From an optimization exercise on the open Yosys and OpenROAD flow, aimed at small area; shortcuts taken in it are not production practice. At most, simulation tests tie the RTL to the original design; equivalence was not proved. Some runs may be left out. An edit can pass the tests and still lose a function that they never use. No functional check of the RTL was part of runs 5 and 6. Power and IR drop assume default switching activity.

==> run_1/floorplan.png <==
The bar under the picture is 100 um long. Pins as bars on the die edge.
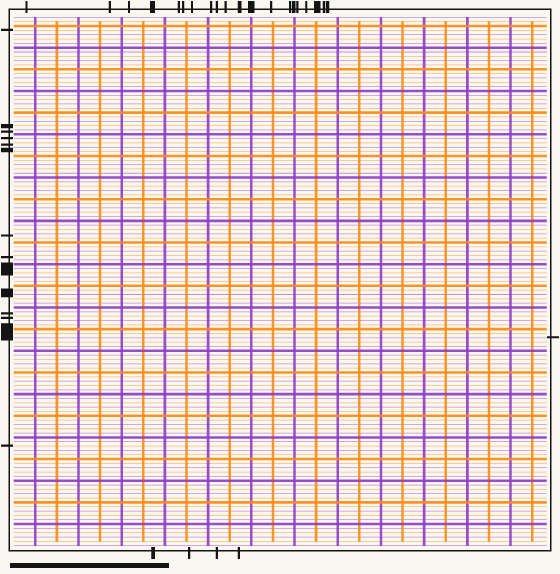
==> run_1/ff_map.png <==
Other sequential cells in the stronger grey, the rest of the logic in the fainter grey.
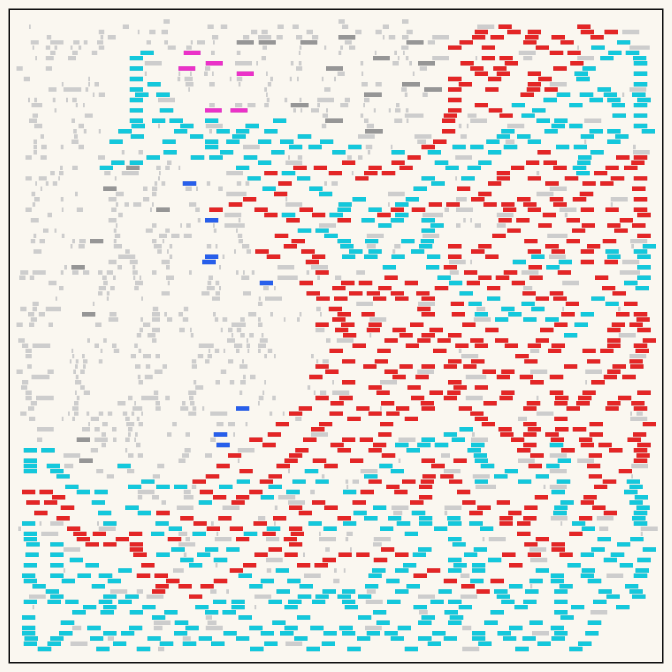
==> run_1/placed.png <==
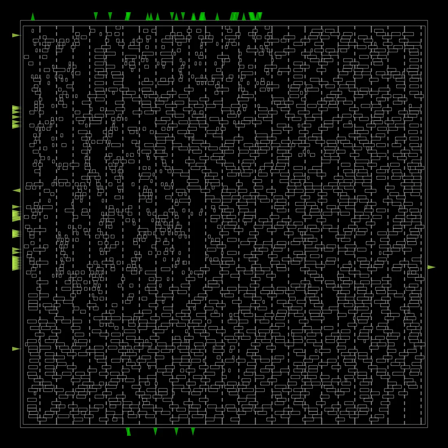
==> design/flow/design.v <==
module IPF ( clk, reset, in_en, din, ipf_type, ipf_band_pos, ipf_wo_class, ipf_offset, lcu_x, lcu_y, lcu_size, busy, out_en, dout, dout_addr, finish);
    input   clk;
    input   reset;
    input   in_en;
    input   [7:0]  din;
    input   [1:0]  ipf_type;
    input   [4:0]  ipf_band_pos;
    input          ipf_wo_class;
    input   [15:0] ipf_offset;
    input   [2:0]  lcu_x;
    input   [2:0]  lcu_y;
    input   [1:0]  lcu_size;
    output busy;
    output finish;
    output out_en;
    output [7:0] dout;
    output [13:0] dout_addr;
    wire s16 = (lcu_size == 2'd0);
    wire s32 = (lcu_size == 2'd1);
    reg [5:0] col, orow;
    reg [2:0] px, py;      
    reg started, fin;
    wire col_end  = s16 ? (&col[3:0])  : s32 ? (&col[4:0])  : (&col);
    wire col_zero = s16 ? ~(|col[3:0]) : s32 ? ~(|col[4:0]) : ~(|col);
    wire col_one  = s16 ? (col[3:0] == 4'd1) : s32 ? (col[4:0] == 5'd1) : (col == 6'd1);
    wire row_end  = s16 ? (&orow[3:0])  : s32 ? (&orow[4:0])  : (&orow);
    wire row_zero = s16 ? ~(|orow[3:0]) : s32 ? ~(|orow[4:0]) : ~(|orow);
    wire [2:0] xsel = row_end ? px : lcu_x;
    wire [2:0] ysel = row_end ? py : lcu_y;
    always @(posedge clk or posedge reset) begin
        if (reset) begin
            col <= 6'd0;
            orow <= 6'h3f;
            px <= 3'd0;
            py <= 3'd0;
            started <= 1'b0;
            fin <= 1'b0;
        end
        else begin
            px <= xsel;
            py <= ysel;
            started <= started | in_en;
            if (in_en | started) begin
                col <= col + 6'd1;
                if (col_end) orow <= orow + 6'd1;
            end
            if (~in_en & started & row_end & col_end) fin <= 1'b1;
        end
    end
    assign finish = fin;
    assign busy = fin;
    assign out_en = 1'b1;
    wire [6:0] ax = s16 ? {xsel, col[3:0]} : s32 ? {xsel[1:0], col[4:0]} : {xsel[0], col};
    wire [6:0] ay = s16 ? {ysel, orow[3:0]} : s32 ? {ysel[1:0], orow[4:0]} : {ysel[0], orow};
    assign dout_addr = {ay, ax};
    wire [4:0] band = din[7:3];
    wire [4:0] bd = band - ipf_band_pos;
    wire prot = (bd == 5'd0) | (bd == 5'd31) | ((bd == 5'd1) & ~(&ipf_band_pos));
    reg [3:0] boff;
    always @(*) begin
        case (band[1:0])
            2'd0: boff = ipf_offset[15:12];
            2'd1: boff = ipf_offset[11:8];
            2'd2: boff = ipf_offset[7:4];
            default: boff = ipf_offset[3:0];
        endcase
    end
    wire [9:0] bsum = {2'b00, din} + {{6{boff[3]}}, boff};
    wire [7:0] bsat = bsum[9] ? 8'd0 : bsum[8] ? 8'd255 : bsum[7:0];
    wire [7:0] bout = ((ipf_type == 2'd1) & ~prot) ? bsat : din;
    reg [7:0] r0, r1;                  
    reg [7:0] la [1:63];               
    reg [7:0] lb [1:64];               
    wire [7:0] c = s16 ? la[15] : s32 ? la[31] : la[63];    
    wire [7:0] a = s16 ? lb[16] : s32 ? lb[32] : lb[64];    
    wire [7:0] ea = ipf_wo_class ? a : r1;
    wire [7:0] ec = ipf_wo_class ? c : r0;
    wire [7:0] eb = din;
    wire [8:0] esum = ea + eb;
    wire [7:0] em = esum[8:1];
    reg [3:0] eoff;
    always @(*) begin
        if (ec < ea & ec < eb)      eoff = ipf_offset[15:12];
        else if (ec > ea & ec > eb) eoff = ipf_offset[3:0];
        else if (ec < em)           eoff = ipf_offset[11:8];
        else if (ec > em)           eoff = ipf_offset[7:4];
        else                        eoff = 4'd0;
    end
    wire [7:0] eout = ec + {{4{eoff[3]}}, eoff};
    wire eo = (ipf_type == 2'd2);
    wire h_act = eo & ~ipf_wo_class & ~col_zero & ~col_one;
    wire v_act = eo & ipf_wo_class & ~row_end & ~row_zero;
    assign dout = v_act ? eout : c;
    integer i;
    always @(posedge clk) begin
        r0 <= bout;
        r1 <= r0;
        la[1] <= h_act ? eout : r0;
        for (i = 2; i <= 63; i = i + 1) la[i] <= la[i-1];
        lb[1] <= c;
        for (i = 2; i <= 64; i = i + 1) lb[i] <= lb[i-1];
    end
endmodule
==> design/flow/run.sh <==
#!/bin/bash
# synth_recipe.tcl (not shown) runs the flow's synth.tcl, then flattens the netlist and writes it again
# the make line also repeats each setting of config.mk as NAME=value (left out here)
make -C /OpenROAD-flow-scripts/flow DESIGN_CONFIG=/design/flow/config.mk WORK_HOME=/design/flow/orfs CLKGATE_MAP_FILE= SYNTH_SCRIPT=/design/flow/synth_recipe.tcl finish
==> design/flow/config.mk <==
export PLATFORM = sky130hd
export DESIGN_NAME = IPF
export DESIGN_NICKNAME = IPF
export VERILOG_FILES = /design/flow/design.v
export SDC_FILE = /design/flow/constraint.sdc
export NUM_CORES = 4
export LEC_CHECK = 0
export CAP_MARGIN = 60
export CELL_PAD_IN_SITES_DETAIL_PLACEMENT = 2
export CELL_PAD_IN_SITES_GLOBAL_PLACEMENT = 4
export CORE_MARGIN = 2
export CORE_UTILIZATION = 22
export PLACE_DENSITY = 0.32
export SLEW_MARGIN = 40
==> design/flow/constraint.sdc <==
create_clock -name core_clock -period 10.0 [get_ports {clk}]
set_input_delay 2.0000 -clock core_clock [delete_from_list [all_inputs] [get_ports {clk}]]
set_output_delay 2.0000 -clock core_clock [all_outputs]
set_load 0.01 [all_outputs]
==> impl_metrics.py, run 1 <==
metrics = {
    "timing": {
        "relSlewSlack_pct": 58.6,
        "skew_ns": 0.0374,
        "worst_pin_slew_ns": 0.615,
        "setup-tns-final_ns": 0,
    },
    "placement": {
        "post_dp_cell_area_sq_um": 27800,
        "gp_congestion": 0.692,
        "place_ws_ns": -0.178,
        "dp_hpwl_um": 32600,
    },
    "yosys": {
        "yosysMostFrequentCell": "dfxtp_1",
        "synthCells": 1538,
        "avgSynthCellArea_sq_um": 16.1,
        "ys.flop_type": "dfxtp_1",
        "syn-num-nets": 1646,
        "synth_area_leaders": "dfxtp_1 84%, ha_1 3.1%, dfrtp_1 1.4%",
        "synthTopCellsByCount": "1,032 x dfxtp_1, 62 x nand2_1, 61 x ha_1, 48 x o21ai_0, 46 x inv_1",
        "synth_seq_cells": 1052,
    },
    "outcome": {
        "outcome": "finished clean",
    },
    "setup_path": {
        "start_kind": "input pin",
        "crit_top_cell": "ha_1",
        "r2r-end": "la[1][6]$_DFF_P_",
        "crit_required_ns": 8.00,
        "endpoint_kind": "primary output",
        "path_class": "in -> out",
    },
    "cts": {
        "cts_tree": "built",
        "numCtsBuffers": 114,
    },
    "route": {
        "drc_errors": 0,
        "dr.pass1.iters": 4,
        "ant_nets": 0,
    },
    "hold_path": {
        "hold-path-endpoint": "lb[18][5]$_DFF_P_",
        "min_from": "lb[17][5]$_DFF_P_",
    },
    "layout": {
        "fin_area_sq_um": 31700,
        "drive_gt1_share_pct": 17.3,
    },
    "global_route": {
        "first_global_vias": 12700,
        "grt_pass1_wl_um": 76700,
    },
}
Notes on floorplan.png above:
[orange] VDD
[purple] VSS
rows: 122
met1 rails: 123
IR drop worst, VDD: 0.150 mV
Die Wd: 339 um
core footprint: 111,000 sq um

Notes on ff_map.png above:
[red] lb | flops: 512
[cyan] la | flops: 504 | where: spread over the die
[blue] r1 | flops: 8
[magenta] col | flops: 6
not coloured: 22
register area: 21,200 sq um
Seq power: 5.00 mW
Seq area share: 66.8%
utilization after layout: 28.5%

Notes on placed.png above:
row cnt: 122
Finished Layout Cells: 3,364

==> run 1: critical path: cells and delay by family <==
kind | cells | cell delay, ns
XOR/XNOR | 2 | 0.31
AO/OA/AOI/OAI | 12 | 1.79
multiplexers | 2 | 0.43
adder cells (fa/ha/maj) | 4 | 1.21
AND/OR/NAND/NOR | 4 | 0.59
buffers and inverters | 5 | 1.20
==> run 1: layer usage <==
| layer | up-vias | GRT usage (%) | share of wire [%] |
|---|---|---|---|
| met5 | - | 0 | 0 |
| met4 | 0 | 4.02 | 3.8 |
| met3 | 127 | 2.35 | 4.4 |
| met2 | 177 | 13.3 | 44 |
| met1 | 5597 | 11.6 | 48 |
| li1 | 5502 | - | - |
==> run 1: how the worst max path moves through the flow <==
stage	end	slack, ns	cells past startpoint
after floorplan	dout[7]	0.87	29
after global placement	dout[7]	-0.18	29
after detailed placement	dout[7]	-0.18	29
after CTS	dout[7]	-0.005	29
after global routing	dout[6]	0.03	31
final	dout[6]	0.45	29
==> run 1: stage by stage <==
step / std cells / power (mW) / hold slack, ns
6_report: 3364 / 9.94 / 0.294
5_1_grt: 3363 / 10.5 / 0.300
4_1_cts: 3360 / 10.2 / 0.293
3_5_place_dp: 3152 / 5.90 / 0.313
3_3_place_gp: 3146 / 5.88 / 0.310
2_1_floorplan: 1538 / 5.41 / 0.310
==> run 1: kinds of logic (layout without fill, tap and decap cells) <==
family | count (synthesis) | after routing | share of synthesized area, %
compound gates | 118 | 118 | 3.00
buf+inv | 74 | 411 | 1.35
simple gates | 137 | 137 | 2.66
mux | 62 | 62 | 2.90
other cells | 1 | 2 | 0.0152
xor+xnor | 29 | 29 | 1.03
flops | 1052 | 1052 | 85.6
fa+ha+maj | 65 | 65 | 3.41
==> run 1: report_power, final <==
part	switching, mW	internal [mW]
Clock	1.67	2.48
Combinational	0.413	0.384
Sequential	0.173	4.83
Total	2.25	7.69
==> run 1: flip-flops by register name (all words and copies together) (netlist names) <==
register	flops
col	6
py	3
started	1
r0	8
r1	8
la	504
orow	6
fin	1
lb	512
px	3
==> run 1: timing repair <==
item / 4_1_cts / 5_1_grt
setup endpoints to repair: 3 / 5
gates cloned: 0 / 0
buffers inserted: 1 / 3
pin swaps: 4 / 8
gates resized for setup: 9 / 23
==> run 1: cell usage in the layout, fill, tap and decap left out, types with 6 or more instances in the layout <==
cell type and instances:
nand4_1 9, inv_1 45, o21ai_1 7, nor2_1 17, clkbuf_1 35, nand2_1 61
dfrtp_1 14, buf_2 6, mux2_2 25, mux2i_1 30, a21oi_1 27, clkbuf_8 25
clkdlybuf4s50_1 61, buf_4 85, xnor2_1 19, ha_1 60, o211ai_1 8, nand3_1 14
a21o_1 12, clkbuf_16 116, xor2_1 10, dfstp_2 6, dfxtp_1 1032, clkinv_2 12
o21ai_0 39, bufinv_16 6
==> run 1: cell type report <==
| cell class | instances | area [sq um] |
|---|---|---|
| repair buffers | 158 | 1360 |
| clock buffers | 176 | 3380 |
| fillers | 11600 | 79400 |
| flip-flops and latches | 1052 | 21200 |
| inverters | 46 | 173 |
| diodes | 1 | 2.50 |
| well taps | 1488 | 1860 |
| multi-input cells | 412 | 3320 |
| clock inverters | 31 | 438 |
==> run 2, diff against run 1 <==
==> design/flow/config.mk (replaced) <==
export PLATFORM = sky130hd
export DESIGN_NAME = IPF
export DESIGN_NICKNAME = IPF
export VERILOG_FILES = /design/flow/design.v
export SDC_FILE = /design/flow/constraint.sdc
export NUM_CORES = 4
export LEC_CHECK = 0
export ABC_AREA = 1
export CAP_MARGIN = 20
export CORE_MARGIN = 2
export CORE_UTILIZATION = 60
export PLACE_DENSITY = 0.7
export SLEW_MARGIN = 20
==> run_2/ff_map.png <==
Other sequential cells in the stronger grey, the rest of the logic in the fainter grey.
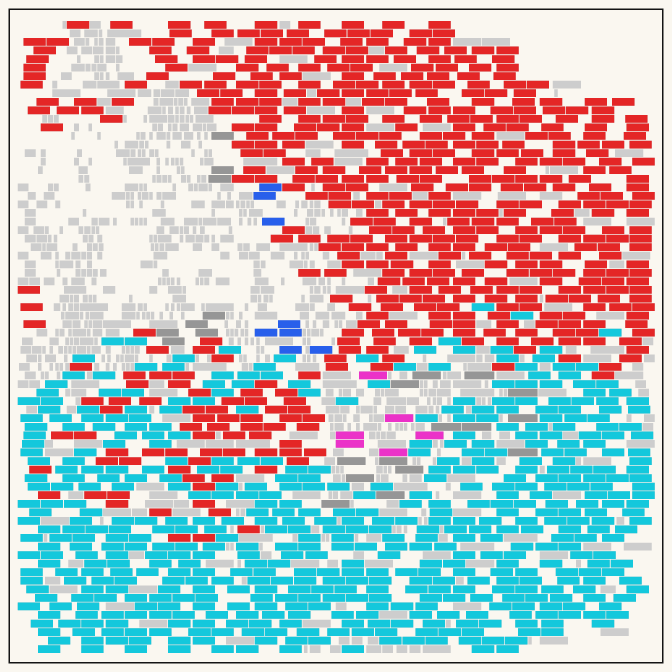
[magenta] col | flops: 6
[blue] r1 | flops: 8 | where: middle
[cyan] la | flops: 504
[red] lb | flops: 512
utilization after layout: 71.7%
Seq power: 4.89 mW
Seq area share: 72.3%

==> run_2/floorplan.png <==
The bar under the picture is 50 um long. Pins as bars on the die edge.
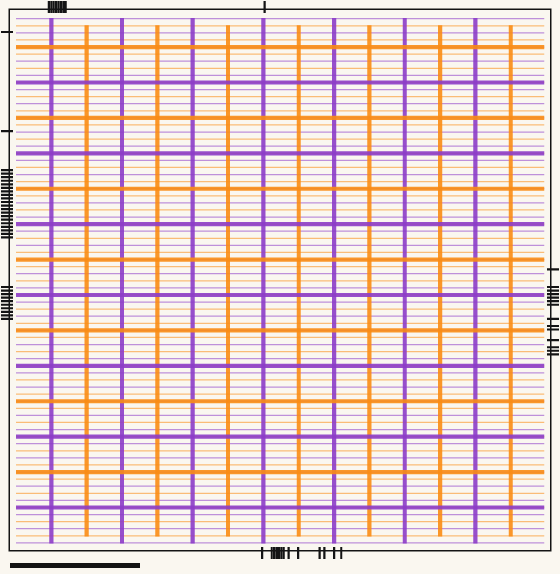
[orange] VDD
[purple] VSS
met1 rails: 75
rows: 74
met5 straps: 14
met4 straps: 14
signal pins: 68
IR drop worst, VDD: 0.190 mV
Die Wd: 207 um
Die Span Y: 207 um
core footprint: 40,800 sq um

==> impl_metrics.py, run 2 <==
metrics = {
    "placement": {
        "dp_hpwl_um": 23100,
    },
    "setup_path": {
        "worstSetupEndpoint": "dout[6]",
        "path_class": "in -> out",
        "crit_required_ns": 8.00,
        "r2r-end": "la[1][7]$_DFF_P_",
        "endpoint_kind": "primary output",
        "crit_top_cell": "nand2_1",
        "start_kind": "input pin",
    },
    "yosys": {
        "yosysMostFrequentCell": "dfxtp_1",
        "synthSimpleGateAreaFrac_pct": 4.90,
        "ys.flop_type": "dfxtp_1",
        "synth_seq_cells": 1052,
        "syn-num-nets": 1771,
        "synth_top_family_by_area": "simple AND/OR/NAND/NOR gates",
        "synthAdderAreaFrac_pct": 3.40,
        "avgSynthCellArea_sq_um": 14.9,
        "synthCells": 1663,
        "synth-xor-area-share_pct": 1.15,
    },
    "outcome": {
        "outcome": "finished clean",
    },
    "cts": {
        "cts_tree": "built",
    },
    "timing": {
        "worst_pin_slew_ns": 1.15,
        "setup-tns-final_ns": 0,
        "skew_ns": 0.0237,
    },
    "power_and_ir_drop": {
        "p_switching_mw": 1.96,
        "p_clk_share_pct": 39.7,
        "seqPwrFrac_pct": 54.0,
        "p_comb_share_pct": 6.3,
        "swShare_pct": 21.6,
    },
    "route": {
        "dr.pass1.iters": 5,
        "drc_errors": 0,
    },
    "layout": {
        "regMostFlops": "lb",
        "final_common_cell": "dfxtp_1",
        "num_antenna_cells": 0,
        "drive_gt1_share_pct": 11.7,
        "layout_common_cells": "1,032 x dfxtp_1, 169 x nand2_1, 94 x inv_1",
    },
    "global_route": {
        "first_global_vias": 11300,
    },
}
==> run_2/placed.png <==
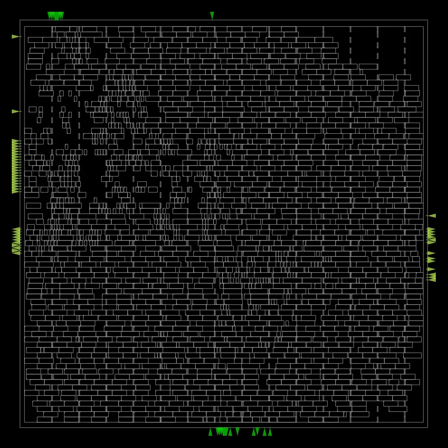
# fillers: 2,555
row cnt: 74
Well Taps: 532
sequential cells: 1,052
Finished Layout Cells: 2,405

==> run_2/closeup.png <==
Window x 141 to 171, y 141 to 171 um. Cells in grey, sequential cells in the stronger grey; small squares are vias.
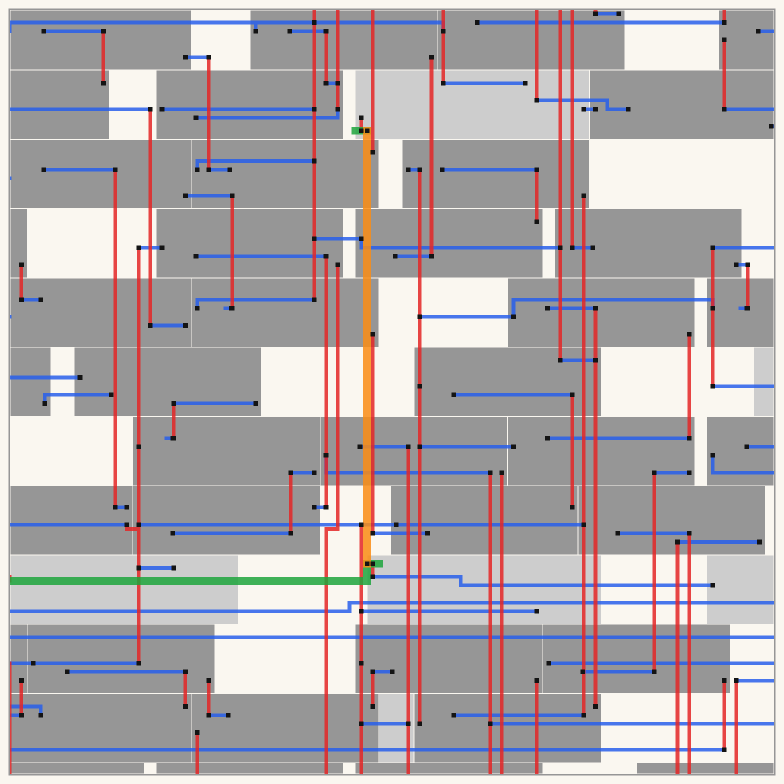
[green] M3
[orange] M4
[red] M2
[blue] M1
cells with their middle in the window: 35
sequential cells in the window: 30
most frequent: dfxtp_1 (30), clkbuf_16 (3), clkbuf_1 (2)
netlist names of flops here include: lb (30)

-- run 2: cell count changes after synthesis, sizes merged, moves of 8 or more --
cell    delta
xnor2     -11
mux2i     -31
inv       +56
a21o       -9
a31oi      +8
nor2      +17
nand3     +25
clkbuf     -8
nand2    +114
xor2      +12
mux2      -23
-- run 2: metal layers --
layer,wire [um],up-vias,part of all wire (%),global-route usage (%)
met5,0,-,0,0
met4,939,0,2.4,6.92
met3,1890,68,4.9,4.08
met2,17100,232,44,28.4
met1,18600,5204,48,26.0
li1,-,5521,-,-
-- run 2: critical path, delay by kind of cell --
family | cells | cell delay [ns]
buf+inv | 4 | 1.20
compound gates | 9 | 1.38
simple gates | 13 | 1.56
fa+ha+maj | 4 | 1.18
xor+xnor | 1 | 0.20
-- run 2: kinds of logic after synthesis --
logic type | count (synthesis)
DFF | 1052
and+or+nand+nor | 274
buffers and inverters | 126
AOI/OAI and AO/OA | 111
adders and majority gates | 65
xor gates and xnor gates | 30
muxes | 4
other | 1
-- run 2: how the worst min path moves through the flow --
stage,from,end,cells after the start
finish,la[10][4]$_DFF_P_,la[11][4]$_DFF_P_,0
global route,lb[22][3]$_DFF_P_,lb[23][3]$_DFF_P_,0
CTS,lb[22][3]$_DFF_P_,lb[23][3]$_DFF_P_,0
detailed placement,la[26][3]$_DFF_P_,la[27][3]$_DFF_P_,0
global placement,lb[6][2]$_DFF_P_,lb[7][2]$_DFF_P_,0
floorplan,la[9][0]$_DFF_P_,la[10][0]$_DFF_P_,0
-- run 2: repair_timing --
action,in CTS,in global routing
hold endpoints to repair,0,0
endpoints found under the setup margin,0,2
resized for setup,0,7
-- run 2: area by class of cell --
type | count | area (sq um)
clock buffers | 126 | 2670
flip-flops and latches | 1052 | 21200
clock inverters | 33 | 507
well taps | 532 | 666
fillers | 2555 | 11600
inverters | 103 | 387
multi-input cells | 485 | 3140
repair buffers | 74 | 721
-- run 2: power by group through the flow --
stage / Clock, mW / Sequential, mW / Combinational [mW]
finish: 3.60 / 4.89 / 0.571
global route: 3.85 / 4.94 / 0.639
CTS: 3.69 / 4.90 / 0.564
detailed placement: 0 / 4.97 / 0.555
global placement: 0 / 4.95 / 0.549
floorplan: 0 / 4.89 / 0.387
-- run 2: metrics by stage --
stage               power, mW  cell area [sq um]  util [%]  hold WS (ns)
global placement         5.50              26000      63.8         0.310
global route             9.42              29300      71.7         0.315
CTS                      9.15              29200      71.6         0.310
finish                   9.06              29300      71.7         0.310
floorplan                5.28              24800         -         0.310
detailed placement       5.52              26000      63.8         0.312
==> run 3, diff against run 2 <==
--- a/design/flow/config.mk
+++ b/design/flow/config.mk
@@ -10,4 +10,7 @@
 export CORE_MARGIN = 2
-export CORE_UTILIZATION = 60
-export PLACE_DENSITY = 0.7
+export CORE_UTILIZATION = 70
+export CTS_BUF_LIST = sky130_fd_sc_hd__clkbuf_4 sky130_fd_sc_hd__clkbuf_8
+export CTS_CLUSTER_DIAMETER = 50
+export CTS_CLUSTER_SIZE = 20
+export PLACE_DENSITY = 0.8
 export SLEW_MARGIN = 20
==> run_3/closeup.png <==
Window x 129 to 159, y 129 to 159 um. Cells in grey, sequential cells in the stronger grey; small squares are vias.
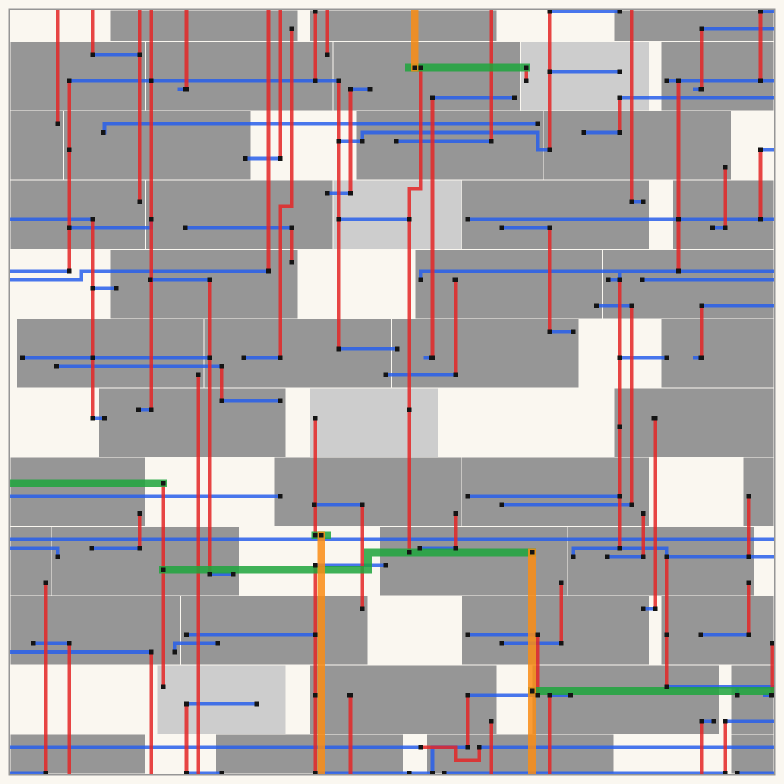
[orange] M4
[green] M3
[blue] M1
[red] M2
sequential cells in the window: 35
netlist names of flops here include: lb (35)
cells with their middle in the window: 39
most frequent: dfxtp_1 (35), clkbuf_8 (4)

==> run_3/floorplan.png <==
The bar under the picture is 50 um long. Pins as bars on the die edge.
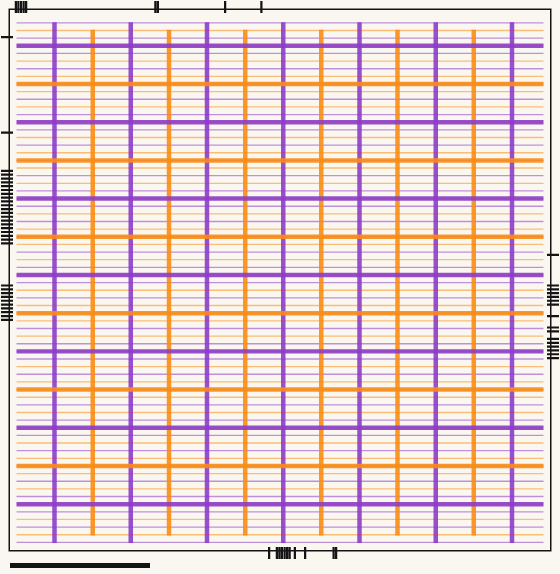
[purple] VSS
[orange] VDD
signal pins: 68
rows: 68
met1 rails: 69
Die Wd: 192 um
Die Span Y: 192 um
IR drop worst, VDD: 0.200 mV
core footprint: 34,700 sq um

==> impl_metrics.py, run 3 <==
metrics = {
    "yosys": {
        "synth_area_leaders": "dfxtp_1 83%, ha_1 3.1%, nand2_1 2.6%",
        "synth_seq_cells": 1052,
        "synthCells": 1663,
        "ys.flop_type": "dfxtp_1",
        "yosysMostFrequentCell": "dfxtp_1",
        "avgSynthCellArea_sq_um": 14.9,
        "syn-num-nets": 1771,
        "synthTopCellsByCount": "1,032 x dfxtp_1, 170 x nand2_1, 94 x inv_1, 61 x ha_1, 35 x nand3_1",
    },
    "power_and_ir_drop": {
        "internal-power_mw": 5.56,
        "seqPwrFrac_pct": 67.5,
        "p_comb_share_pct": 8.0,
        "p_switching_mw": 1.69,
        "swShare_pct": 23.3,
        "p_clk_share_pct": 24.5,
        "power_mw": 7.24,
    },
    "layout": {
        "seq_area_sq_um": 21200,
        "final_common_cell": "dfxtp_1",
        "fillers": 1962,
        "reg_top3": "lb (512), la (504)",
        "multi_input_area_sq_um": 3120,
        "fin_area_sq_um": 27000,
        "fin_cells": 2244,
        "regMostFlops": "lb",
        "layout_common_cells": "1,032 x dfxtp_1, 169 x nand2_1, 94 x inv_1",
    },
    "timing": {
        "worst_pin_slew_ns": 0.913,
        "skew_ns": 0.0366,
        "relSlewSlack_pct": 38.5,
        "fin_crit_sh_pct": 95.3,
        "setup-tns-final_ns": 0,
    },
    "setup_path": {
        "path_class": "in -> out",
        "endpoint_kind": "primary output",
        "crit_required_ns": 8.00,
        "crit_top_cell": "nand2_1",
        "r2r-end": "la[1][6]$_DFF_P_",
        "slowest_delay_ns": 0.53,
    },
    "cts": {
        "cts_tree": "built",
        "cts_root_buf": "clkbuf_8",
        "hold_buffers": 0,
        "clkSinkCount": 1052,
        "numCtsBuffers": 60,
    },
    "global_route": {
        "first_global_vias": 11100,
    },
    "route": {
        "dr.pass1.iters": 5,
        "ant_nets": 0,
        "drt_iter0_drc": 668,
        "drc_errors": 0,
    },
    "outcome": {
        "outcome": "finished clean",
    },
    "placement": {
        "dp_hpwl_um": 25300,
        "place_inst": 2167,
        "gp_congestion": 0.871,
    },
    "hold_path": {
        "hold_depth": 0,
    },
}
==> run_3/layers.png <==
Two of the layers only.
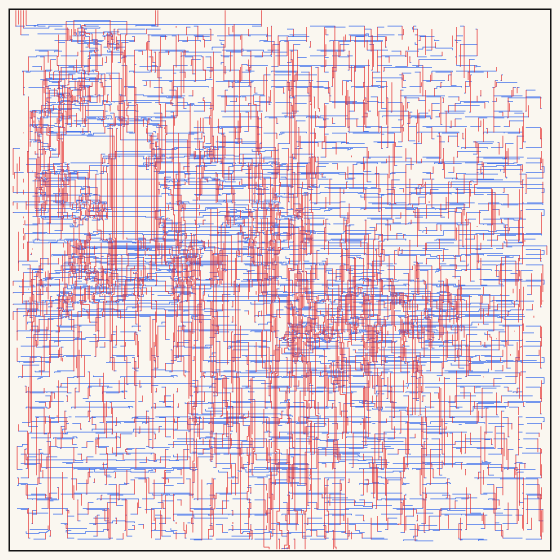
[red] M2 | wire length: 17,600 um
[blue] M1 | wire length: 17,500 um
drt total wl: 38,700 um
via count: 10.9k
mean routed wirelength per cell: 17.2 um
total track usage: 21.6%

==> run_3/ff_map.png <==
Other sequential cells in the stronger grey, the rest of the logic in the fainter grey.
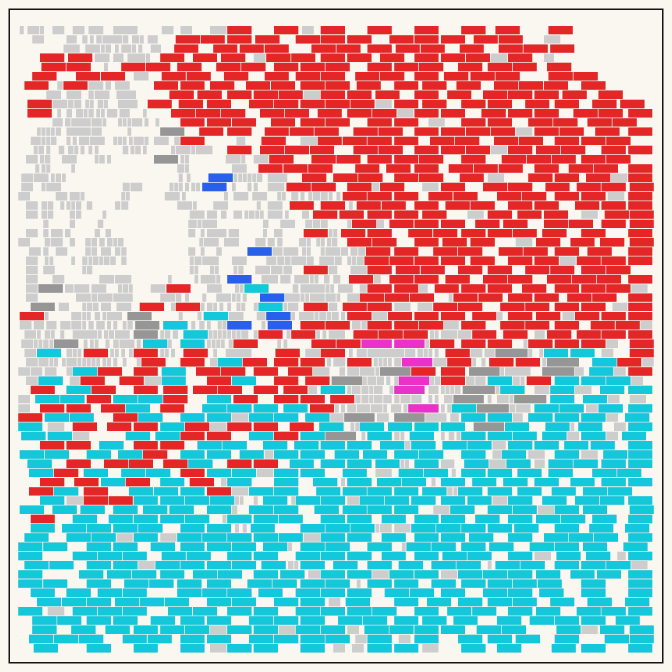
[cyan] la | flops: 504
[blue] r1 | flops: 8
[red] lb | flops: 512
[magenta] col | flops: 6 | where: middle
not coloured: 22
utilization after layout: 77.7%
Seq area share: 78.5%

-- run 3: cell counts after synthesis --
Identical to the previous run, type by type.
-- run 3: stage by stage --
step | setup slack (ns) | utilization [%] | hold slack [ns]
2_1_floorplan | 1.75 | - | 0.310
3_3_place_gp | 0.386 | 74.7 | 0.310
3_5_place_dp | 0.263 | 74.7 | 0.312
4_1_cts | 0.192 | 77.6 | 0.317
5_1_grt | -0.00570 | 77.7 | 0.321
6_report | 0.468 | 77.7 | 0.318
-- run 3: layout make-up --
cell class / instances / area share (%)
flip-flops and latches: 1052 / 78.5
multi-input cells: 485 / 11.6
clock buffers: 67 / 3.28
repair buffers: 73 / 2.65
well taps: 455 / 2.11
inverters: 103 / 1.45
clock inverters: 8 / 0.418
diodes: 1 / 0.00928
-- run 3: cells by family after synthesis --
group / share of synthesized area (%)
and+or+nand+nor: 4.90
xor gates and xnor gates: 1.15
AOI/OAI and AO/OA: 2.86
DFF: 85.3
buffers and inverters: 2.18
muxes: 0.182
adders and majority gates: 3.40
other: 0.0151
-- run 3: how the worst max path moves through the flow --
stage / startpoint / end / slack (ns) / depth (start not counted)
detailed placement: lcu_size[1] / dout[6] / 0.26 / 32
finish: lcu_size[0] / dout[6] / 0.47 / 32
global placement: lcu_size[1] / dout[6] / 0.39 / 32
global route: lcu_size[0] / dout[6] / -0.006 / 32
CTS: lcu_size[1] / dout[6] / 0.19 / 32
floorplan: lcu_size[0] / dout[6] / 1.75 / 31
-- run 3: layer usage --
metal | track usage (%) | wire (um) | part of all wire [%]
met5 | 0 | 0 | 0
met4 | 9.66 | 1410 | 3.6
met3 | 4.06 | 2140 | 5.5
met2 | 34.4 | 17600 | 45
met1 | 29.1 | 17500 | 45
-- run 3: critical path, delay by kind of cell --
family | cells | cell delay, ns
fa+ha+maj | 3 | 0.95
simple gates | 15 | 1.84
buf+inv | 5 | 1.23
compound gates | 8 | 1.31
xor+xnor | 1 | 0.18
-- run 3: what timing repair did --
action,in CTS,in global routing
setup buffers,0,1
gates resized for setup,0,7
setup endpoints to repair,0,4
-- run 3: power by group through the flow --
stage / registers, mW / clock network (mW) / logic (mW)
floorplan: 4.89 / 0 / 0.387
global placement: 4.95 / 0 / 0.541
detailed placement: 4.98 / 0 / 0.559
CTS: 4.90 / 1.82 / 0.571
global route: 4.94 / 1.96 / 0.644
finish: 4.89 / 1.77 / 0.579
==> run 4, diff against run 3 <==
--- a/design/flow/design.v
+++ b/design/flow/design.v
@@ -19,18 +19,20 @@
     wire s32 = (lcu_size == 2'd1);
-    reg [5:0] col, orow;
-    reg [2:0] px, py;      
+    reg [6:0] ox, oy;
     reg started, fin;
-    wire col_end  = s16 ? (&col[3:0])  : s32 ? (&col[4:0])  : (&col);
-    wire col_zero = s16 ? ~(|col[3:0]) : s32 ? ~(|col[4:0]) : ~(|col);
-    wire col_one  = s16 ? (col[3:0] == 4'd1) : s32 ? (col[4:0] == 5'd1) : (col == 6'd1);
-    wire row_end  = s16 ? (&orow[3:0])  : s32 ? (&orow[4:0])  : (&orow);
-    wire row_zero = s16 ? ~(|orow[3:0]) : s32 ? ~(|orow[4:0]) : ~(|orow);
-    wire [2:0] xsel = row_end ? px : lcu_x;
-    wire [2:0] ysel = row_end ? py : lcu_y;
+    wire [6:0] mask = s16 ? 7'h0f : s32 ? 7'h1f : 7'h3f;
+    wire col_end  = &(ox | ~mask);
+    wire col_zero = ~(|(ox & mask));
+    wire col_one  = ((ox & mask) == 7'd1);
+    wire row_end  = &(oy | ~mask);
+    wire row_zero = ~(|(oy & mask));
+    wire adv = in_en | started;
+    wire new_lcu = adv & row_end & col_end;
+    wire [6:0] lx = s16 ? {lcu_x, 4'd0} : s32 ? {lcu_x[1:0], 5'd0} : {lcu_x[0], 6'd0};
+    wire [6:0] ly = s16 ? {lcu_y, 4'd0} : s32 ? {lcu_y[1:0], 5'd0} : {lcu_y[0], 6'd0};
+    wire [6:0] ox_inc = ox + 7'd1;
+    wire [6:0] oy_inc = oy + 7'd1;
     always @(posedge clk or posedge reset) begin
         if (reset) begin
-            col <= 6'd0;
-            orow <= 6'h3f;
-            px <= 3'd0;
-            py <= 3'd0;
+            ox <= 7'd0;
+            oy <= 7'h7f;
             started <= 1'b0;
@@ -39,9 +41,5 @@
         else begin
-            px <= xsel;
-            py <= ysel;
             started <= started | in_en;
-            if (in_en | started) begin
-                col <= col + 6'd1;
-                if (col_end) orow <= orow + 6'd1;
-            end
+            if (adv) ox <= (ox_inc & mask) | ((new_lcu ? lx : ox) & ~mask);
+            if (adv & col_end) oy <= (oy_inc & mask) | ((new_lcu ? ly : oy) & ~mask);
             if (~in_en & started & row_end & col_end) fin <= 1'b1;
@@ -52,5 +50,3 @@
     assign out_en = 1'b1;
-    wire [6:0] ax = s16 ? {xsel, col[3:0]} : s32 ? {xsel[1:0], col[4:0]} : {xsel[0], col};
-    wire [6:0] ay = s16 ? {ysel, orow[3:0]} : s32 ? {ysel[1:0], orow[4:0]} : {ysel[0], orow};
-    assign dout_addr = {ay, ax};
+    assign dout_addr = {oy, ox};
     wire [4:0] band = din[7:3];
@@ -67,4 +63,4 @@
     end
-    wire [9:0] bsum = {2'b00, din} + {{6{boff[3]}}, boff};
-    wire [7:0] bsat = bsum[9] ? 8'd0 : bsum[8] ? 8'd255 : bsum[7:0];
+    wire [8:0] bsum = {1'b0, din} + {1'b0, {4{boff[3]}}, boff};
+    wire [7:0] bsat = (bsum[8] ^ boff[3]) ? {8{~boff[3]}} : bsum[7:0];
     wire [7:0] bout = ((ipf_type == 2'd1) & ~prot) ? bsat : din;
==> design/flow/flow/run.sh (new file) <==
#!/bin/bash
# The standard layout, except that the port buffers use the smallest
# buffer cell (buf_1) instead of the resizer's default choice.
set -euo pipefail
export BUFFER_PORTS_ARGS="-buffer_cell sky130_fd_sc_hd__buf_1"
bash standard.sh > standard.log 2>&1
==> design/flow/standard.sh (new file) <==
#!/bin/bash
# synth_recipe.tcl (not shown) runs the flow's synth.tcl, then flattens the netlist and writes it again
# the make line also repeats each setting of config.mk as NAME=value (left out here)
make -C /OpenROAD-flow-scripts/flow DESIGN_CONFIG=/design/flow/config.mk WORK_HOME=/design/flow/orfs CLKGATE_MAP_FILE= SYNTH_SCRIPT=/design/flow/synth_recipe.tcl "${@:-finish}"
removed: design/flow/run.sh
==> run_4/ff_map.png <==
Other sequential cells in the stronger grey, the rest of the logic in the fainter grey.
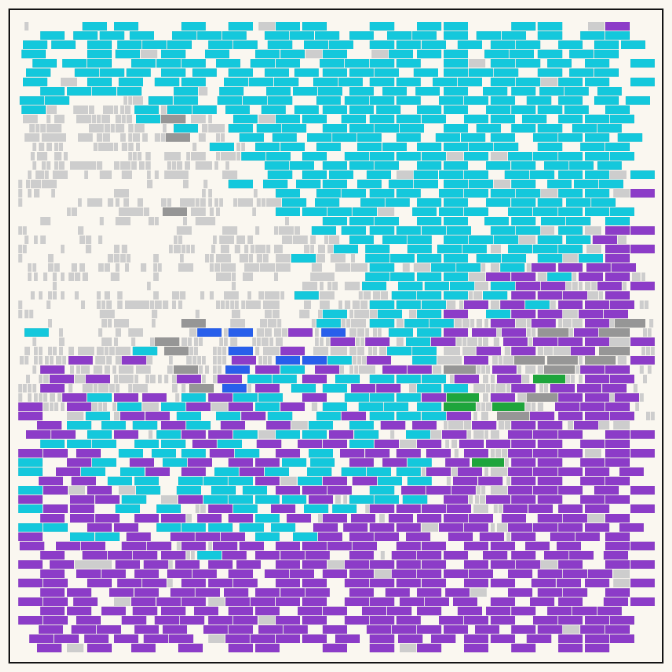
[green] oy | flops: 5 | where: right middle
[cyan] lb | flops: 512 | where: spread over the die
[blue] r1 | flops: 8
[purple] la | flops: 504
register area: 21,100 sq um
utilization after layout: 76.0%
Seq area share: 80.3%

==> run_4/closeup.png <==
Window x 128 to 158, y 128 to 158 um. Cells in grey, sequential cells in the stronger grey; small squares are vias.
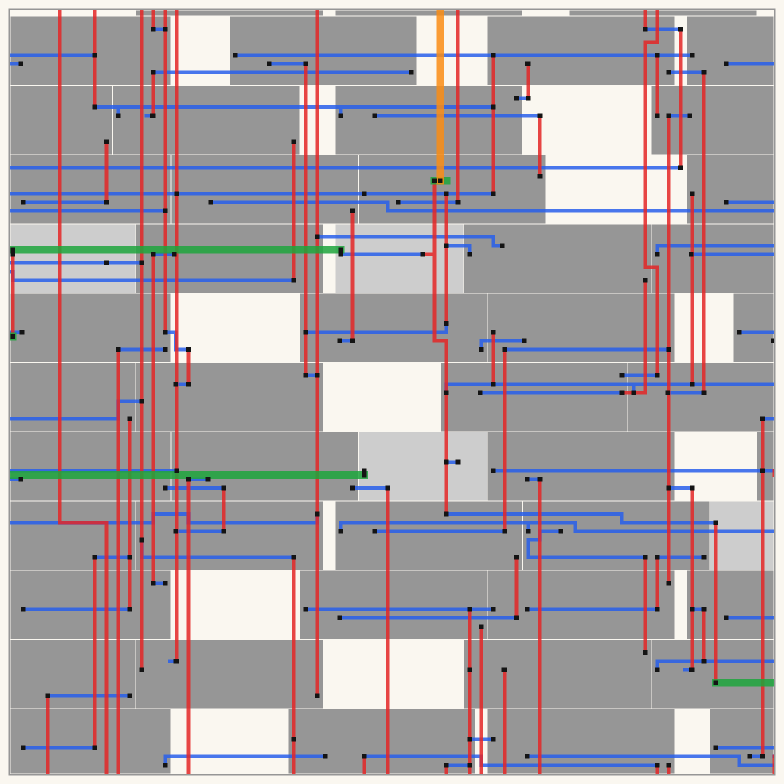
[red] M2
[orange] M4
[blue] M1
[green] M3
cells with their middle in the window: 40
netlist names of flops here include: lb (37)
most frequent: dfxtp_1 (37), clkbuf_8 (3)
sequential cells in the window: 37

==> impl_metrics.py, run 4 <==
metrics = {
    "placement": {
        "post_dp_cell_area_sq_um": 25300,
        "gp_congestion": 0.862,
        "dp_hpwl_um": 27700,
    },
    "route": {
        "ant_nets": 0,
        "drc_errors": 0,
        "drt_iter0_drc": 562,
    },
    "cts": {
        "ctsResizeCount": 0,
        "postCtsSetupBuffers": 0,
        "cts_tree": "built",
        "numCtsBuffers": 59,
        "hold_buffers": 0,
        "clkSinkCount": 1048,
        "cts_root_buf": "clkbuf_8",
    },
    "timing": {
        "skew_ns": 0.0417,
        "fin_crit_sh_pct": 93.9,
        "worst_pin_slew_ns": 1.02,
        "hold_ws_ns": 0.320,
        "relSlewSlack_pct": 31.0,
    },
    "setup_path": {
        "crit_top_cell": "nand2_1",
        "path_class": "in -> out",
        "endpoint_kind": "primary output",
        "slowest_delay_ns": 0.36,
        "start_kind": "input pin",
        "crit_required_ns": 8.00,
    },
    "power_and_ir_drop": {
        "p_comb_share_pct": 7.3,
        "swShare_pct": 23.3,
        "p_clk_share_pct": 24.5,
        "p_switching_mw": 1.67,
        "internal-power_mw": 5.50,
    },
    "yosys": {
        "ys.flop_type": "dfxtp_1",
        "avgSynthCellArea_sq_um": 14.9,
        "synthTopCellsByCount": "1,032 x dfxtp_1, 151 x nand2_1, 95 x inv_1, 58 x ha_1, 43 x nand3_1",
        "syn-num-nets": 1752,
        "synthCells": 1647,
        "yosysMostFrequentCell": "dfxtp_1",
        "synth_area_leaders": "dfxtp_1 84%, ha_1 3.0%, nand2_1 2.3%",
    },
    "die": {
        "rows": 68,
    },
    "layout": {
        "drive_gt1_share_pct": 6.30,
        "final_common_cell": "dfxtp_1",
        "layout_common_cells": "1,032 x dfxtp_1, 151 x nand2_1, 95 x inv_1",
        "fin_area_sq_um": 26200,
    },
    "global_route": {
        "grt_pass1_wl_um": 61600,
    },
    "outcome": {
        "outcome": "finished clean",
    },
}
==> run_4/layers.png <==
Two of the layers only.
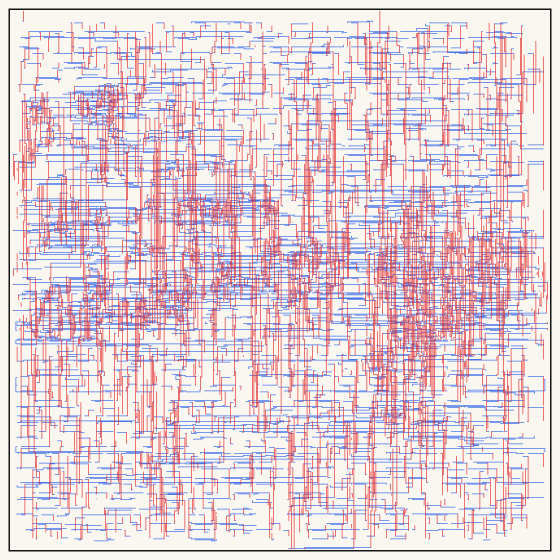
[blue] M1 | wire length: 18,000 um
[red] M2 | wire length: 18,700 um
total track usage: 22.7%
mean routed wirelength per cell: 18.0 um
via count: 10.9k
drt total wl: 40,100 um

==> run_4/floorplan.png <==
The bar under the picture is 50 um long. Pins as bars on the die edge.
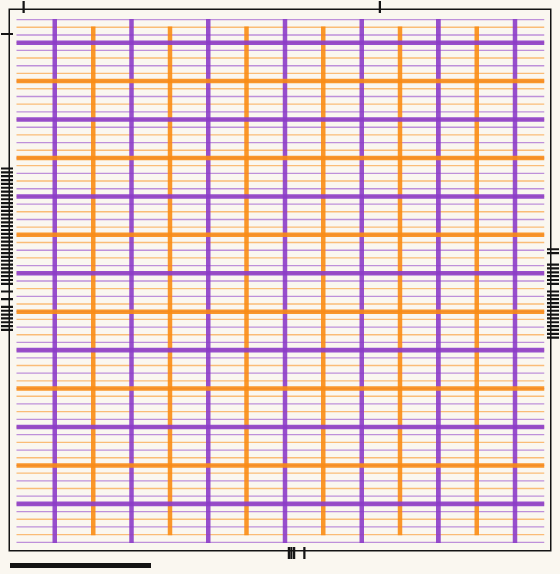
[purple] VSS
[orange] VDD
met4 straps: 13
met5 straps: 13
signal pins: 68
rows: 68
met1 rails: 69
core footprint: 34,500 sq um
Die Wd: 191 um
IR drop worst, VDD: 0.190 mV
Die Span Y: 191 um

run 4: routing by layer:
layer | global-route usage (%) | wire (um) | vias to the layer above | share of wire [%]
met4 | 7.60 | 989 | 0 | 2.5
met1 | 30.4 | 18000 | 5120 | 45
met5 | 0 | 0 | - | 0
met2 | 37.0 | 18700 | 308 | 47
met3 | 5.01 | 2360 | 72 | 5.9
li1 | - | - | 5389 | -
run 4: area by class of cell:
cell class | count | area (sq um)
clock buffers | 68 | 892
clock inverters | 5 | 82.6
fillers | 2001 | 8300
inverters | 103 | 389
multi-input cells | 484 | 2980
flip-flops and latches | 1048 | 21100
well taps | 455 | 569
repair buffers | 69 | 270
run 4: cell families after synthesis:
logic type      synth area share (%)
fa+ha+maj                       3.29
compound gates                  2.99
flops                           86.0
simple gates                    4.92
other cells                   0.0153
buf+inv                         1.85
xor+xnor                       0.930
run 4: metrics by stage:
stage          utilization (%)  cells
2_1_floorplan                -   1647
3_3_place_gp              73.2   2159
3_5_place_dp              73.2   2159
4_1_cts                   76.0   2232
5_1_grt                   76.0   2232
6_report                  76.0   2232
run 4: power by group through the flow:
stage               sequential, mW  clock [mW]  combinational [mW]
floorplan                     4.90           0               0.337
finish                        4.89        1.76               0.524
detailed placement            4.98           0               0.513
CTS                           4.90        1.79               0.521
global route                  4.93        1.93               0.585
global placement              4.93           0               0.486
run 4: worst paths after layout:
kind / cells past startpoint / endpoint
hold reg to reg: 0 / lb[20][4]$_DFF_P_
hold / removal: 0 / lb[20][4]$_DFF_P_
setup reg to reg: 33 / la[1][7]$_DFF_P_
setup / recovery: 37 / dout[7]
max in group asynchronous: 2 / fin$_DFFE_PP0P_
min in group asynchronous: 2 / ox[1]$_DFFE_PP0N_
run 4: critical path, delay by kind of cell:
| family | cells | cell delay (ns) |
|---|---|---|
| AO/OA/AOI/OAI | 12 | 1.84 |
| AND/OR/NAND/NOR | 16 | 1.82 |
| adder cells (fa/ha/maj) | 3 | 0.93 |
| buffers and inverters | 6 | 0.81 |
==> run 5, diff against run 4 <==
--- a/design/flow/design.v
+++ b/design/flow/design.v
@@ -74,11 +74,25 @@
     wire [7:0] eb = din;
+    function carry8;
+        input [7:0] x, y;
+        input cin;
+        integer k;
+        begin
+            carry8 = cin;
+            for (k = 0; k < 8; k = k + 1)
+                carry8 = (x[k] & y[k]) | (carry8 & (x[k] | y[k]));
+        end
+    endfunction
     wire [8:0] esum = ea + eb;
     wire [7:0] em = esum[8:1];
+    wire c_lt_m = carry8(em, ~ec, 1'b0);      
+    wire c_gt_m = carry8(ec, ~em, 1'b0);      
+    wire ua = carry8(ea, ~ec, c_gt_m);
+    wire ub = carry8(eb, ~ec, c_gt_m);
     reg [3:0] eoff;
     always @(*) begin
-        if (ec < ea & ec < eb)      eoff = ipf_offset[15:12];
-        else if (ec > ea & ec > eb) eoff = ipf_offset[3:0];
-        else if (ec < em)           eoff = ipf_offset[11:8];
-        else if (ec > em)           eoff = ipf_offset[7:4];
-        else                        eoff = 4'd0;
+        if (c_lt_m & ua & ub)        eoff = ipf_offset[15:12];
+        else if (c_gt_m & ~ua & ~ub) eoff = ipf_offset[3:0];
+        else if (c_lt_m)             eoff = ipf_offset[11:8];
+        else if (c_gt_m)             eoff = ipf_offset[7:4];
+        else                         eoff = 4'd0;
     end
==> design/flow/flow/run.sh (replaced) <==
#!/bin/bash
# Layout flow: the standard flow (standard.sh) with two changes:
#  - after the standard synthesis, its combinational logic is re-mapped by
#    ABC's default script (flow/remap.tcl); the flip-flops are left as they
#    are and checked to be identical, else the standard netlist is kept;
#  - the port buffers use the smallest buffer cell (buf_1).
# Each tool's output goes to a log file in this folder; ORFS also keeps its
# per-step logs under orfs/logs.
set -euo pipefail
export BUFFER_PORTS_ARGS="-buffer_cell sky130_fd_sc_hd__buf_1"

bash standard.sh synth > synth.log 2>&1

res=orfs/results/$FLOW_PLATFORM/IPF/base
cp $res/1_2_yosys.v standard_synth.v
IN_V=standard_synth.v OUT_V=remapped.v yosys -c flow/remap.tcl > remap.log 2>&1 || true

flops() { grep -oE '^ *sky130_fd_sc_hd__(df|ed|sd)[a-z0-9_]+ [^ ]+' "$1" | sort; }
if [ -s remapped.v ] && [ "$(flops standard_synth.v | wc -l)" -gt 0 ] && \
   cmp -s <(flops standard_synth.v) <(flops remapped.v); then
  echo "re-mapped netlist used; flip-flops identical: $(flops remapped.v | wc -l)" > remap_check.log
  cp remapped.v $res/1_2_yosys.v
  touch $res/1_2_yosys.v
else
  echo "re-mapping failed or changed flip-flops; standard netlist kept" > remap_check.log
fi

bash standard.sh > flow.log 2>&1
==> design/flow/flow/remap.tcl (new file) <==
# Re-map the combinational logic of the standard synthesis netlist
# (IN_V) with ABC's default script and a 4 ns delay target, keeping every flip-flop instance (name,
# cell and connections) and the tie cells exactly as they are. Writes OUT_V.
set lib $::env(FLOW_HOME)/platforms/sky130hd/lib/sky130_fd_sc_hd__tt_025C_1v80.lib
yosys read_liberty -ignore_miss_func $lib
yosys read_verilog $::env(IN_V)
yosys hierarchy -top $::env(FLOW_TOP)
yosys setattr -mod -set keep_hierarchy 1 {sky130_fd_sc_hd__df*} {sky130_fd_sc_hd__conb_1}
yosys flatten
yosys opt_clean -purge
yosys abc -D 4000 -liberty $lib -dont_use sky130_fd_sc_hd__lpflow_bleeder_1 -dont_use sky130_fd_sc_hd__lpflow_clkbufkapwr_1 -dont_use sky130_fd_sc_hd__lpflow_clkbufkapwr_16 -dont_use sky130_fd_sc_hd__lpflow_clkbufkapwr_2 -dont_use sky130_fd_sc_hd__lpflow_clkbufkapwr_4 -dont_use sky130_fd_sc_hd__lpflow_clkbufkapwr_8 -dont_use sky130_fd_sc_hd__lpflow_clkinvkapwr_1 -dont_use sky130_fd_sc_hd__lpflow_clkinvkapwr_16 -dont_use sky130_fd_sc_hd__lpflow_clkinvkapwr_2 -dont_use sky130_fd_sc_hd__lpflow_clkinvkapwr_4 -dont_use sky130_fd_sc_hd__lpflow_clkinvkapwr_8 -dont_use sky130_fd_sc_hd__lpflow_decapkapwr_12 -dont_use sky130_fd_sc_hd__lpflow_decapkapwr_3 -dont_use sky130_fd_sc_hd__lpflow_decapkapwr_4 -dont_use sky130_fd_sc_hd__lpflow_decapkapwr_6 -dont_use sky130_fd_sc_hd__lpflow_decapkapwr_8 -dont_use sky130_fd_sc_hd__lpflow_inputiso0n_1 -dont_use sky130_fd_sc_hd__lpflow_inputiso0p_1 -dont_use sky130_fd_sc_hd__lpflow_inputiso1n_1 -dont_use sky130_fd_sc_hd__lpflow_inputiso1p_1 -dont_use sky130_fd_sc_hd__lpflow_inputisolatch_1 -dont_use sky130_fd_sc_hd__lpflow_isobufsrc_1 -dont_use sky130_fd_sc_hd__lpflow_isobufsrc_16 -dont_use sky130_fd_sc_hd__lpflow_isobufsrc_2 -dont_use sky130_fd_sc_hd__lpflow_isobufsrc_4 -dont_use sky130_fd_sc_hd__lpflow_isobufsrc_8 -dont_use sky130_fd_sc_hd__lpflow_isobufsrckapwr_16 -dont_use sky130_fd_sc_hd__lpflow_lsbuf_lh_hl_isowell_tap_1 -dont_use sky130_fd_sc_hd__lpflow_lsbuf_lh_hl_isowell_tap_2 -dont_use sky130_fd_sc_hd__lpflow_lsbuf_lh_hl_isowell_tap_4 -dont_use sky130_fd_sc_hd__lpflow_lsbuf_lh_isowell_4 -dont_use sky130_fd_sc_hd__lpflow_lsbuf_lh_isowell_tap_1 -dont_use sky130_fd_sc_hd__lpflow_lsbuf_lh_isowell_tap_2 -dont_use sky130_fd_sc_hd__lpflow_lsbuf_lh_isowell_tap_4 -dont_use sky130_fd_sc_hd__probe_p_8 -dont_use sky130_fd_sc_hd__probec_p_8 
yosys opt_clean -purge
yosys setattr -mod -set blackbox 1 {sky130_fd_sc_hd__*}
yosys stat -liberty $lib
yosys write_verilog -noattr -nohex -nodec $::env(OUT_V)
--- a/design/flow/config.mk
+++ b/design/flow/config.mk
@@ -12,4 +12,4 @@
 export CTS_BUF_LIST = sky130_fd_sc_hd__clkbuf_4 sky130_fd_sc_hd__clkbuf_8
-export CTS_CLUSTER_DIAMETER = 50
-export CTS_CLUSTER_SIZE = 20
+export CTS_CLUSTER_DIAMETER = 45
+export CTS_CLUSTER_SIZE = 16
 export PLACE_DENSITY = 0.8
==> run_5/floorplan.png <==
The bar under the picture is 50 um long. Pins as bars on the die edge.
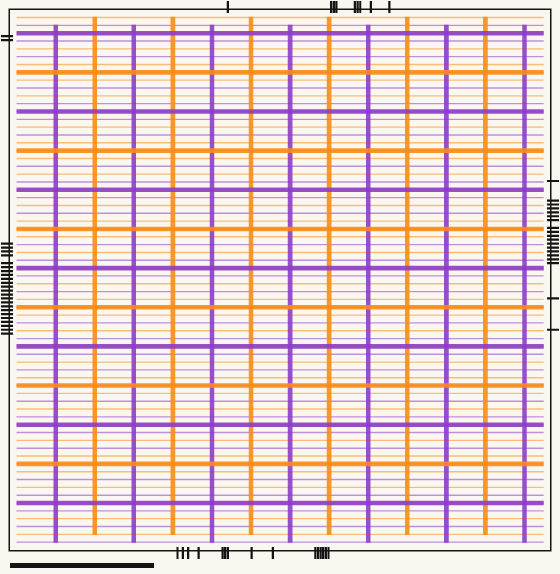
[purple] VSS
[orange] VDD
met1 rails: 68
signal pins: 68
met5 straps: 13
met4 straps: 13
core footprint: 33,400 sq um
Die Wd: 188 um
Die Span Y: 188 um

==> run_5/closeup.png <==
Window x 126 to 156, y 126 to 156 um. Cells in grey, sequential cells in the stronger grey; small squares are vias.
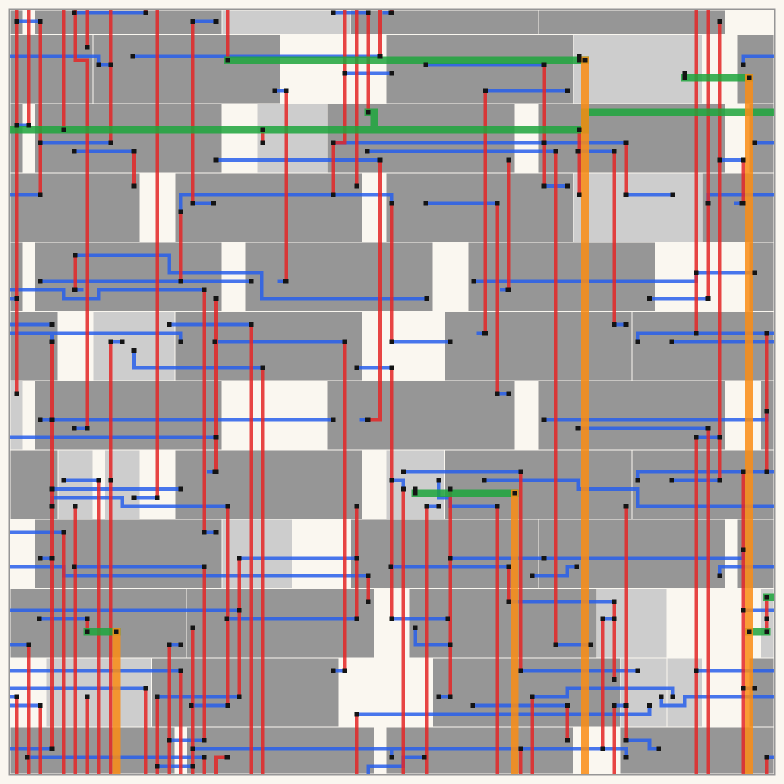
[blue] M1
[green] M3
[red] M2
[orange] M4
netlist names of flops here include: lb (19), la (13)
most frequent: dfxtp_1 (32)
sequential cells in the window: 32
cells with their middle in the window: 44

==> impl_metrics.py, run 5 <==
metrics = {
    "setup_path": {
        "slowest_delay_ns": 0.33,
        "crit_top_cell": "buf_4",
        "start_kind": "input pin",
        "crit_family": "compound AO/OA/AOI/OAI gates",
        "path_class": "in -> out",
        "crit_required_ns": 8.00,
        "endpoint_kind": "primary output",
        "cp.arrival_ns": 7.81,
        "path_buf_inv": 6,
    },
    "timing": {
        "setup-tns-final_ns": 0,
        "relSlewSlack_pct": 36.2,
        "skew_ns": 0.0213,
        "worst_pin_slew_ns": 0.948,
        "fin_ws_ns": 0.187,
        "maxSlewViolCount": 0,
        "fin_crit_sh_pct": 98.1,
    },
    "power_and_ir_drop": {
        "peakVddDrop_mv": 0.199,
        "swShare_pct": 22.8,
        "p_switching_mw": 1.69,
        "internal-power_mw": 5.72,
        "power_mw": 7.42,
        "seqPwrFrac_pct": 65.9,
        "p_comb_share_pct": 7.3,
        "p_clk_share_pct": 26.8,
    },
    "route": {
        "drt_iter0_drc": 741,
        "ant_nets": 0,
        "drc_errors": 0,
        "dr.pass1.iters": 5,
    },
    "placement": {
        "gp_congestion": 0.841,
        "place_inst": 2054,
        "dp_hpwl_um": 24600,
        "place_ws_ns": -0.617,
    },
    "global_route": {
        "first_global_vias": 11200,
        "grt_pass1_wl_um": 61400,
    },
    "yosys": {
        "avgSynthCellArea_sq_um": 16.2,
        "syn-num-nets": 1500,
        "synthCells": 1457,
    },
    "cts": {
        "numCtsBuffers": 77,
        "clkSinkCount": 1048,
        "cts_root_buf": "clkbuf_8",
        "hold_buffers": 0,
        "cts_tree": "built",
    },
    "layout": {
        "reg_top3": "lb (512), la (504)",
        "regMostFlops": "lb",
        "final_nets": 1739,
        "layout_common_cells": "1,032 x dfxtp_1, 93 x buf_4, 82 x clkbuf_8",
        "multi_input_area_sq_um": 2660,
        "largest_reg_flops": 512,
        "num_antenna_cells": 0,
        "seq_area_sq_um": 21100,
        "final_common_cell": "dfxtp_1",
        "drive_gt1_share_pct": 13.8,
    },
    "outcome": {
        "outcome": "finished clean",
    },
    "die": {
        "rows": 67,
        "start_util_pct": 70.7,
    },
}
==> run_5/layers.png <==
Two of the layers only.
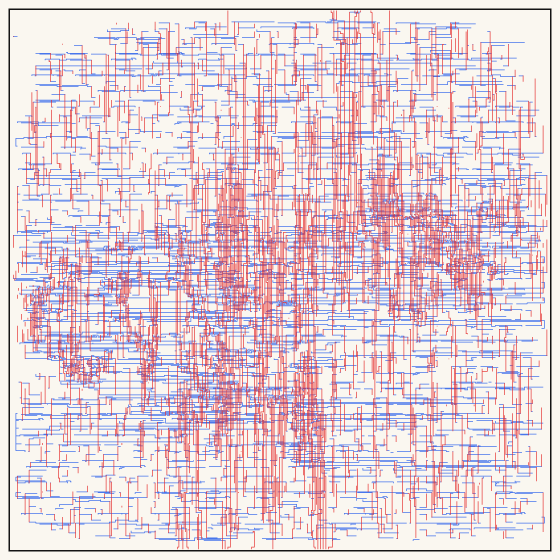
[red] M2 | wire length: 18,200 um
[blue] M1 | wire length: 17,500 um
via count: 10.8k
total track usage: 23.0%
mean routed wirelength per cell: 18.2 um
drt total wl: 39,400 um

==> run_5/placed.png <==
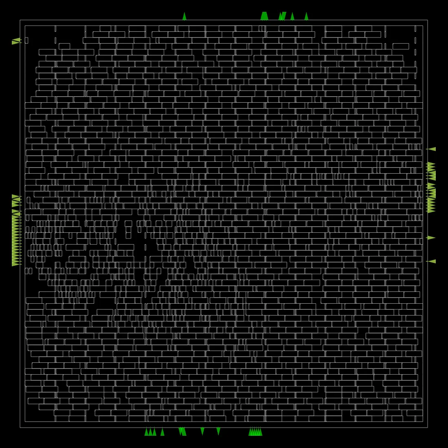
sequential cells: 1,048
Well Taps: 448
Seq area share: 79.0%
# fillers: 1,782
Finished Layout Cells: 2,162

-- run 5: changes by cell type in the layout (fill, tap and decap cells not counted), moves of 21 or more --
cell	delta
clkinv_1	+26
ha_1	-58
nand2_1	-108
nand3_1	-30
xnor2_1	+28
clkbuf_8	+21
inv_1	-95
buf_4	+90
-- run 5: cell type report --
type                       count  area share, %
clock buffer                  88           4.40
tap                          448           2.10
inverter                      28          0.394
sequential                  1048           79.0
clock inverter                 9          0.380
multi-input combinational    381           9.98
timing repair buffer         160           3.70
-- run 5: power groups by stage --
stage / Combinational [mW] / Sequential (mW) / Clock, mW
after floorplan: 0.272 / 4.89 / 0
after global placement: 0.469 / 4.93 / 0
after detailed placement: 0.481 / 4.97 / 0
after CTS: 0.511 / 4.89 / 2.04
after global routing: 0.585 / 4.93 / 2.18
final: 0.545 / 4.89 / 1.99
-- run 5: path summary, 6_finish.rpt --
| path | start | endpoint | depth (start not counted) |
|---|---|---|---|
| worst max-delay path | lcu_size[0] | dout[7] | 29 |
| worst min-delay path | lb[33][7]$_DFF_P_ | lb[34][7]$_DFF_P_ | 0 |
| worst max register to register | lb[32][1]$_DFF_P_ | la[1][7]$_DFF_P_ | 27 |
| worst min register to register | lb[33][7]$_DFF_P_ | lb[34][7]$_DFF_P_ | 0 |
| max in group asynchronous | reset | oy[3]$_DFFE_PP1P_ | 2 |
| min in group asynchronous | reset | ox[0]$_DFFE_PP0N_ | 2 |
-- run 5: timing repair --
| action | in CTS | in global routing |
|---|---|---|
| resized for setup | 26 | 28 |
| endpoints found under the setup margin | 3 | 2 |
| buffers inserted | 2 | 9 |
| gates cloned | 0 | 0 |
| pin swaps | 16 | 24 |
-- run 5: through the flow --
step | instance area [sq um] | utilization (%) | hold WS [ns]
floorplan | 23600 | - | 0.310
global placement | 25000 | 75.0 | 0.310
detailed placement | 25000 | 75.0 | 0.312
CTS | 26400 | 79.3 | 0.314
global route | 26700 | 79.9 | 0.325
finish | 26700 | 79.9 | 0.317
-- run 5: routing by layer --
metal / GRT usage [%] / up-vias / share of wire [%] / wire (um)
met5: 1.51 / - / 0.18 / 69
met4: 9.09 / 2 / 2.7 / 1050
met3: 5.39 / 91 / 6.4 / 2530
met2: 36.2 / 359 / 46 / 18200
met1: 31.2 / 5179 / 44 / 17500
li1: - / 5217 / - / -
==> run 6, diff against run 5 <==
--- a/design/flow/design.v
+++ b/design/flow/design.v
@@ -17,4 +17,6 @@
     output [13:0] dout_addr;
-    wire s16 = (lcu_size == 2'd0);
-    wire s32 = (lcu_size == 2'd1);
+    reg [1:0] size;
+    always @(posedge clk) size <= lcu_size;
+    wire s16 = (size == 2'd0);
+    wire s32 = (size == 2'd1);
     reg [6:0] ox, oy;
@@ -88,8 +90,10 @@
     wire c_gt_m = carry8(ec, ~em, 1'b0);      
-    wire ua = carry8(ea, ~ec, c_gt_m);
-    wire ub = carry8(eb, ~ec, c_gt_m);
+    wire c_lt_a = carry8(ea, ~ec, 1'b0);
+    wire c_gt_a = carry8(ec, ~ea, 1'b0);
+    wire c_lt_b = carry8(eb, ~ec, 1'b0);
+    wire c_gt_b = carry8(ec, ~eb, 1'b0);
     reg [3:0] eoff;
     always @(*) begin
-        if (c_lt_m & ua & ub)        eoff = ipf_offset[15:12];
-        else if (c_gt_m & ~ua & ~ub) eoff = ipf_offset[3:0];
+        if (c_lt_a & c_lt_b)         eoff = ipf_offset[15:12];
+        else if (c_gt_a & c_gt_b)    eoff = ipf_offset[3:0];
         else if (c_lt_m)             eoff = ipf_offset[11:8];
==> design/flow/flow/remap.tcl (replaced) <==
# Re-map the combinational logic of the standard synthesis netlist
# (IN_V) with ABC's default script, keeping every flip-flop instance (name,
# cell and connections) and the tie cells exactly as they are. Writes OUT_V.
set lib $::env(FLOW_HOME)/platforms/sky130hd/lib/sky130_fd_sc_hd__tt_025C_1v80.lib
yosys read_liberty -ignore_miss_func $lib
yosys read_verilog $::env(IN_V)
yosys hierarchy -top $::env(FLOW_TOP)
yosys setattr -mod -set keep_hierarchy 1 {sky130_fd_sc_hd__df*} {sky130_fd_sc_hd__conb_1}
yosys flatten
yosys opt_clean -purge
yosys abc -liberty $lib -dont_use sky130_fd_sc_hd__lpflow_bleeder_1 -dont_use sky130_fd_sc_hd__lpflow_clkbufkapwr_1 -dont_use sky130_fd_sc_hd__lpflow_clkbufkapwr_16 -dont_use sky130_fd_sc_hd__lpflow_clkbufkapwr_2 -dont_use sky130_fd_sc_hd__lpflow_clkbufkapwr_4 -dont_use sky130_fd_sc_hd__lpflow_clkbufkapwr_8 -dont_use sky130_fd_sc_hd__lpflow_clkinvkapwr_1 -dont_use sky130_fd_sc_hd__lpflow_clkinvkapwr_16 -dont_use sky130_fd_sc_hd__lpflow_clkinvkapwr_2 -dont_use sky130_fd_sc_hd__lpflow_clkinvkapwr_4 -dont_use sky130_fd_sc_hd__lpflow_clkinvkapwr_8 -dont_use sky130_fd_sc_hd__lpflow_decapkapwr_12 -dont_use sky130_fd_sc_hd__lpflow_decapkapwr_3 -dont_use sky130_fd_sc_hd__lpflow_decapkapwr_4 -dont_use sky130_fd_sc_hd__lpflow_decapkapwr_6 -dont_use sky130_fd_sc_hd__lpflow_decapkapwr_8 -dont_use sky130_fd_sc_hd__lpflow_inputiso0n_1 -dont_use sky130_fd_sc_hd__lpflow_inputiso0p_1 -dont_use sky130_fd_sc_hd__lpflow_inputiso1n_1 -dont_use sky130_fd_sc_hd__lpflow_inputiso1p_1 -dont_use sky130_fd_sc_hd__lpflow_inputisolatch_1 -dont_use sky130_fd_sc_hd__lpflow_isobufsrc_1 -dont_use sky130_fd_sc_hd__lpflow_isobufsrc_16 -dont_use sky130_fd_sc_hd__lpflow_isobufsrc_2 -dont_use sky130_fd_sc_hd__lpflow_isobufsrc_4 -dont_use sky130_fd_sc_hd__lpflow_isobufsrc_8 -dont_use sky130_fd_sc_hd__lpflow_isobufsrckapwr_16 -dont_use sky130_fd_sc_hd__lpflow_lsbuf_lh_hl_isowell_tap_1 -dont_use sky130_fd_sc_hd__lpflow_lsbuf_lh_hl_isowell_tap_2 -dont_use sky130_fd_sc_hd__lpflow_lsbuf_lh_hl_isowell_tap_4 -dont_use sky130_fd_sc_hd__lpflow_lsbuf_lh_isowell_4 -dont_use sky130_fd_sc_hd__lpflow_lsbuf_lh_isowell_tap_1 -dont_use sky130_fd_sc_hd__lpflow_lsbuf_lh_isowell_tap_2 -dont_use sky130_fd_sc_hd__lpflow_lsbuf_lh_isowell_tap_4 -dont_use sky130_fd_sc_hd__probe_p_8 -dont_use sky130_fd_sc_hd__probec_p_8 
yosys opt_clean -purge
yosys setattr -mod -set blackbox 1 {sky130_fd_sc_hd__*}
yosys stat -liberty $lib
yosys write_verilog -noattr -nohex -nodec $::env(OUT_V)
==> run_6/closeup.png <==
Window x 126 to 156, y 126 to 156 um. Cells in grey, sequential cells in the stronger grey; small squares are vias.
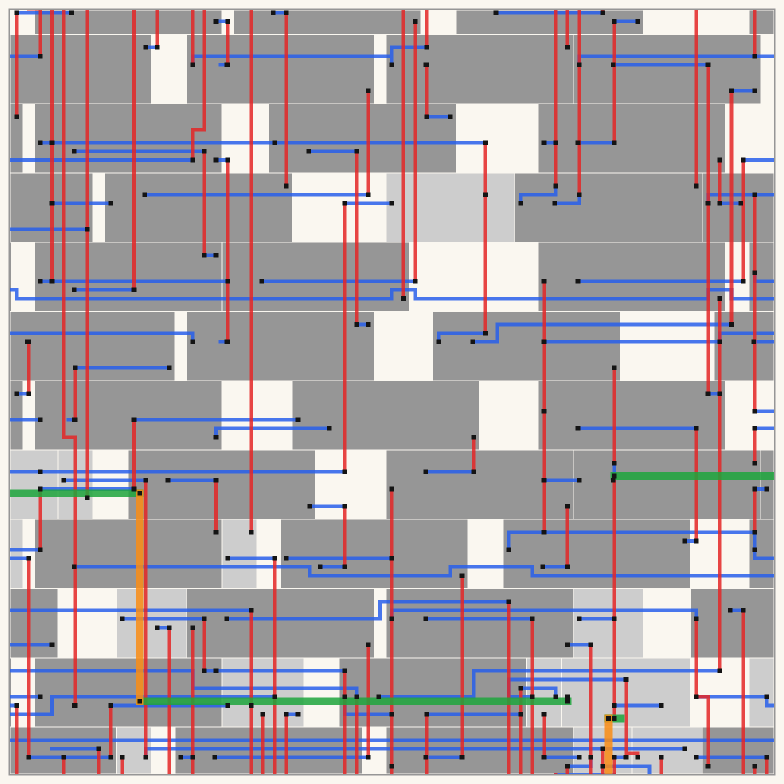
[red] M2
[blue] M1
[green] M3
[orange] M4
most frequent: dfxtp_1 (30)
netlist names of flops here include: lb (24), la (5)
cells with their middle in the window: 41
sequential cells in the window: 30

==> run_6/floorplan.png <==
The bar under the picture is 50 um long. Pins as bars on the die edge.
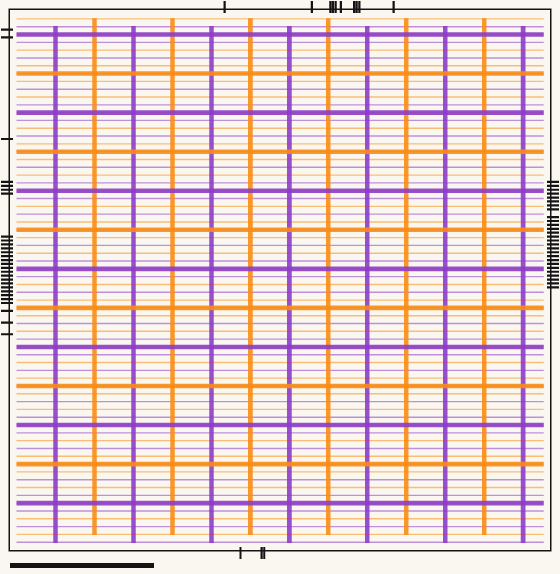
[purple] VSS
[orange] VDD
rows: 67
met5 straps: 13
signal pins: 68
met1 rails: 68
met4 straps: 13
core footprint: 33,400 sq um
IR drop worst, VDD: 0.194 mV

==> impl_metrics.py, run 6 <==
metrics = {
    "global_route": {
        "grt_pass1_wl_um": 57900,
        "grt_use_met1_pct": 30.5,
        "top_usage_layer": "met2",
        "gr-usage-all-layers_pct": 21.6,
        "use_met3_pct": 5.93,
        "first_global_vias": 10700,
    },
    "yosys": {
        "syn-cell-area_sq_um": 23700,
        "synthCells": 1476,
        "syn-num-nets": 1519,
        "avgSynthCellArea_sq_um": 16.1,
    },
    "layout": {
        "num_antenna_cells": 0,
        "largest_reg_flops": 512,
        "drive_gt1_share_pct": 8.02,
        "reg_top3": "lb (512), la (504)",
        "regMostFlops": "lb",
        "layout_common_cells": "1,034 x dfxtp_1, 79 x clkbuf_8, 66 x buf_1",
        "final_common_cell": "dfxtp_1",
        "final_nets": 1686,
    },
    "route": {
        "drc_errors": 0,
        "wl_per_cell_um": 17.7,
        "drt_iter0_drc": 685,
        "dr.pass1.iters": 5,
        "ant_nets": 0,
        "finalWirelength_um": 37300,
    },
    "placement": {
        "gp_congestion": 0.882,
        "dp_hpwl_um": 23500,
        "place_inst": 2012,
        "place_ws_ns": 0.210,
    },
    "power_and_ir_drop": {
        "seqPwrFrac_pct": 67.3,
        "p_clk_share_pct": 26.8,
        "p_comb_share_pct": 5.9,
        "internal-power_mw": 5.61,
        "swShare_pct": 22.6,
        "p_switching_mw": 1.64,
    },
    "die": {
        "die_h_um": 188,
        "start_util_pct": 70.9,
        "die_x_um": 188,
    },
    "timing": {
        "relSlewSlack_pct": 33.0,
        "fin_ws_ns": 0.347,
        "setup-tns-final_ns": 0,
        "maxSlewViolCount": 0,
        "fin_crit_sh_pct": 96.5,
        "hold_viol": 0,
        "worst_pin_slew_ns": 1.00,
    },
    "outcome": {
        "outcome": "finished clean",
    },
    "setup_path": {
        "path_class": "in -> out",
        "cp.arrival_ns": 7.65,
        "start_kind": "input pin",
        "endpoint_kind": "primary output",
        "crit_required_ns": 8.00,
    },
    "cts": {
        "numCtsBuffers": 77,
        "clkSinkCount": 1050,
        "cts_root_buf": "clkbuf_8",
    },
}
==> run_6/ff_map.png <==
Other sequential cells in the stronger grey, the rest of the logic in the fainter grey.
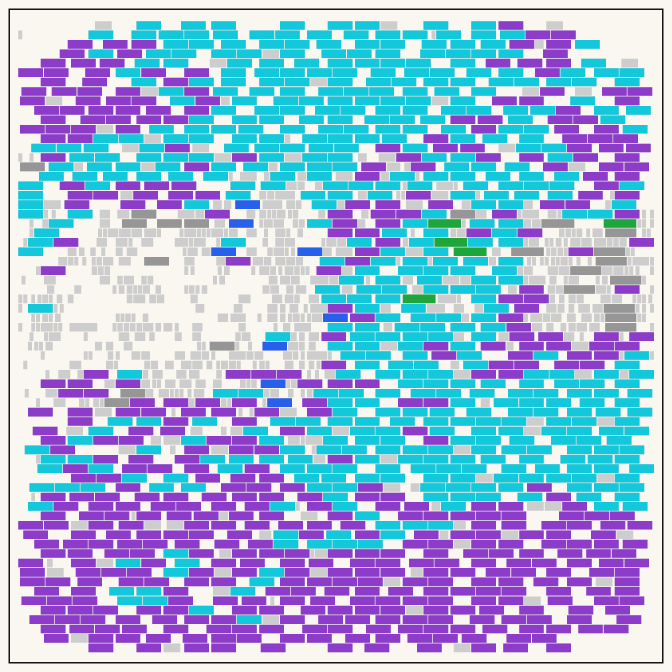
[green] oy | flops: 5
[cyan] lb | flops: 512 | where: spread over the die
[purple] la | flops: 504 | where: spread over the die
[blue] r1 | flops: 8 | where: middle
Seq power: 4.88 mW
utilization after layout: 77.6%
register area: 21,100 sq um

==> run_6/placed.png <==
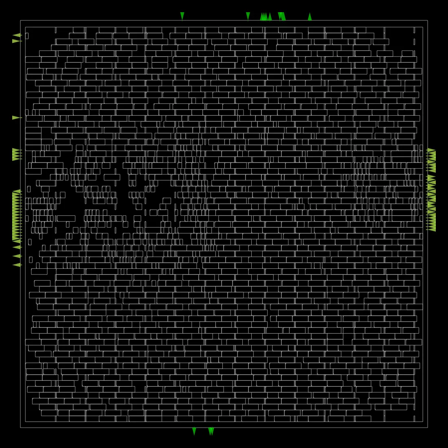
Seq area share: 81.3%
# fillers: 1,841
sequential cells: 1,050
Finished Layout Cells: 2,106
row cnt: 67

==> run 6: critical path: stages <==
cell and delay (ns):
buf_1 0.18, clkinvlp_4 0.27, o41ai_1 0.41, buf_4 0.19, xnor2_1 0.10, o311ai_0 0.38, buf_4 0.19, a21o_1 0.16
a311oi_2 0.15, or3_1 0.36, a32o_1 0.28, a31oi_2 0.23, o21ai_0 0.13, a311oi_1 0.33, o21ai_0 0.24, o211ai_1 0.28
a31o_1 0.22, a21oi_1 0.11, maj3_1 0.41, maj3_1 0.39, xnor2_1 0.24, mux2i_1 0.16, buf_1 0.20
==> run 6: path summary, 6_finish.rpt <==
path | startpoint | to | slack, ns | cells after the start
max in group asynchronous | reset | async pin | 8.36 | 2
worst max register to register | size[1]$_DFF_P_ | la[1][7]$_DFF_P_ | 3.78 | 20
worst max-delay path | ipf_wo_class | dout[7] | 0.35 | 23
worst min-delay path | lb[7][1]$_DFF_P_ | lb[8][1]$_DFF_P_ | 0.30 | 0
min in group asynchronous | reset | ox[1]$_DFFE_PP0N_ | 1.31 | 2
worst min register to register | lb[7][1]$_DFF_P_ | lb[8][1]$_DFF_P_ | 0.30 | 0
==> run 6: metrics by stage <==
stage	total power, mW	cell area, sq um	hold slack, ns
6_report	7.25	25900	0.301
5_1_grt	7.52	25900	0.306
4_1_cts	7.30	25900	0.307
3_5_place_dp	5.39	24700	0.312
3_3_place_gp	5.34	24700	0.310
2_1_floorplan	5.15	23700	0.310
==> run 6: cell type report <==
type	count	area, sq um
Multi-Input combinational cell	399	2550
Clock buffer	84	1120
Tap cell	448	561
Sequential cell	1050	21100
Timing Repair Buffer	88	417
Fill cell	1841	7500
Inverter	27	105
Clock inverter	10	82.6
==> run 6: power by group through the flow <==
stage,Combinational [mW],Sequential (mW),Clock [mW]
final,0.428,4.88,1.94
after global routing,0.465,4.93,2.13
after CTS,0.423,4.89,1.99
after detailed placement,0.418,4.97,0
after global placement,0.407,4.93,0
after floorplan,0.260,4.89,0
==> run 6: timing repair <==
item | in CTS | in global routing
endpoints found under the setup margin | 0 | 1
hold buffers | 0 | 0
setup buffers | 0 | 0
resized for setup | 0 | 6
endpoints found under the hold margin | 0 | 0
==> run 6: routing by layer <==
layer  wire length, um  part of all wire [%]
met1             17600                    47
met2             16300                    44
met3              2390                   6.4
met4               991                   2.7
met5                 0                     0
==> run 7, diff against run 6 <==
--- a/design/flow/design.v
+++ b/design/flow/design.v
@@ -26,7 +26,10 @@
     wire col_zero = ~(|(ox & mask));
-    wire col_one  = ((ox & mask) == 7'd1);
     wire row_end  = &(oy | ~mask);
+    wire row_pen  = &(oy | ~mask | 7'd1) & ~oy[0];
     wire row_zero = ~(|(oy & mask));
-    wire adv = in_en | started;
-    wire new_lcu = adv & row_end & col_end;
+    wire n_col_zero = col_end;
+    wire n_col_one  = col_zero;
+    wire n_row_end  = col_end ? row_pen : row_end;
+    wire n_row_zero = col_end ? row_end : row_zero;
+    wire new_lcu = started & row_end & col_end;
     wire [6:0] lx = s16 ? {lcu_x, 4'd0} : s32 ? {lcu_x[1:0], 5'd0} : {lcu_x[0], 6'd0};
@@ -44,4 +47,4 @@
             started <= started | in_en;
-            if (adv) ox <= (ox_inc & mask) | ((new_lcu ? lx : ox) & ~mask);
-            if (adv & col_end) oy <= (oy_inc & mask) | ((new_lcu ? ly : oy) & ~mask);
+            if (started) ox <= (ox_inc & mask) | ((new_lcu ? lx : ox) & ~mask);
+            if (started & col_end) oy <= (oy_inc & mask) | ((new_lcu ? ly : oy) & ~mask);
             if (~in_en & started & row_end & col_end) fin <= 1'b1;
@@ -90,10 +93,8 @@
     wire c_gt_m = carry8(ec, ~em, 1'b0);      
-    wire c_lt_a = carry8(ea, ~ec, 1'b0);
-    wire c_gt_a = carry8(ec, ~ea, 1'b0);
-    wire c_lt_b = carry8(eb, ~ec, 1'b0);
-    wire c_gt_b = carry8(ec, ~eb, 1'b0);
+    wire ua = carry8(ea, ~ec, c_gt_m);
+    wire ub = carry8(eb, ~ec, c_gt_m);
     reg [3:0] eoff;
     always @(*) begin
-        if (c_lt_a & c_lt_b)         eoff = ipf_offset[15:12];
-        else if (c_gt_a & c_gt_b)    eoff = ipf_offset[3:0];
+        if (c_lt_m & ua & ub)        eoff = ipf_offset[15:12];
+        else if (c_gt_m & ~ua & ~ub) eoff = ipf_offset[3:0];
         else if (c_lt_m)             eoff = ipf_offset[11:8];
@@ -104,7 +105,9 @@
     wire eo = (ipf_type == 2'd2);
-    wire h_act = eo & ~ipf_wo_class & ~col_zero & ~col_one;
-    wire v_act = eo & ipf_wo_class & ~row_end & ~row_zero;
-    assign dout = v_act ? eout : c;
+    wire h_act = eo & ~ipf_wo_class & ~n_col_zero & ~n_col_one;
+    wire v_act = eo & ipf_wo_class & ~n_row_end & ~n_row_zero;
+    reg [7:0] dout_r;
+    assign dout = dout_r;
     integer i;
     always @(posedge clk) begin
+        dout_r <= v_act ? eout : c;
         r0 <= bout;
--- a/design/flow/flow/run.sh
+++ b/design/flow/flow/run.sh
@@ -5,3 +5,4 @@
 #    are and checked to be identical, else the standard netlist is kept;
-#  - the port buffers use the smallest buffer cell (buf_1).
+#  - the port buffers use the smallest buffer cell (buf_1);
+#  - clock tree synthesis inserts no dummy loads.
 # Each tool's output goes to a log file in this folder; ORFS also keeps its
@@ -10,2 +11,3 @@
 export BUFFER_PORTS_ARGS="-buffer_cell sky130_fd_sc_hd__buf_1"
+export CTS_ARGS="-sink_clustering_enable -repair_clock_nets -sink_clustering_size 16 -sink_clustering_max_diameter 45 -buf_list {sky130_fd_sc_hd__clkbuf_4 sky130_fd_sc_hd__clkbuf_8} -dont_use_dummy_load"
 
==> run_7/layers.png <==
Two of the layers only.
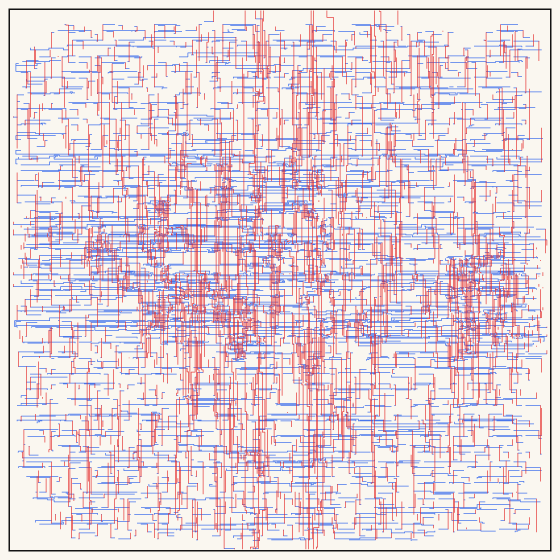
[red] M2 | wire length: 15,200 um
[blue] M1 | wire length: 17,000 um
via count: 10.4k
drt total wl: 34,900 um
mean routed wirelength per cell: 16.9 um
total track usage: 20.4%

==> run_7/placed.png <==
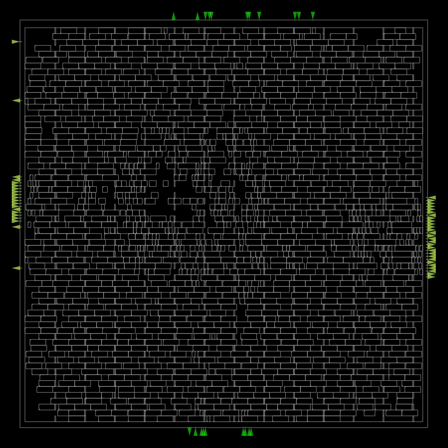
core footprint: 33,500 sq um
Finished Layout Cells: 2,071

==> impl_metrics.py, run 7 <==
metrics = {
    "placement": {
        "dp_hpwl_um": 22300,
        "place_ws_ns": 1.23,
    },
    "hold_path": {
        "hold-path-endpoint": "la[4][0]$_DFF_P_",
        "hold_depth": 0,
        "min_from": "la[3][0]$_DFF_P_",
    },
    "die": {
        "start_util_pct": 71.1,
        "die_x_um": 189,
        "die_h_um": 189,
        "rows": 67,
    },
    "setup_path": {
        "endpoint_kind": "flip-flop",
        "path_buf_inv": 1,
        "slowest_delay_ns": 0.61,
        "start_kind": "input pin",
        "r2r-end": "la[1][7]$_DFF_P_",
        "crit_family": "compound AO/OA/AOI/OAI gates",
        "cp.arrival_ns": 8.53,
        "worst_r2r_path_depth": 22,
        "r2r-start": "size[0]$_DFF_P_",
        "path_class": "in -> reg",
        "r2r_slack_ns": 3.09,
        "crit_top_cell": "o31ai_1",
        "crit_chain": "clkbuf_2 -> o31ai_1 -> o32ai_1 -> o211ai_1 -> a311oi_1 -> o31ai_1 -> o21ai_0 -> maj3_1 -> xnor2_1 -> a221oi_1 -> o221ai_1 -> a21o_1 -> a21o_1 -> a21oi_1 -> a2bb2oi_1 -> nor4b_1 -> o31ai_1 -> a32oi_1 -> o311ai_0 -> a31oi_1 -> o211a_1 -> nor3_1 -> o31ai_1",
        "path_depth": 23,
        "crit_required_ns": 10.50,
    },
    "timing": {
        "relSlewSlack_pct": 25.3,
        "worst_pin_slew_ns": 1.11,
        "hold_viol": 0,
        "fin_crit_sh_pct": 80.3,
        "setup-tns-final_ns": 0,
        "maxSlewViolCount": 0,
        "fin_ws_ns": 1.97,
        "skew_ns": 0.0627,
    },
    "layout": {
        "final_nets": 1666,
        "final_common_cell": "dfxtp_1",
        "layout_common_cells": "1,042 x dfxtp_1, 77 x clkbuf_8, 65 x buf_1",
        "largest_reg_flops": 512,
        "reg_top3": "lb (512), la (504)",
        "regMostFlops": "lb",
    },
    "power_and_ir_drop": {
        "power_mw": 7.16,
        "swShare_pct": 21.7,
        "p_clk_share_pct": 25.5,
        "p_comb_share_pct": 5.6,
        "seqPwrFrac_pct": 68.8,
    },
    "route": {
        "dr.pass1.iters": 5,
        "ant_nets": 0,
        "drc_errors": 0,
        "drt_iter0_drc": 611,
    },
    "outcome": {
        "outcome": "finished clean",
    },
    "cts": {
        "cts_root_buf": "clkbuf_8",
        "postCtsSetupBuffers": 0,
        "cts_tree": "built",
        "ctsResizeCount": 0,
        "clkSinkCount": 1058,
    },
    "global_route": {
        "use_met3_pct": 4.60,
        "first_global_vias": 10400,
        "grt_pass1_wl_um": 55200,
        "top_usage_layer": "met2",
    },
    "yosys": {
        "syn-num-nets": 1516,
        "avgSynthCellArea_sq_um": 16.2,
    },
    "flow_run": {
        "cap_viol_max_count": 0,
    },
}
==> run_7/ff_map.png <==
Other sequential cells in the stronger grey, the rest of the logic in the fainter grey.
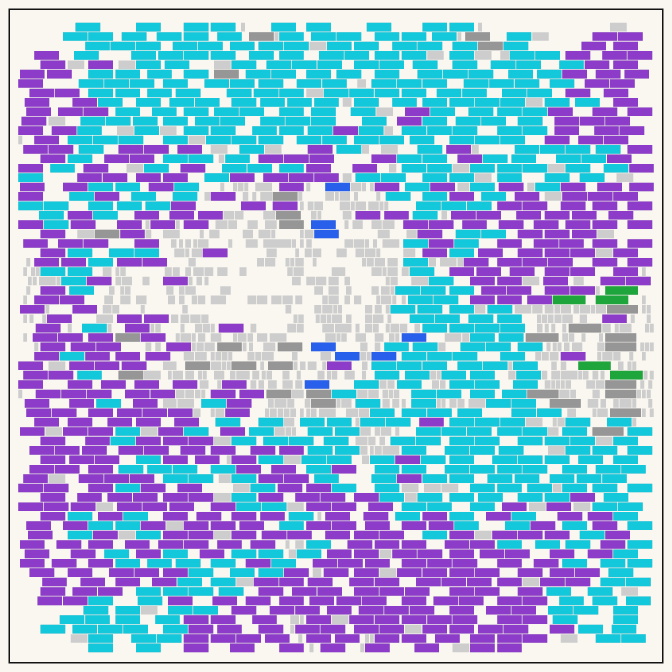
[cyan] lb | flops: 512 | where: spread over the die
[purple] la | flops: 504 | where: spread over the die
[blue] r1 | flops: 8 | where: middle
[green] oy | flops: 5 | where: right middle
utilization after layout: 76.8%
Seq area share: 82.6%
register area: 21,300 sq um

==> run_7/closeup.png <==
Window x 126 to 156, y 126 to 156 um. Cells in grey, sequential cells in the stronger grey; small squares are vias.
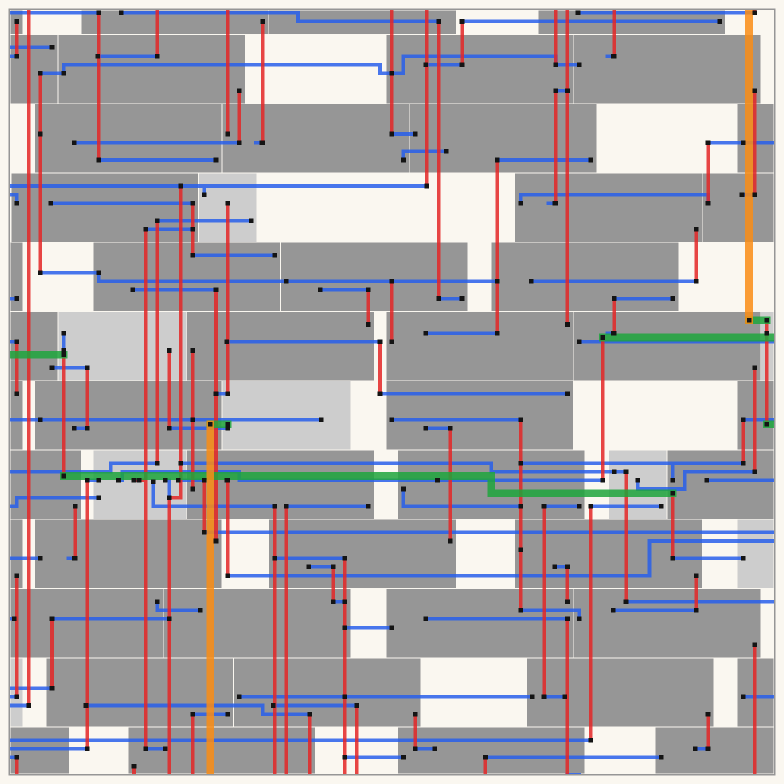
[red] M2
[orange] M4
[green] M3
[blue] M1
most frequent: dfxtp_1 (32), nor2b_1 (2), clkbuf_8 (2)
cells with their middle in the window: 37
netlist names of flops here include: lb (19), la (13)
sequential cells in the window: 32

==> run 7: worst max-delay path by stage <==
stage / slack [ns] / startpoint / endpoint
6_report: 1.97 / ipf_wo_class / la[1][7]$_DFF_P_
4_1_cts: 1.90 / ipf_wo_class / la[1][7]$_DFF_P_
5_1_grt: 1.37 / ipf_wo_class / la[1][7]$_DFF_P_
3_3_place_gp: 1.45 / ipf_wo_class / dout_r[6]$_DFF_P_
3_5_place_dp: 1.23 / ipf_wo_class / la[1][7]$_DFF_P_
2_1_floorplan: 2.78 / ipf_wo_class / dout_r[6]$_DFF_P_
==> run 7: final cells by class <==
cell class                      instances  area (sq um)
Antenna cell                            2          5.00
Clock buffer                           77          1060
Fill cell                            1961          7770
Inverter                               22          82.6
Multi-Input combinational cell        393          2500
Sequential cell                      1058         21300
Tap cell                              448           561
Timing Repair Buffer                   71           287
==> run 7: through the flow <==
stage / hold WS [ns] / std cells / area [sq um]
after floorplan: 0.310 / 1473 / 23800
after global placement: 0.310 / 1992 / 24700
after detailed placement: 0.312 / 1992 / 24700
after CTS: 0.305 / 2069 / 25800
after global routing: 0.303 / 2071 / 25800
final: 0.310 / 2071 / 25800
==> run 7: worst register-to-register path, stage by stage (launching register included) <==
cell and delay (ns):
dfxtp_1 0.77, nor2b_2 0.38, buf_4 0.31, a222oi_1 0.21, a21oi_1 0.56, nand2_1 0.13, maj3_1 0.37, a221oi_1 0.29
o31ai_1 0.12, a221oi_1 0.42, o221ai_1 0.19, a21o_1 0.18, a21o_1 0.15, a21oi_1 0.15, a2bb2oi_1 0.55, nor4b_1 0.12
o31ai_1 0.43, a32oi_1 0.18, o311ai_0 0.42, a31oi_1 0.23, o211a_1 0.28, nor3_1 0.25, o31ai_1 0.12
==> run 7: layer usage <==
layer,share of wire [%],up-vias
met5,0.031,-
met4,2.7,2
met3,5.1,77
met2,43,263
met1,49,4949
li1,-,5083
==> run 7: power groups by stage <==
stage                     clock (mW)  sequential [mW]  combinational (mW)
final                           1.83             4.93               0.403
after global routing            2.03             4.98               0.444
after CTS                       1.88             4.94               0.399
after detailed placement           0             5.03               0.396
after global placement             0             4.99               0.387
after floorplan                    0             4.95               0.272
==> run 8, diff against run 7 <==
--- a/design/flow/flow/run.sh
+++ b/design/flow/flow/run.sh
@@ -11,3 +11,3 @@
 export BUFFER_PORTS_ARGS="-buffer_cell sky130_fd_sc_hd__buf_1"
-export CTS_ARGS="-sink_clustering_enable -repair_clock_nets -sink_clustering_size 16 -sink_clustering_max_diameter 45 -buf_list {sky130_fd_sc_hd__clkbuf_4 sky130_fd_sc_hd__clkbuf_8} -dont_use_dummy_load"
+export CTS_ARGS="-sink_clustering_enable -repair_clock_nets -sink_clustering_size 22 -sink_clustering_max_diameter 45 -buf_list {sky130_fd_sc_hd__clkbuf_4 sky130_fd_sc_hd__clkbuf_8} -dont_use_dummy_load"
 
==> run_8/layers.png <==
Two of the layers only.
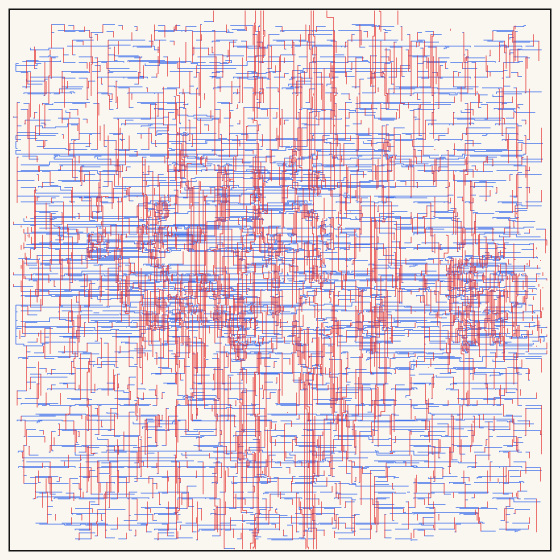
[red] M2 | wire length: 15,200 um
[blue] M1 | wire length: 17,300 um
drt total wl: 35,200 um
total track usage: 20.1%
mean routed wirelength per cell: 17.1 um
via count: 10.3k

==> run_8/ff_map.png <==
Other sequential cells in the stronger grey, the rest of the logic in the fainter grey.
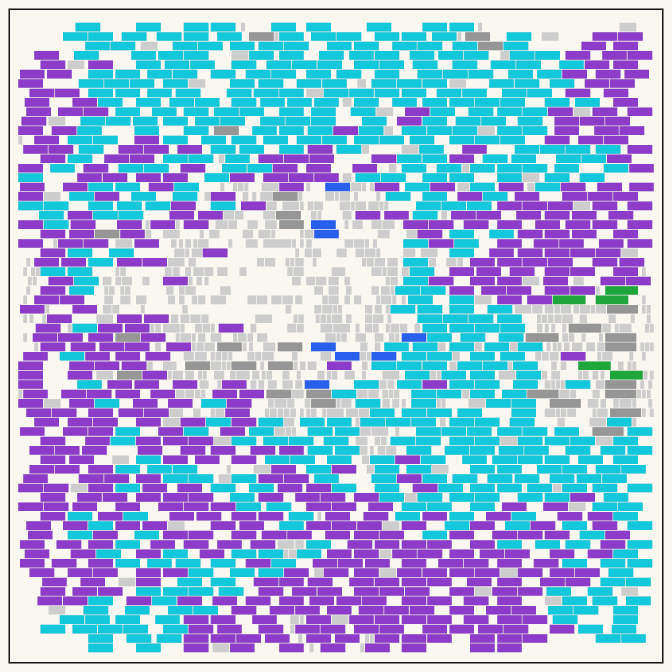
[blue] r1 | flops: 8 | where: middle
[purple] la | flops: 504 | where: spread over the die
[cyan] lb | flops: 512 | where: spread over the die
[green] oy | flops: 5 | where: right middle
not coloured: 29
Seq power: 4.93 mW
Seq area share: 83.4%

==> impl_metrics.py, run 8 <==
metrics = {
    "timing": {
        "skew_ns": 0.0924,
        "relSlewSlack_pct": 26.9,
        "fin_ws_ns": 1.98,
        "setup-tns-final_ns": 0,
        "maxSlewViolCount": 0,
        "worst_pin_slew_ns": 1.09,
        "hold_ws_ns": 0.274,
        "hold_viol": 0,
    },
    "layout": {
        "final_nets": 1648,
        "drive_gt1_share_pct": 4.62,
        "regMostFlops": "lb",
        "largest_reg_flops": 512,
        "final_common_cell": "dfxtp_1",
        "reg_top3": "lb (512), la (504)",
    },
    "setup_path": {
        "cp.arrival_ns": 8.53,
        "cp_slowest_cell": "o32ai_1",
        "path_class": "in -> reg",
        "slowest_delay_ns": 0.61,
        "endpoint_kind": "flip-flop",
        "crit_required_ns": 10.51,
        "start_kind": "input pin",
    },
    "flow_run": {
        "cap_viol_max_count": 0,
    },
    "global_route": {
        "first_global_vias": 10200,
        "grt_pass1_wl_um": 55000,
    },
    "cts": {
        "insertion_delay_ns": 0.68,
        "clkSinkCount": 1058,
        "numCtsBuffers": 59,
        "hold_buffers": 0,
        "postCtsSetupBuffers": 0,
        "cts_root_buf": "clkbuf_8",
    },
    "outcome": {
        "outcome": "finished clean",
    },
    "yosys": {
        "synthCells": 1473,
        "syn-cell-area_sq_um": 23800,
        "avgSynthCellArea_sq_um": 16.2,
    },
    "placement": {
        "place_inst": 1992,
        "dp_hpwl_um": 22300,
        "gp_congestion": 0.844,
        "place_ws_ns": 1.23,
    },
    "die": {
        "coreArea_sq_um": 33500,
        "die_x_um": 189,
        "start_util_pct": 71.1,
        "rows": 67,
    },
    "route": {
        "drt_iter0_drc": 629,
        "ant_nets": 0,
    },
}
==> run_8/placed.png <==
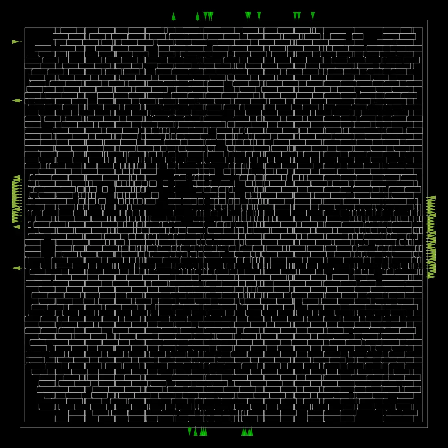
# fillers: 1,999
utilization after layout: 76.1%
Finished Layout Cells: 2,053
sequential cells: 1,058

==> run_8/floorplan.png <==
The bar under the picture is 50 um long. Pins as bars on the die edge.
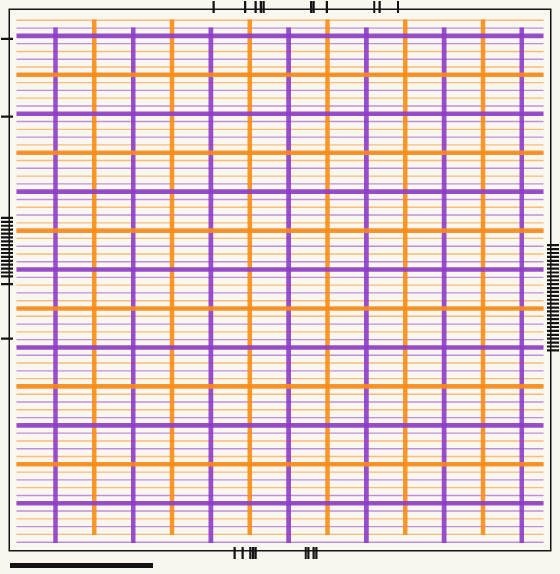
[orange] VDD
[purple] VSS
met4 straps: 13
met5 straps: 13
Die Span Y: 189 um
IR drop worst, VDD: 0.187 mV

==> run 8: where the power goes <==
part	leakage, nW	internal [mW]	switching [mW]
sequential	8.79	4.75	0.180
clock	0.424	0.532	1.11
combinational	0.971	0.158	0.247
==> run 8: final timing paths <==
kind | cells past startpoint | end | start | slack (ns)
worst max-delay path | 23 | la[1][7]$_DFF_P_ | ipf_wo_class | 1.98
worst min-delay path | 0 | la[26][6]$_DFF_P_ | la[25][6]$_DFF_P_ | 0.27
worst max register to register | 23 | la[1][7]$_DFF_P_ | size[1]$_DFF_P_ | 3.10
worst min register to register | 0 | la[26][6]$_DFF_P_ | la[25][6]$_DFF_P_ | 0.27
max in group asynchronous | 2 | oy[6]$_DFFE_PP1P_ | reset | 8.34
min in group asynchronous | 2 | async pin | reset | 1.30
==> run 8: worst max-delay path, delay by kind of cell <==
family          cells  cell delay (ns)
simple gates        2             0.37
buf+inv             1             0.53
xor+xnor            1             0.11
fa+ha+maj           1             0.29
compound gates     18             5.21
==> run 8: layer usage <==
metal,GRT usage (%),up-vias,wire length [um]
li1,-,5045,-
met1,30.4,4902,17300
met2,30.0,236,15200
met3,3.17,71,1650
met4,7.06,0,978
met5,0,-,0
==> run 8: layout make-up <==
type / count / area [sq um] / area share, %
Timing Repair Buffer: 71 / 287 / 1.12
Multi-Input combinational cell: 393 / 2500 / 9.79
Antenna cell: 2 / 5.00 / 0.0196
Clock buffer: 59 / 812 / 3.18
Inverter: 22 / 82.6 / 0.324
Tap cell: 448 / 561 / 2.20
Sequential cell: 1058 / 21300 / 83.4
==> run 8: through the flow <==
stage               utilization, %  power [mW]  instance area, sq um
CTS                           76.1        7.02                 25500
global placement              73.6        5.38                 24700
floorplan                        -        5.22                 23800
finish                        76.1        6.98                 25500
detailed placement            73.6        5.42                 24700
global route                  76.1        7.25                 25500
==> run 9, diff against run 8 <==
--- a/design/flow/flow/run.sh
+++ b/design/flow/flow/run.sh
@@ -11,3 +11,3 @@
 export BUFFER_PORTS_ARGS="-buffer_cell sky130_fd_sc_hd__buf_1"
-export CTS_ARGS="-sink_clustering_enable -repair_clock_nets -sink_clustering_size 22 -sink_clustering_max_diameter 45 -buf_list {sky130_fd_sc_hd__clkbuf_4 sky130_fd_sc_hd__clkbuf_8} -dont_use_dummy_load"
+export CTS_ARGS="-sink_clustering_enable -repair_clock_nets -sink_clustering_size 30 -sink_clustering_max_diameter 40 -buf_list {sky130_fd_sc_hd__clkbuf_16} -dont_use_dummy_load"
 
==> run_9/layers.png <==
Two of the layers only.
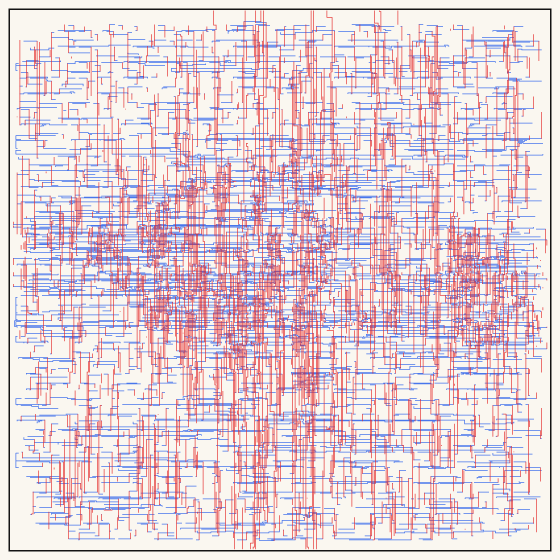
[red] M2 | wire length: 18,400 um
[blue] M1 | wire length: 18,000 um
total track usage: 22.8%
mean routed wirelength per cell: 19.1 um
drt total wl: 39,400 um
via count: 10.6k

==> run_9/ff_map.png <==
Other sequential cells in the stronger grey, the rest of the logic in the fainter grey.
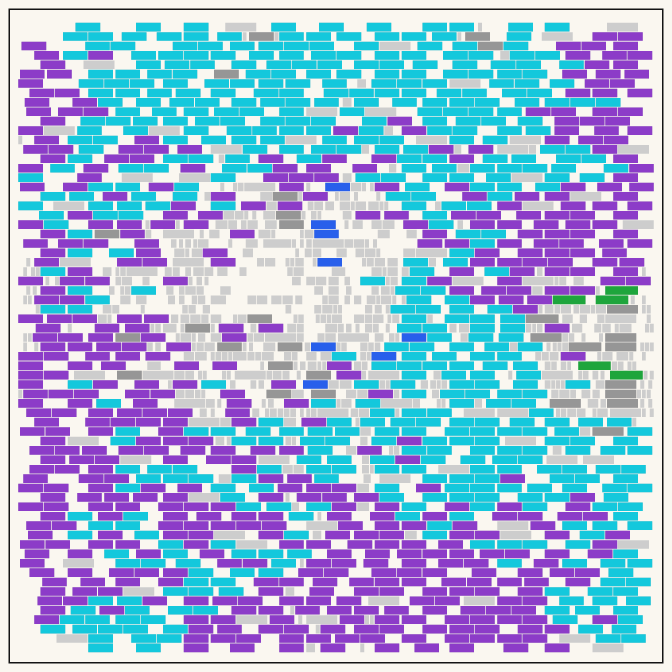
[blue] r1 | flops: 8 | where: middle
[cyan] lb | flops: 512 | where: spread over the die
[purple] la | flops: 504 | where: spread over the die
[green] oy | flops: 5 | where: right middle
not coloured: 29
utilization after layout: 79.0%
Seq area share: 80.3%
Seq power: 4.96 mW

==> impl_metrics.py, run 9 <==
metrics = {
    "outcome": {
        "outcome": "finished clean",
    },
    "layout": {
        "reg_top3": "lb (512), la (504)",
        "final_common_cell": "dfxtp_1",
        "regMostFlops": "lb",
        "layout_common_cells": "1,042 x dfxtp_1, 71 x clkbuf_16, 65 x buf_1",
        "largest_reg_flops": 512,
        "drive_gt1_share_pct": 5.33,
    },
    "route": {
        "drc_errors": 0,
        "ant_nets": 0,
        "dr.pass1.iters": 5,
        "drt_iter0_drc": 877,
    },
    "timing": {
        "setup-tns-final_ns": 0,
        "hold_ws_ns": 0.282,
        "fin_crit_sh_pct": 81.5,
        "relSlewSlack_pct": 26.0,
        "worst_pin_slew_ns": 1.10,
        "maxSlewViolCount": 0,
        "skew_ns": 0.0516,
        "layout_min_cycle_time_ns": 8.15,
        "hold_viol": 0,
    },
    "cts": {
        "cts_tree": "built",
        "clkSlewWorstSetupHoldPaths_ns": 0.09,
        "ctsResizeCount": 0,
        "insertion_delay_ns": 0.59,
        "clkSinkCount": 1058,
        "cts_root_buf": "clkbuf_16",
        "numCtsBuffers": 71,
    },
    "yosys": {
        "avgSynthCellArea_sq_um": 16.2,
        "syn-num-nets": 1516,
        "synthCells": 1473,
        "syn-cell-area_sq_um": 23800,
    },
    "die": {
        "die_h_um": 189,
        "start_util_pct": 71.1,
        "rows": 67,
        "coreArea_sq_um": 33500,
        "die_x_um": 189,
    },
    "power_and_ir_drop": {
        "peakVddDrop_mv": 0.218,
    },
    "setup_path": {
        "crit_required_ns": 10.47,
        "crit_top_cell": "o31ai_1",
        "path_buf_inv": 1,
        "start_kind": "input pin",
        "slowest_delay_ns": 0.61,
        "crit_chain": "clkbuf_2 -> o31ai_1 -> o32ai_1 -> o211ai_1 -> a311oi_1 -> o31ai_1 -> o21ai_0 -> maj3_1 -> xnor2_1 -> a221oi_1 -> o221ai_1 -> a21o_1 -> a21o_1 -> a21oi_1 -> a2bb2oi_1 -> nor4b_1 -> o31ai_1 -> a32oi_1 -> o311ai_0 -> a31oi_1 -> o21a_1 -> xnor2_1 -> mux2_1",
        "path_class": "in -> reg",
        "endpoint_kind": "flip-flop",
        "cp_slowest_cell": "o32ai_1",
        "cp.arrival_ns": 8.62,
    },
    "global_route": {
        "grt_pass1_wl_um": 61100,
        "first_global_vias": 11000,
    },
    "flow_run": {
        "cap_viol_max_count": 0,
    },
    "placement": {
        "dp_hpwl_um": 22300,
        "gp_congestion": 0.844,
    },
}
==> run_9/closeup.png <==
Window x 126 to 156, y 126 to 156 um. Cells in grey, sequential cells in the stronger grey; small squares are vias.
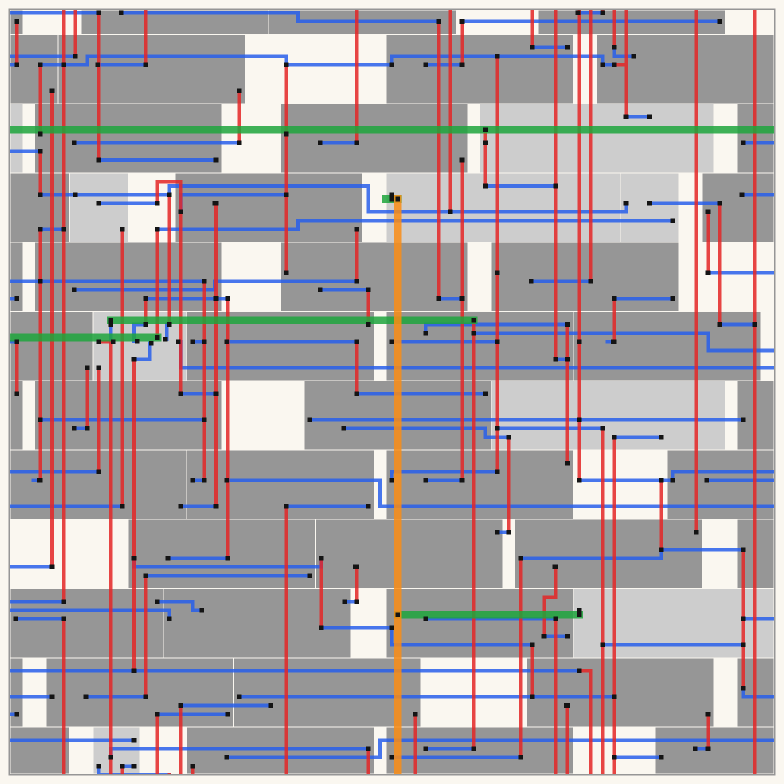
[green] M3
[orange] M4
[red] M2
[blue] M1
cells with their middle in the window: 38
most frequent: dfxtp_1 (30), clkbuf_16 (4), nor2b_1 (2)
sequential cells in the window: 30
netlist names of flops here include: lb (18), la (12)

==> run_9/placed.png <==
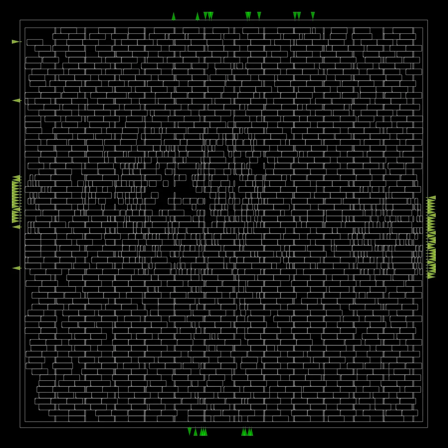
Finished Layout Cells: 2,064
# fillers: 1,854

run 9: layer usage:
metal	GRT usage (%)	part of all wire (%)
met4	8.44	2.5
met2	36.3	47
met5	0	0.033
met3	4.27	5.1
met1	31.6	46
run 9: cell type report:
cell class              count  area [sq um]  share of cell area (%)
inverters                  22          82.6                   0.312
diodes                      1          2.50                 0.00945
repair buffers             71           287                    1.08
clock buffers              71          1780                    6.71
multi-input cells         393          2500                    9.43
flip-flops and latches   1058         21300                    80.3
well taps                 448           561                    2.12
run 9: where the power goes:
part / switching [mW] / internal (mW)
sequential: 0.198 / 4.76
clock: 1.25 / 1.26
combinational: 0.259 / 0.158
run 9: per-stage QoR:
step           cell area [sq um]  power (mW)  cells  setup slack (ns)  util (%)
5_1_grt                    26500        8.15   2064              1.27      79.0
2_1_floorplan              23800        5.22   1473              2.78         -
3_3_place_gp               24700        5.38   1992              1.45      73.6
3_5_place_dp               24700        5.42   1992              1.23      73.6
4_1_cts                    26500        7.93   2063              1.72      78.9
6_report                   26500        7.88   2064              1.85      79.0
run 9: final timing paths:
path	start	to	slack, ns	cells past startpoint
max	ipf_wo_class	dout_r[6]$_DFF_P_	1.85	23
min	lb[39][1]$_DFF_P_	lb[40][1]$_DFF_P_	0.28	0
max reg2reg	size[0]$_DFF_P_	dout_r[6]$_DFF_P_	2.95	22
min reg2reg	lb[39][1]$_DFF_P_	lb[40][1]$_DFF_P_	0.28	0
max in group asynchronous	reset	oy[3]$_DFFE_PP1P_	8.27	2
min in group asynchronous	reset	async pin	1.39	2
run 9: worst reg2reg max path: stages, from the launching register on:
cell	delay [ns]
dfxtp_1	0.77
nor2b_2	0.40
buf_4	0.32
a222oi_1	0.20
a21oi_1	0.58
nand2_1	0.13
maj3_1	0.37
a221oi_1	0.30
o31ai_1	0.12
a221oi_1	0.41
o221ai_1	0.19
a21o_1	0.18
a21o_1	0.15
a21oi_1	0.15
a2bb2oi_1	0.54
nor4b_1	0.12
o31ai_1	0.44
a32oi_1	0.18
o311ai_0	0.41
a31oi_1	0.24
o21a_1	0.26
xnor2_1	0.15
mux2_1	0.32
==> run 10, diff against run 9 <==
--- a/design/flow/flow/run.sh
+++ b/design/flow/flow/run.sh
@@ -11,3 +11,3 @@
 export BUFFER_PORTS_ARGS="-buffer_cell sky130_fd_sc_hd__buf_1"
-export CTS_ARGS="-sink_clustering_enable -repair_clock_nets -sink_clustering_size 30 -sink_clustering_max_diameter 40 -buf_list {sky130_fd_sc_hd__clkbuf_16} -dont_use_dummy_load"
+export CTS_ARGS="-sink_clustering_enable -repair_clock_nets -sink_clustering_size 13 -sink_clustering_max_diameter 32 -buf_list {sky130_fd_sc_hd__clkbuf_4} -dont_use_dummy_load"
 
==> run_10/placed.png <==
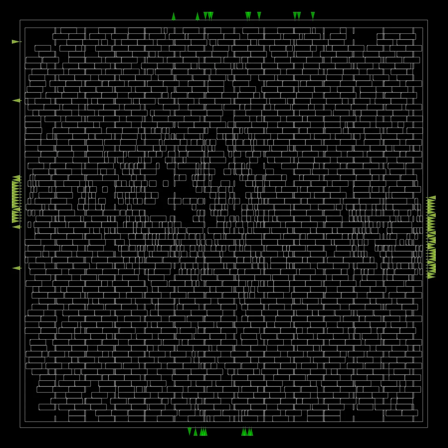
Finished Layout Cells: 2,111
# fillers: 2,037

==> run_10/ff_map.png <==
Other sequential cells in the stronger grey, the rest of the logic in the fainter grey.
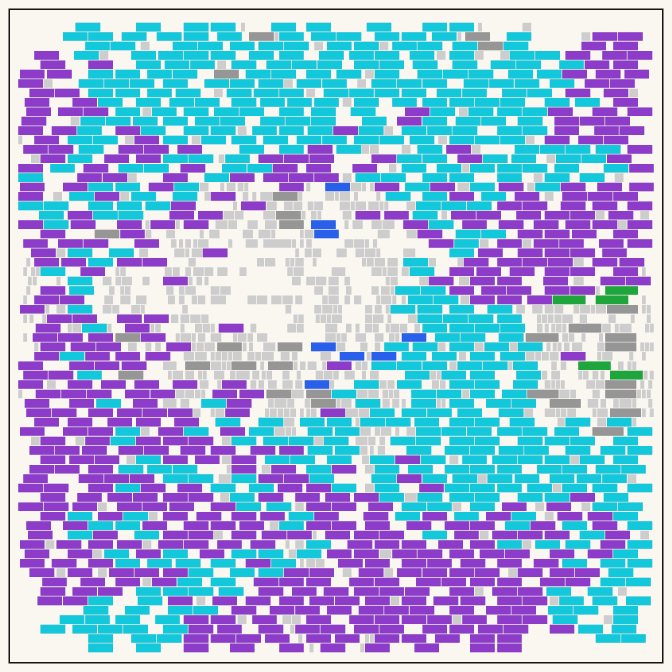
[cyan] lb | flops: 512 | where: spread over the die
[purple] la | flops: 504 | where: spread over the die
[green] oy | flops: 5 | where: right middle
[blue] r1 | flops: 8 | where: middle
Seq area share: 83.2%
Seq power: 4.93 mW

==> impl_metrics.py, run 10 <==
metrics = {
    "timing": {
        "worst_pin_slew_ns": 1.08,
        "hold_ws_ns": 0.234,
        "hold_viol": 0,
        "setup-tns-final_ns": 0,
        "relSlewSlack_pct": 27.3,
        "fin_crit_sh_pct": 79.0,
        "maxSlewViolCount": 0,
    },
    "layout": {
        "layout_common_cells": "1,042 x dfxtp_1, 115 x clkbuf_4, 65 x buf_1",
        "reg_top3": "lb (512), la (504)",
        "largest_reg_flops": 512,
        "final_common_cell": "dfxtp_1",
    },
    "global_route": {
        "grt_pass1_wl_um": 55100,
    },
    "route": {
        "drt_iter0_drc": 617,
    },
    "yosys": {
        "synthCells": 1473,
        "syn-cell-area_sq_um": 23800,
    },
    "die": {
        "die_h_um": 189,
        "rows": 67,
        "die_x_um": 189,
    },
    "cts": {
        "ctsResizeCount": 0,
        "cts_tree": "built",
        "hold_buffers": 0,
        "numCtsBuffers": 115,
    },
    "setup_path": {
        "path_class": "in -> reg",
        "crit_top_cell": "o31ai_1",
        "crit_chain": "clkbuf_2 -> o31ai_1 -> o32ai_1 -> o211ai_1 -> a311oi_1 -> o31ai_1 -> o21ai_0 -> maj3_1 -> xnor2_1 -> a221oi_1 -> o221ai_1 -> a21o_1 -> a21o_1 -> a21oi_1 -> a2bb2oi_1 -> nor4b_1 -> o31ai_1 -> a32oi_1 -> o311ai_0 -> a31oi_1 -> o211a_1 -> nor3_1 -> o31ai_1",
        "crit_required_ns": 10.66,
        "crit_family": "compound AO/OA/AOI/OAI gates",
    },
    "outcome": {
        "outcome": "finished clean",
    },
    "power_and_ir_drop": {
        "peakVddDrop_mv": 0.196,
    },
}
==> run_10/closeup.png <==
Window x 126 to 156, y 126 to 156 um. Cells in grey, sequential cells in the stronger grey; small squares are vias.
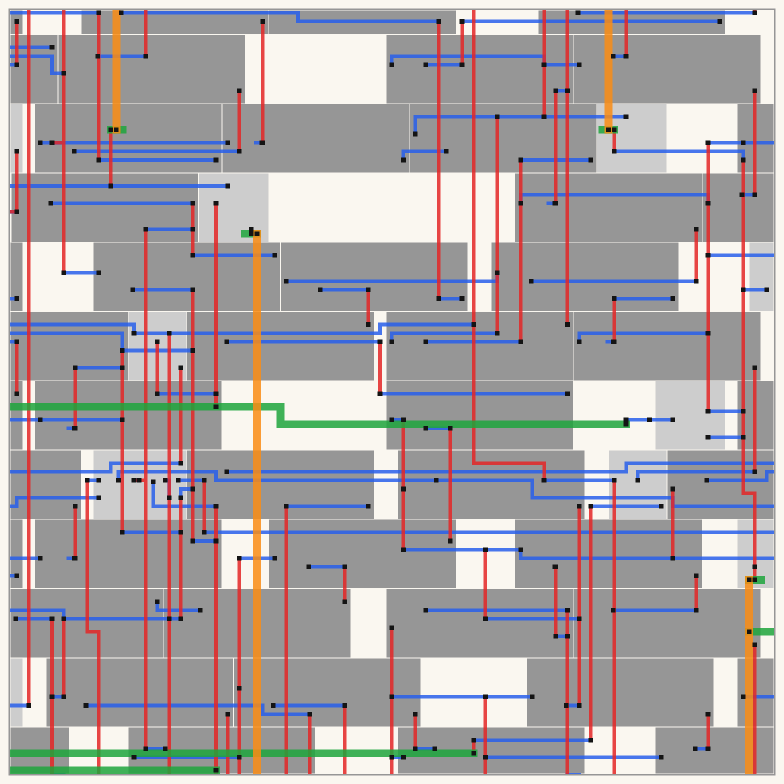
[blue] M1
[orange] M4
[green] M3
[red] M2
most frequent: dfxtp_1 (33), clkbuf_4 (4), nor2b_1 (2)
netlist names of flops here include: lb (20), la (13)
cells with their middle in the window: 40
sequential cells in the window: 33

==> run_10/layers.png <==
Two of the layers only.
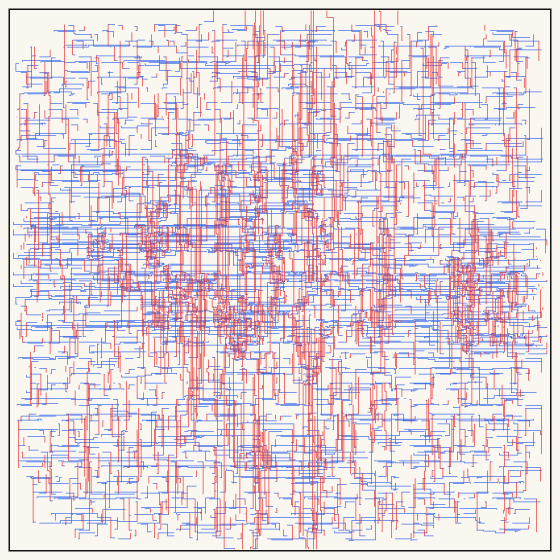
[blue] M1 | wire length: 16,600 um
[red] M2 | wire length: 15,300 um
via count: 10.6k
drt total wl: 34,800 um
total track usage: 20.3%
mean routed wirelength per cell: 16.5 um

## run 10: per-stage QoR
stage	setup slack, ns	power, mW	area [sq um]	instances
after detailed placement	1.23	5.42	24700	1992
after floorplan	2.78	5.22	23800	1473
after global routing	1.58	7.30	25600	2111
after CTS	2.10	7.05	25600	2107
final	2.10	6.98	25600	2111
after global placement	1.45	5.38	24700	1992
## run 10: area by class of cell
cell class / count / share of cell area [%]
Sequential cell: 1058 / 83.2
Multi-Input combinational cell: 393 / 9.77
Clock buffer: 115 / 3.38
Inverter: 22 / 0.323
Tap cell: 448 / 2.19
Antenna cell: 4 / 0.0391
Timing Repair Buffer: 71 / 1.12
## run 10: per-layer routing
metal | share of wire, % | wire (um) | vias up | track usage (%)
met1 | 48 | 16600 | 4994 | 29.3
met2 | 44 | 15300 | 286 | 29.7
li1 | - | - | 5207 | -
met4 | 2.5 | 852 | 2 | 8.17
met5 | 0.037 | 13 | - | 0
met3 | 5.7 | 1970 | 64 | 5.20
## run 10: worst paths after layout
path                       depth (start not counted)                 to              from  slack [ns]
max                                               23   la[1][7]$_DFF_P_      ipf_wo_class        2.10
min                                                0   la[2][4]$_DFF_P_  la[1][4]$_DFF_P_        0.23
max reg2reg                                       23   la[1][7]$_DFF_P_   size[1]$_DFF_P_        3.08
min reg2reg                                        0   la[2][4]$_DFF_P_  la[1][4]$_DFF_P_        0.23
max in group asynchronous                          2  oy[2]$_DFFE_PP1P_             reset        8.51
min in group asynchronous                          2          async pin             reset        1.14
## run 10: where the power goes
part / internal [mW] / switching [mW] / total (mW)
logic: 0.158 / 0.246 / 0.404
clock network: 0.528 / 1.12 / 1.65
registers: 4.75 / 0.176 / 4.93
total: 5.44 / 1.54 / 6.98

## Gallery

Metal layers overlaid.
Two of the layers only.
(a)
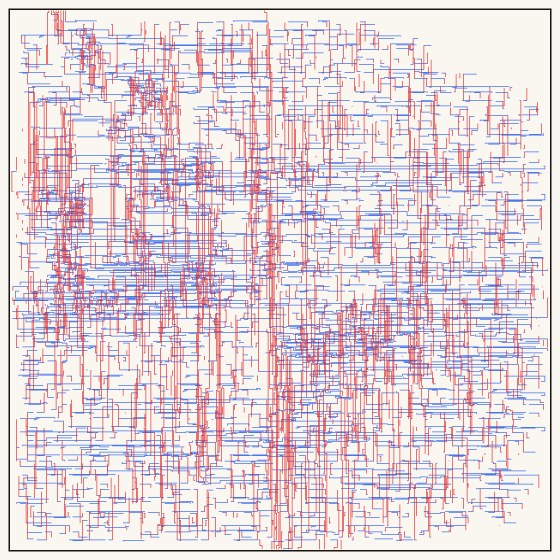
(b)
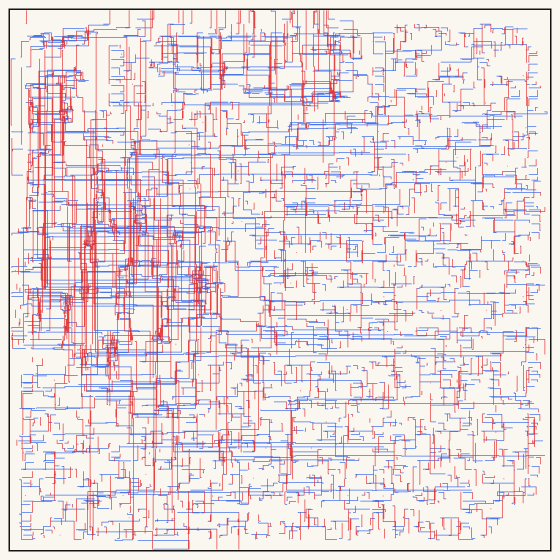
(c)
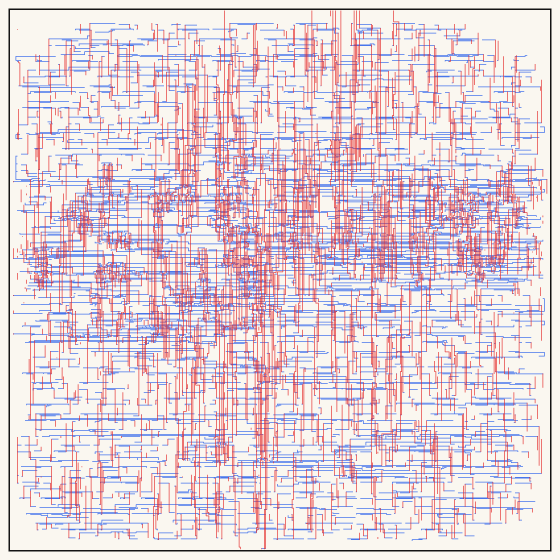
(b): run 1
(a): run 2
(c): run 6
The one with the most wire is (b).

Key to (c):
[blue] M1 | wire length: 17,600 um
[red] M2 | wire length: 16,300 um

==> static timing again, ports no longer ideal <==
How much do the figures lean on ideal ports? The routed layouts below were timed once more, with nothing changed but the port constraints. Step 1, drivers: a clkbuf_16 drives clk and a buf_2 each remaining input, both assumed. Step 2 times the ports against the registers' clock, not the clock port: input delays grow and output delays shrink by t, the midpoint of the rising clock arrivals with the driver on. a / b / c = no drivers / after step 1 / after step 2; a / b = the first two.
run	shift t [ns]	setup slack, ns	latest minus earliest clock arrival (ns)
run 1	0.742	0.448 / 0.422 / 0.422	0.040 / 0.040
run 2	0.653	0.476 / 0.402 / 0.402	0.030 / 0.030
run 3	0.737	0.468 / 0.390 / 0.390	0.047 / 0.048
run 4	0.721	0.610 / 0.552 / 0.552	0.046 / 0.046
run 5	0.690	0.187 / 0.097 / 0.097	0.024 / 0.024
run 6	0.682	0.347 / 0.281 / 0.281	0.048 / 0.047
run 7	0.657	1.968 / 1.958 / 1.300	0.063 / 0.063
run 8	0.683	1.983 / 1.973 / 1.290	0.093 / 0.093
run 9	0.612	1.850 / 1.841 / 1.229	0.058 / 0.058
run 10	0.814	2.101 / 2.091 / 1.277	0.123 / 0.124
After both steps every run listed still meets setup and hold. The setup slack of run 10, which loses most, moves by -0.010 ns with the drivers and by -0.824 ns with both steps.
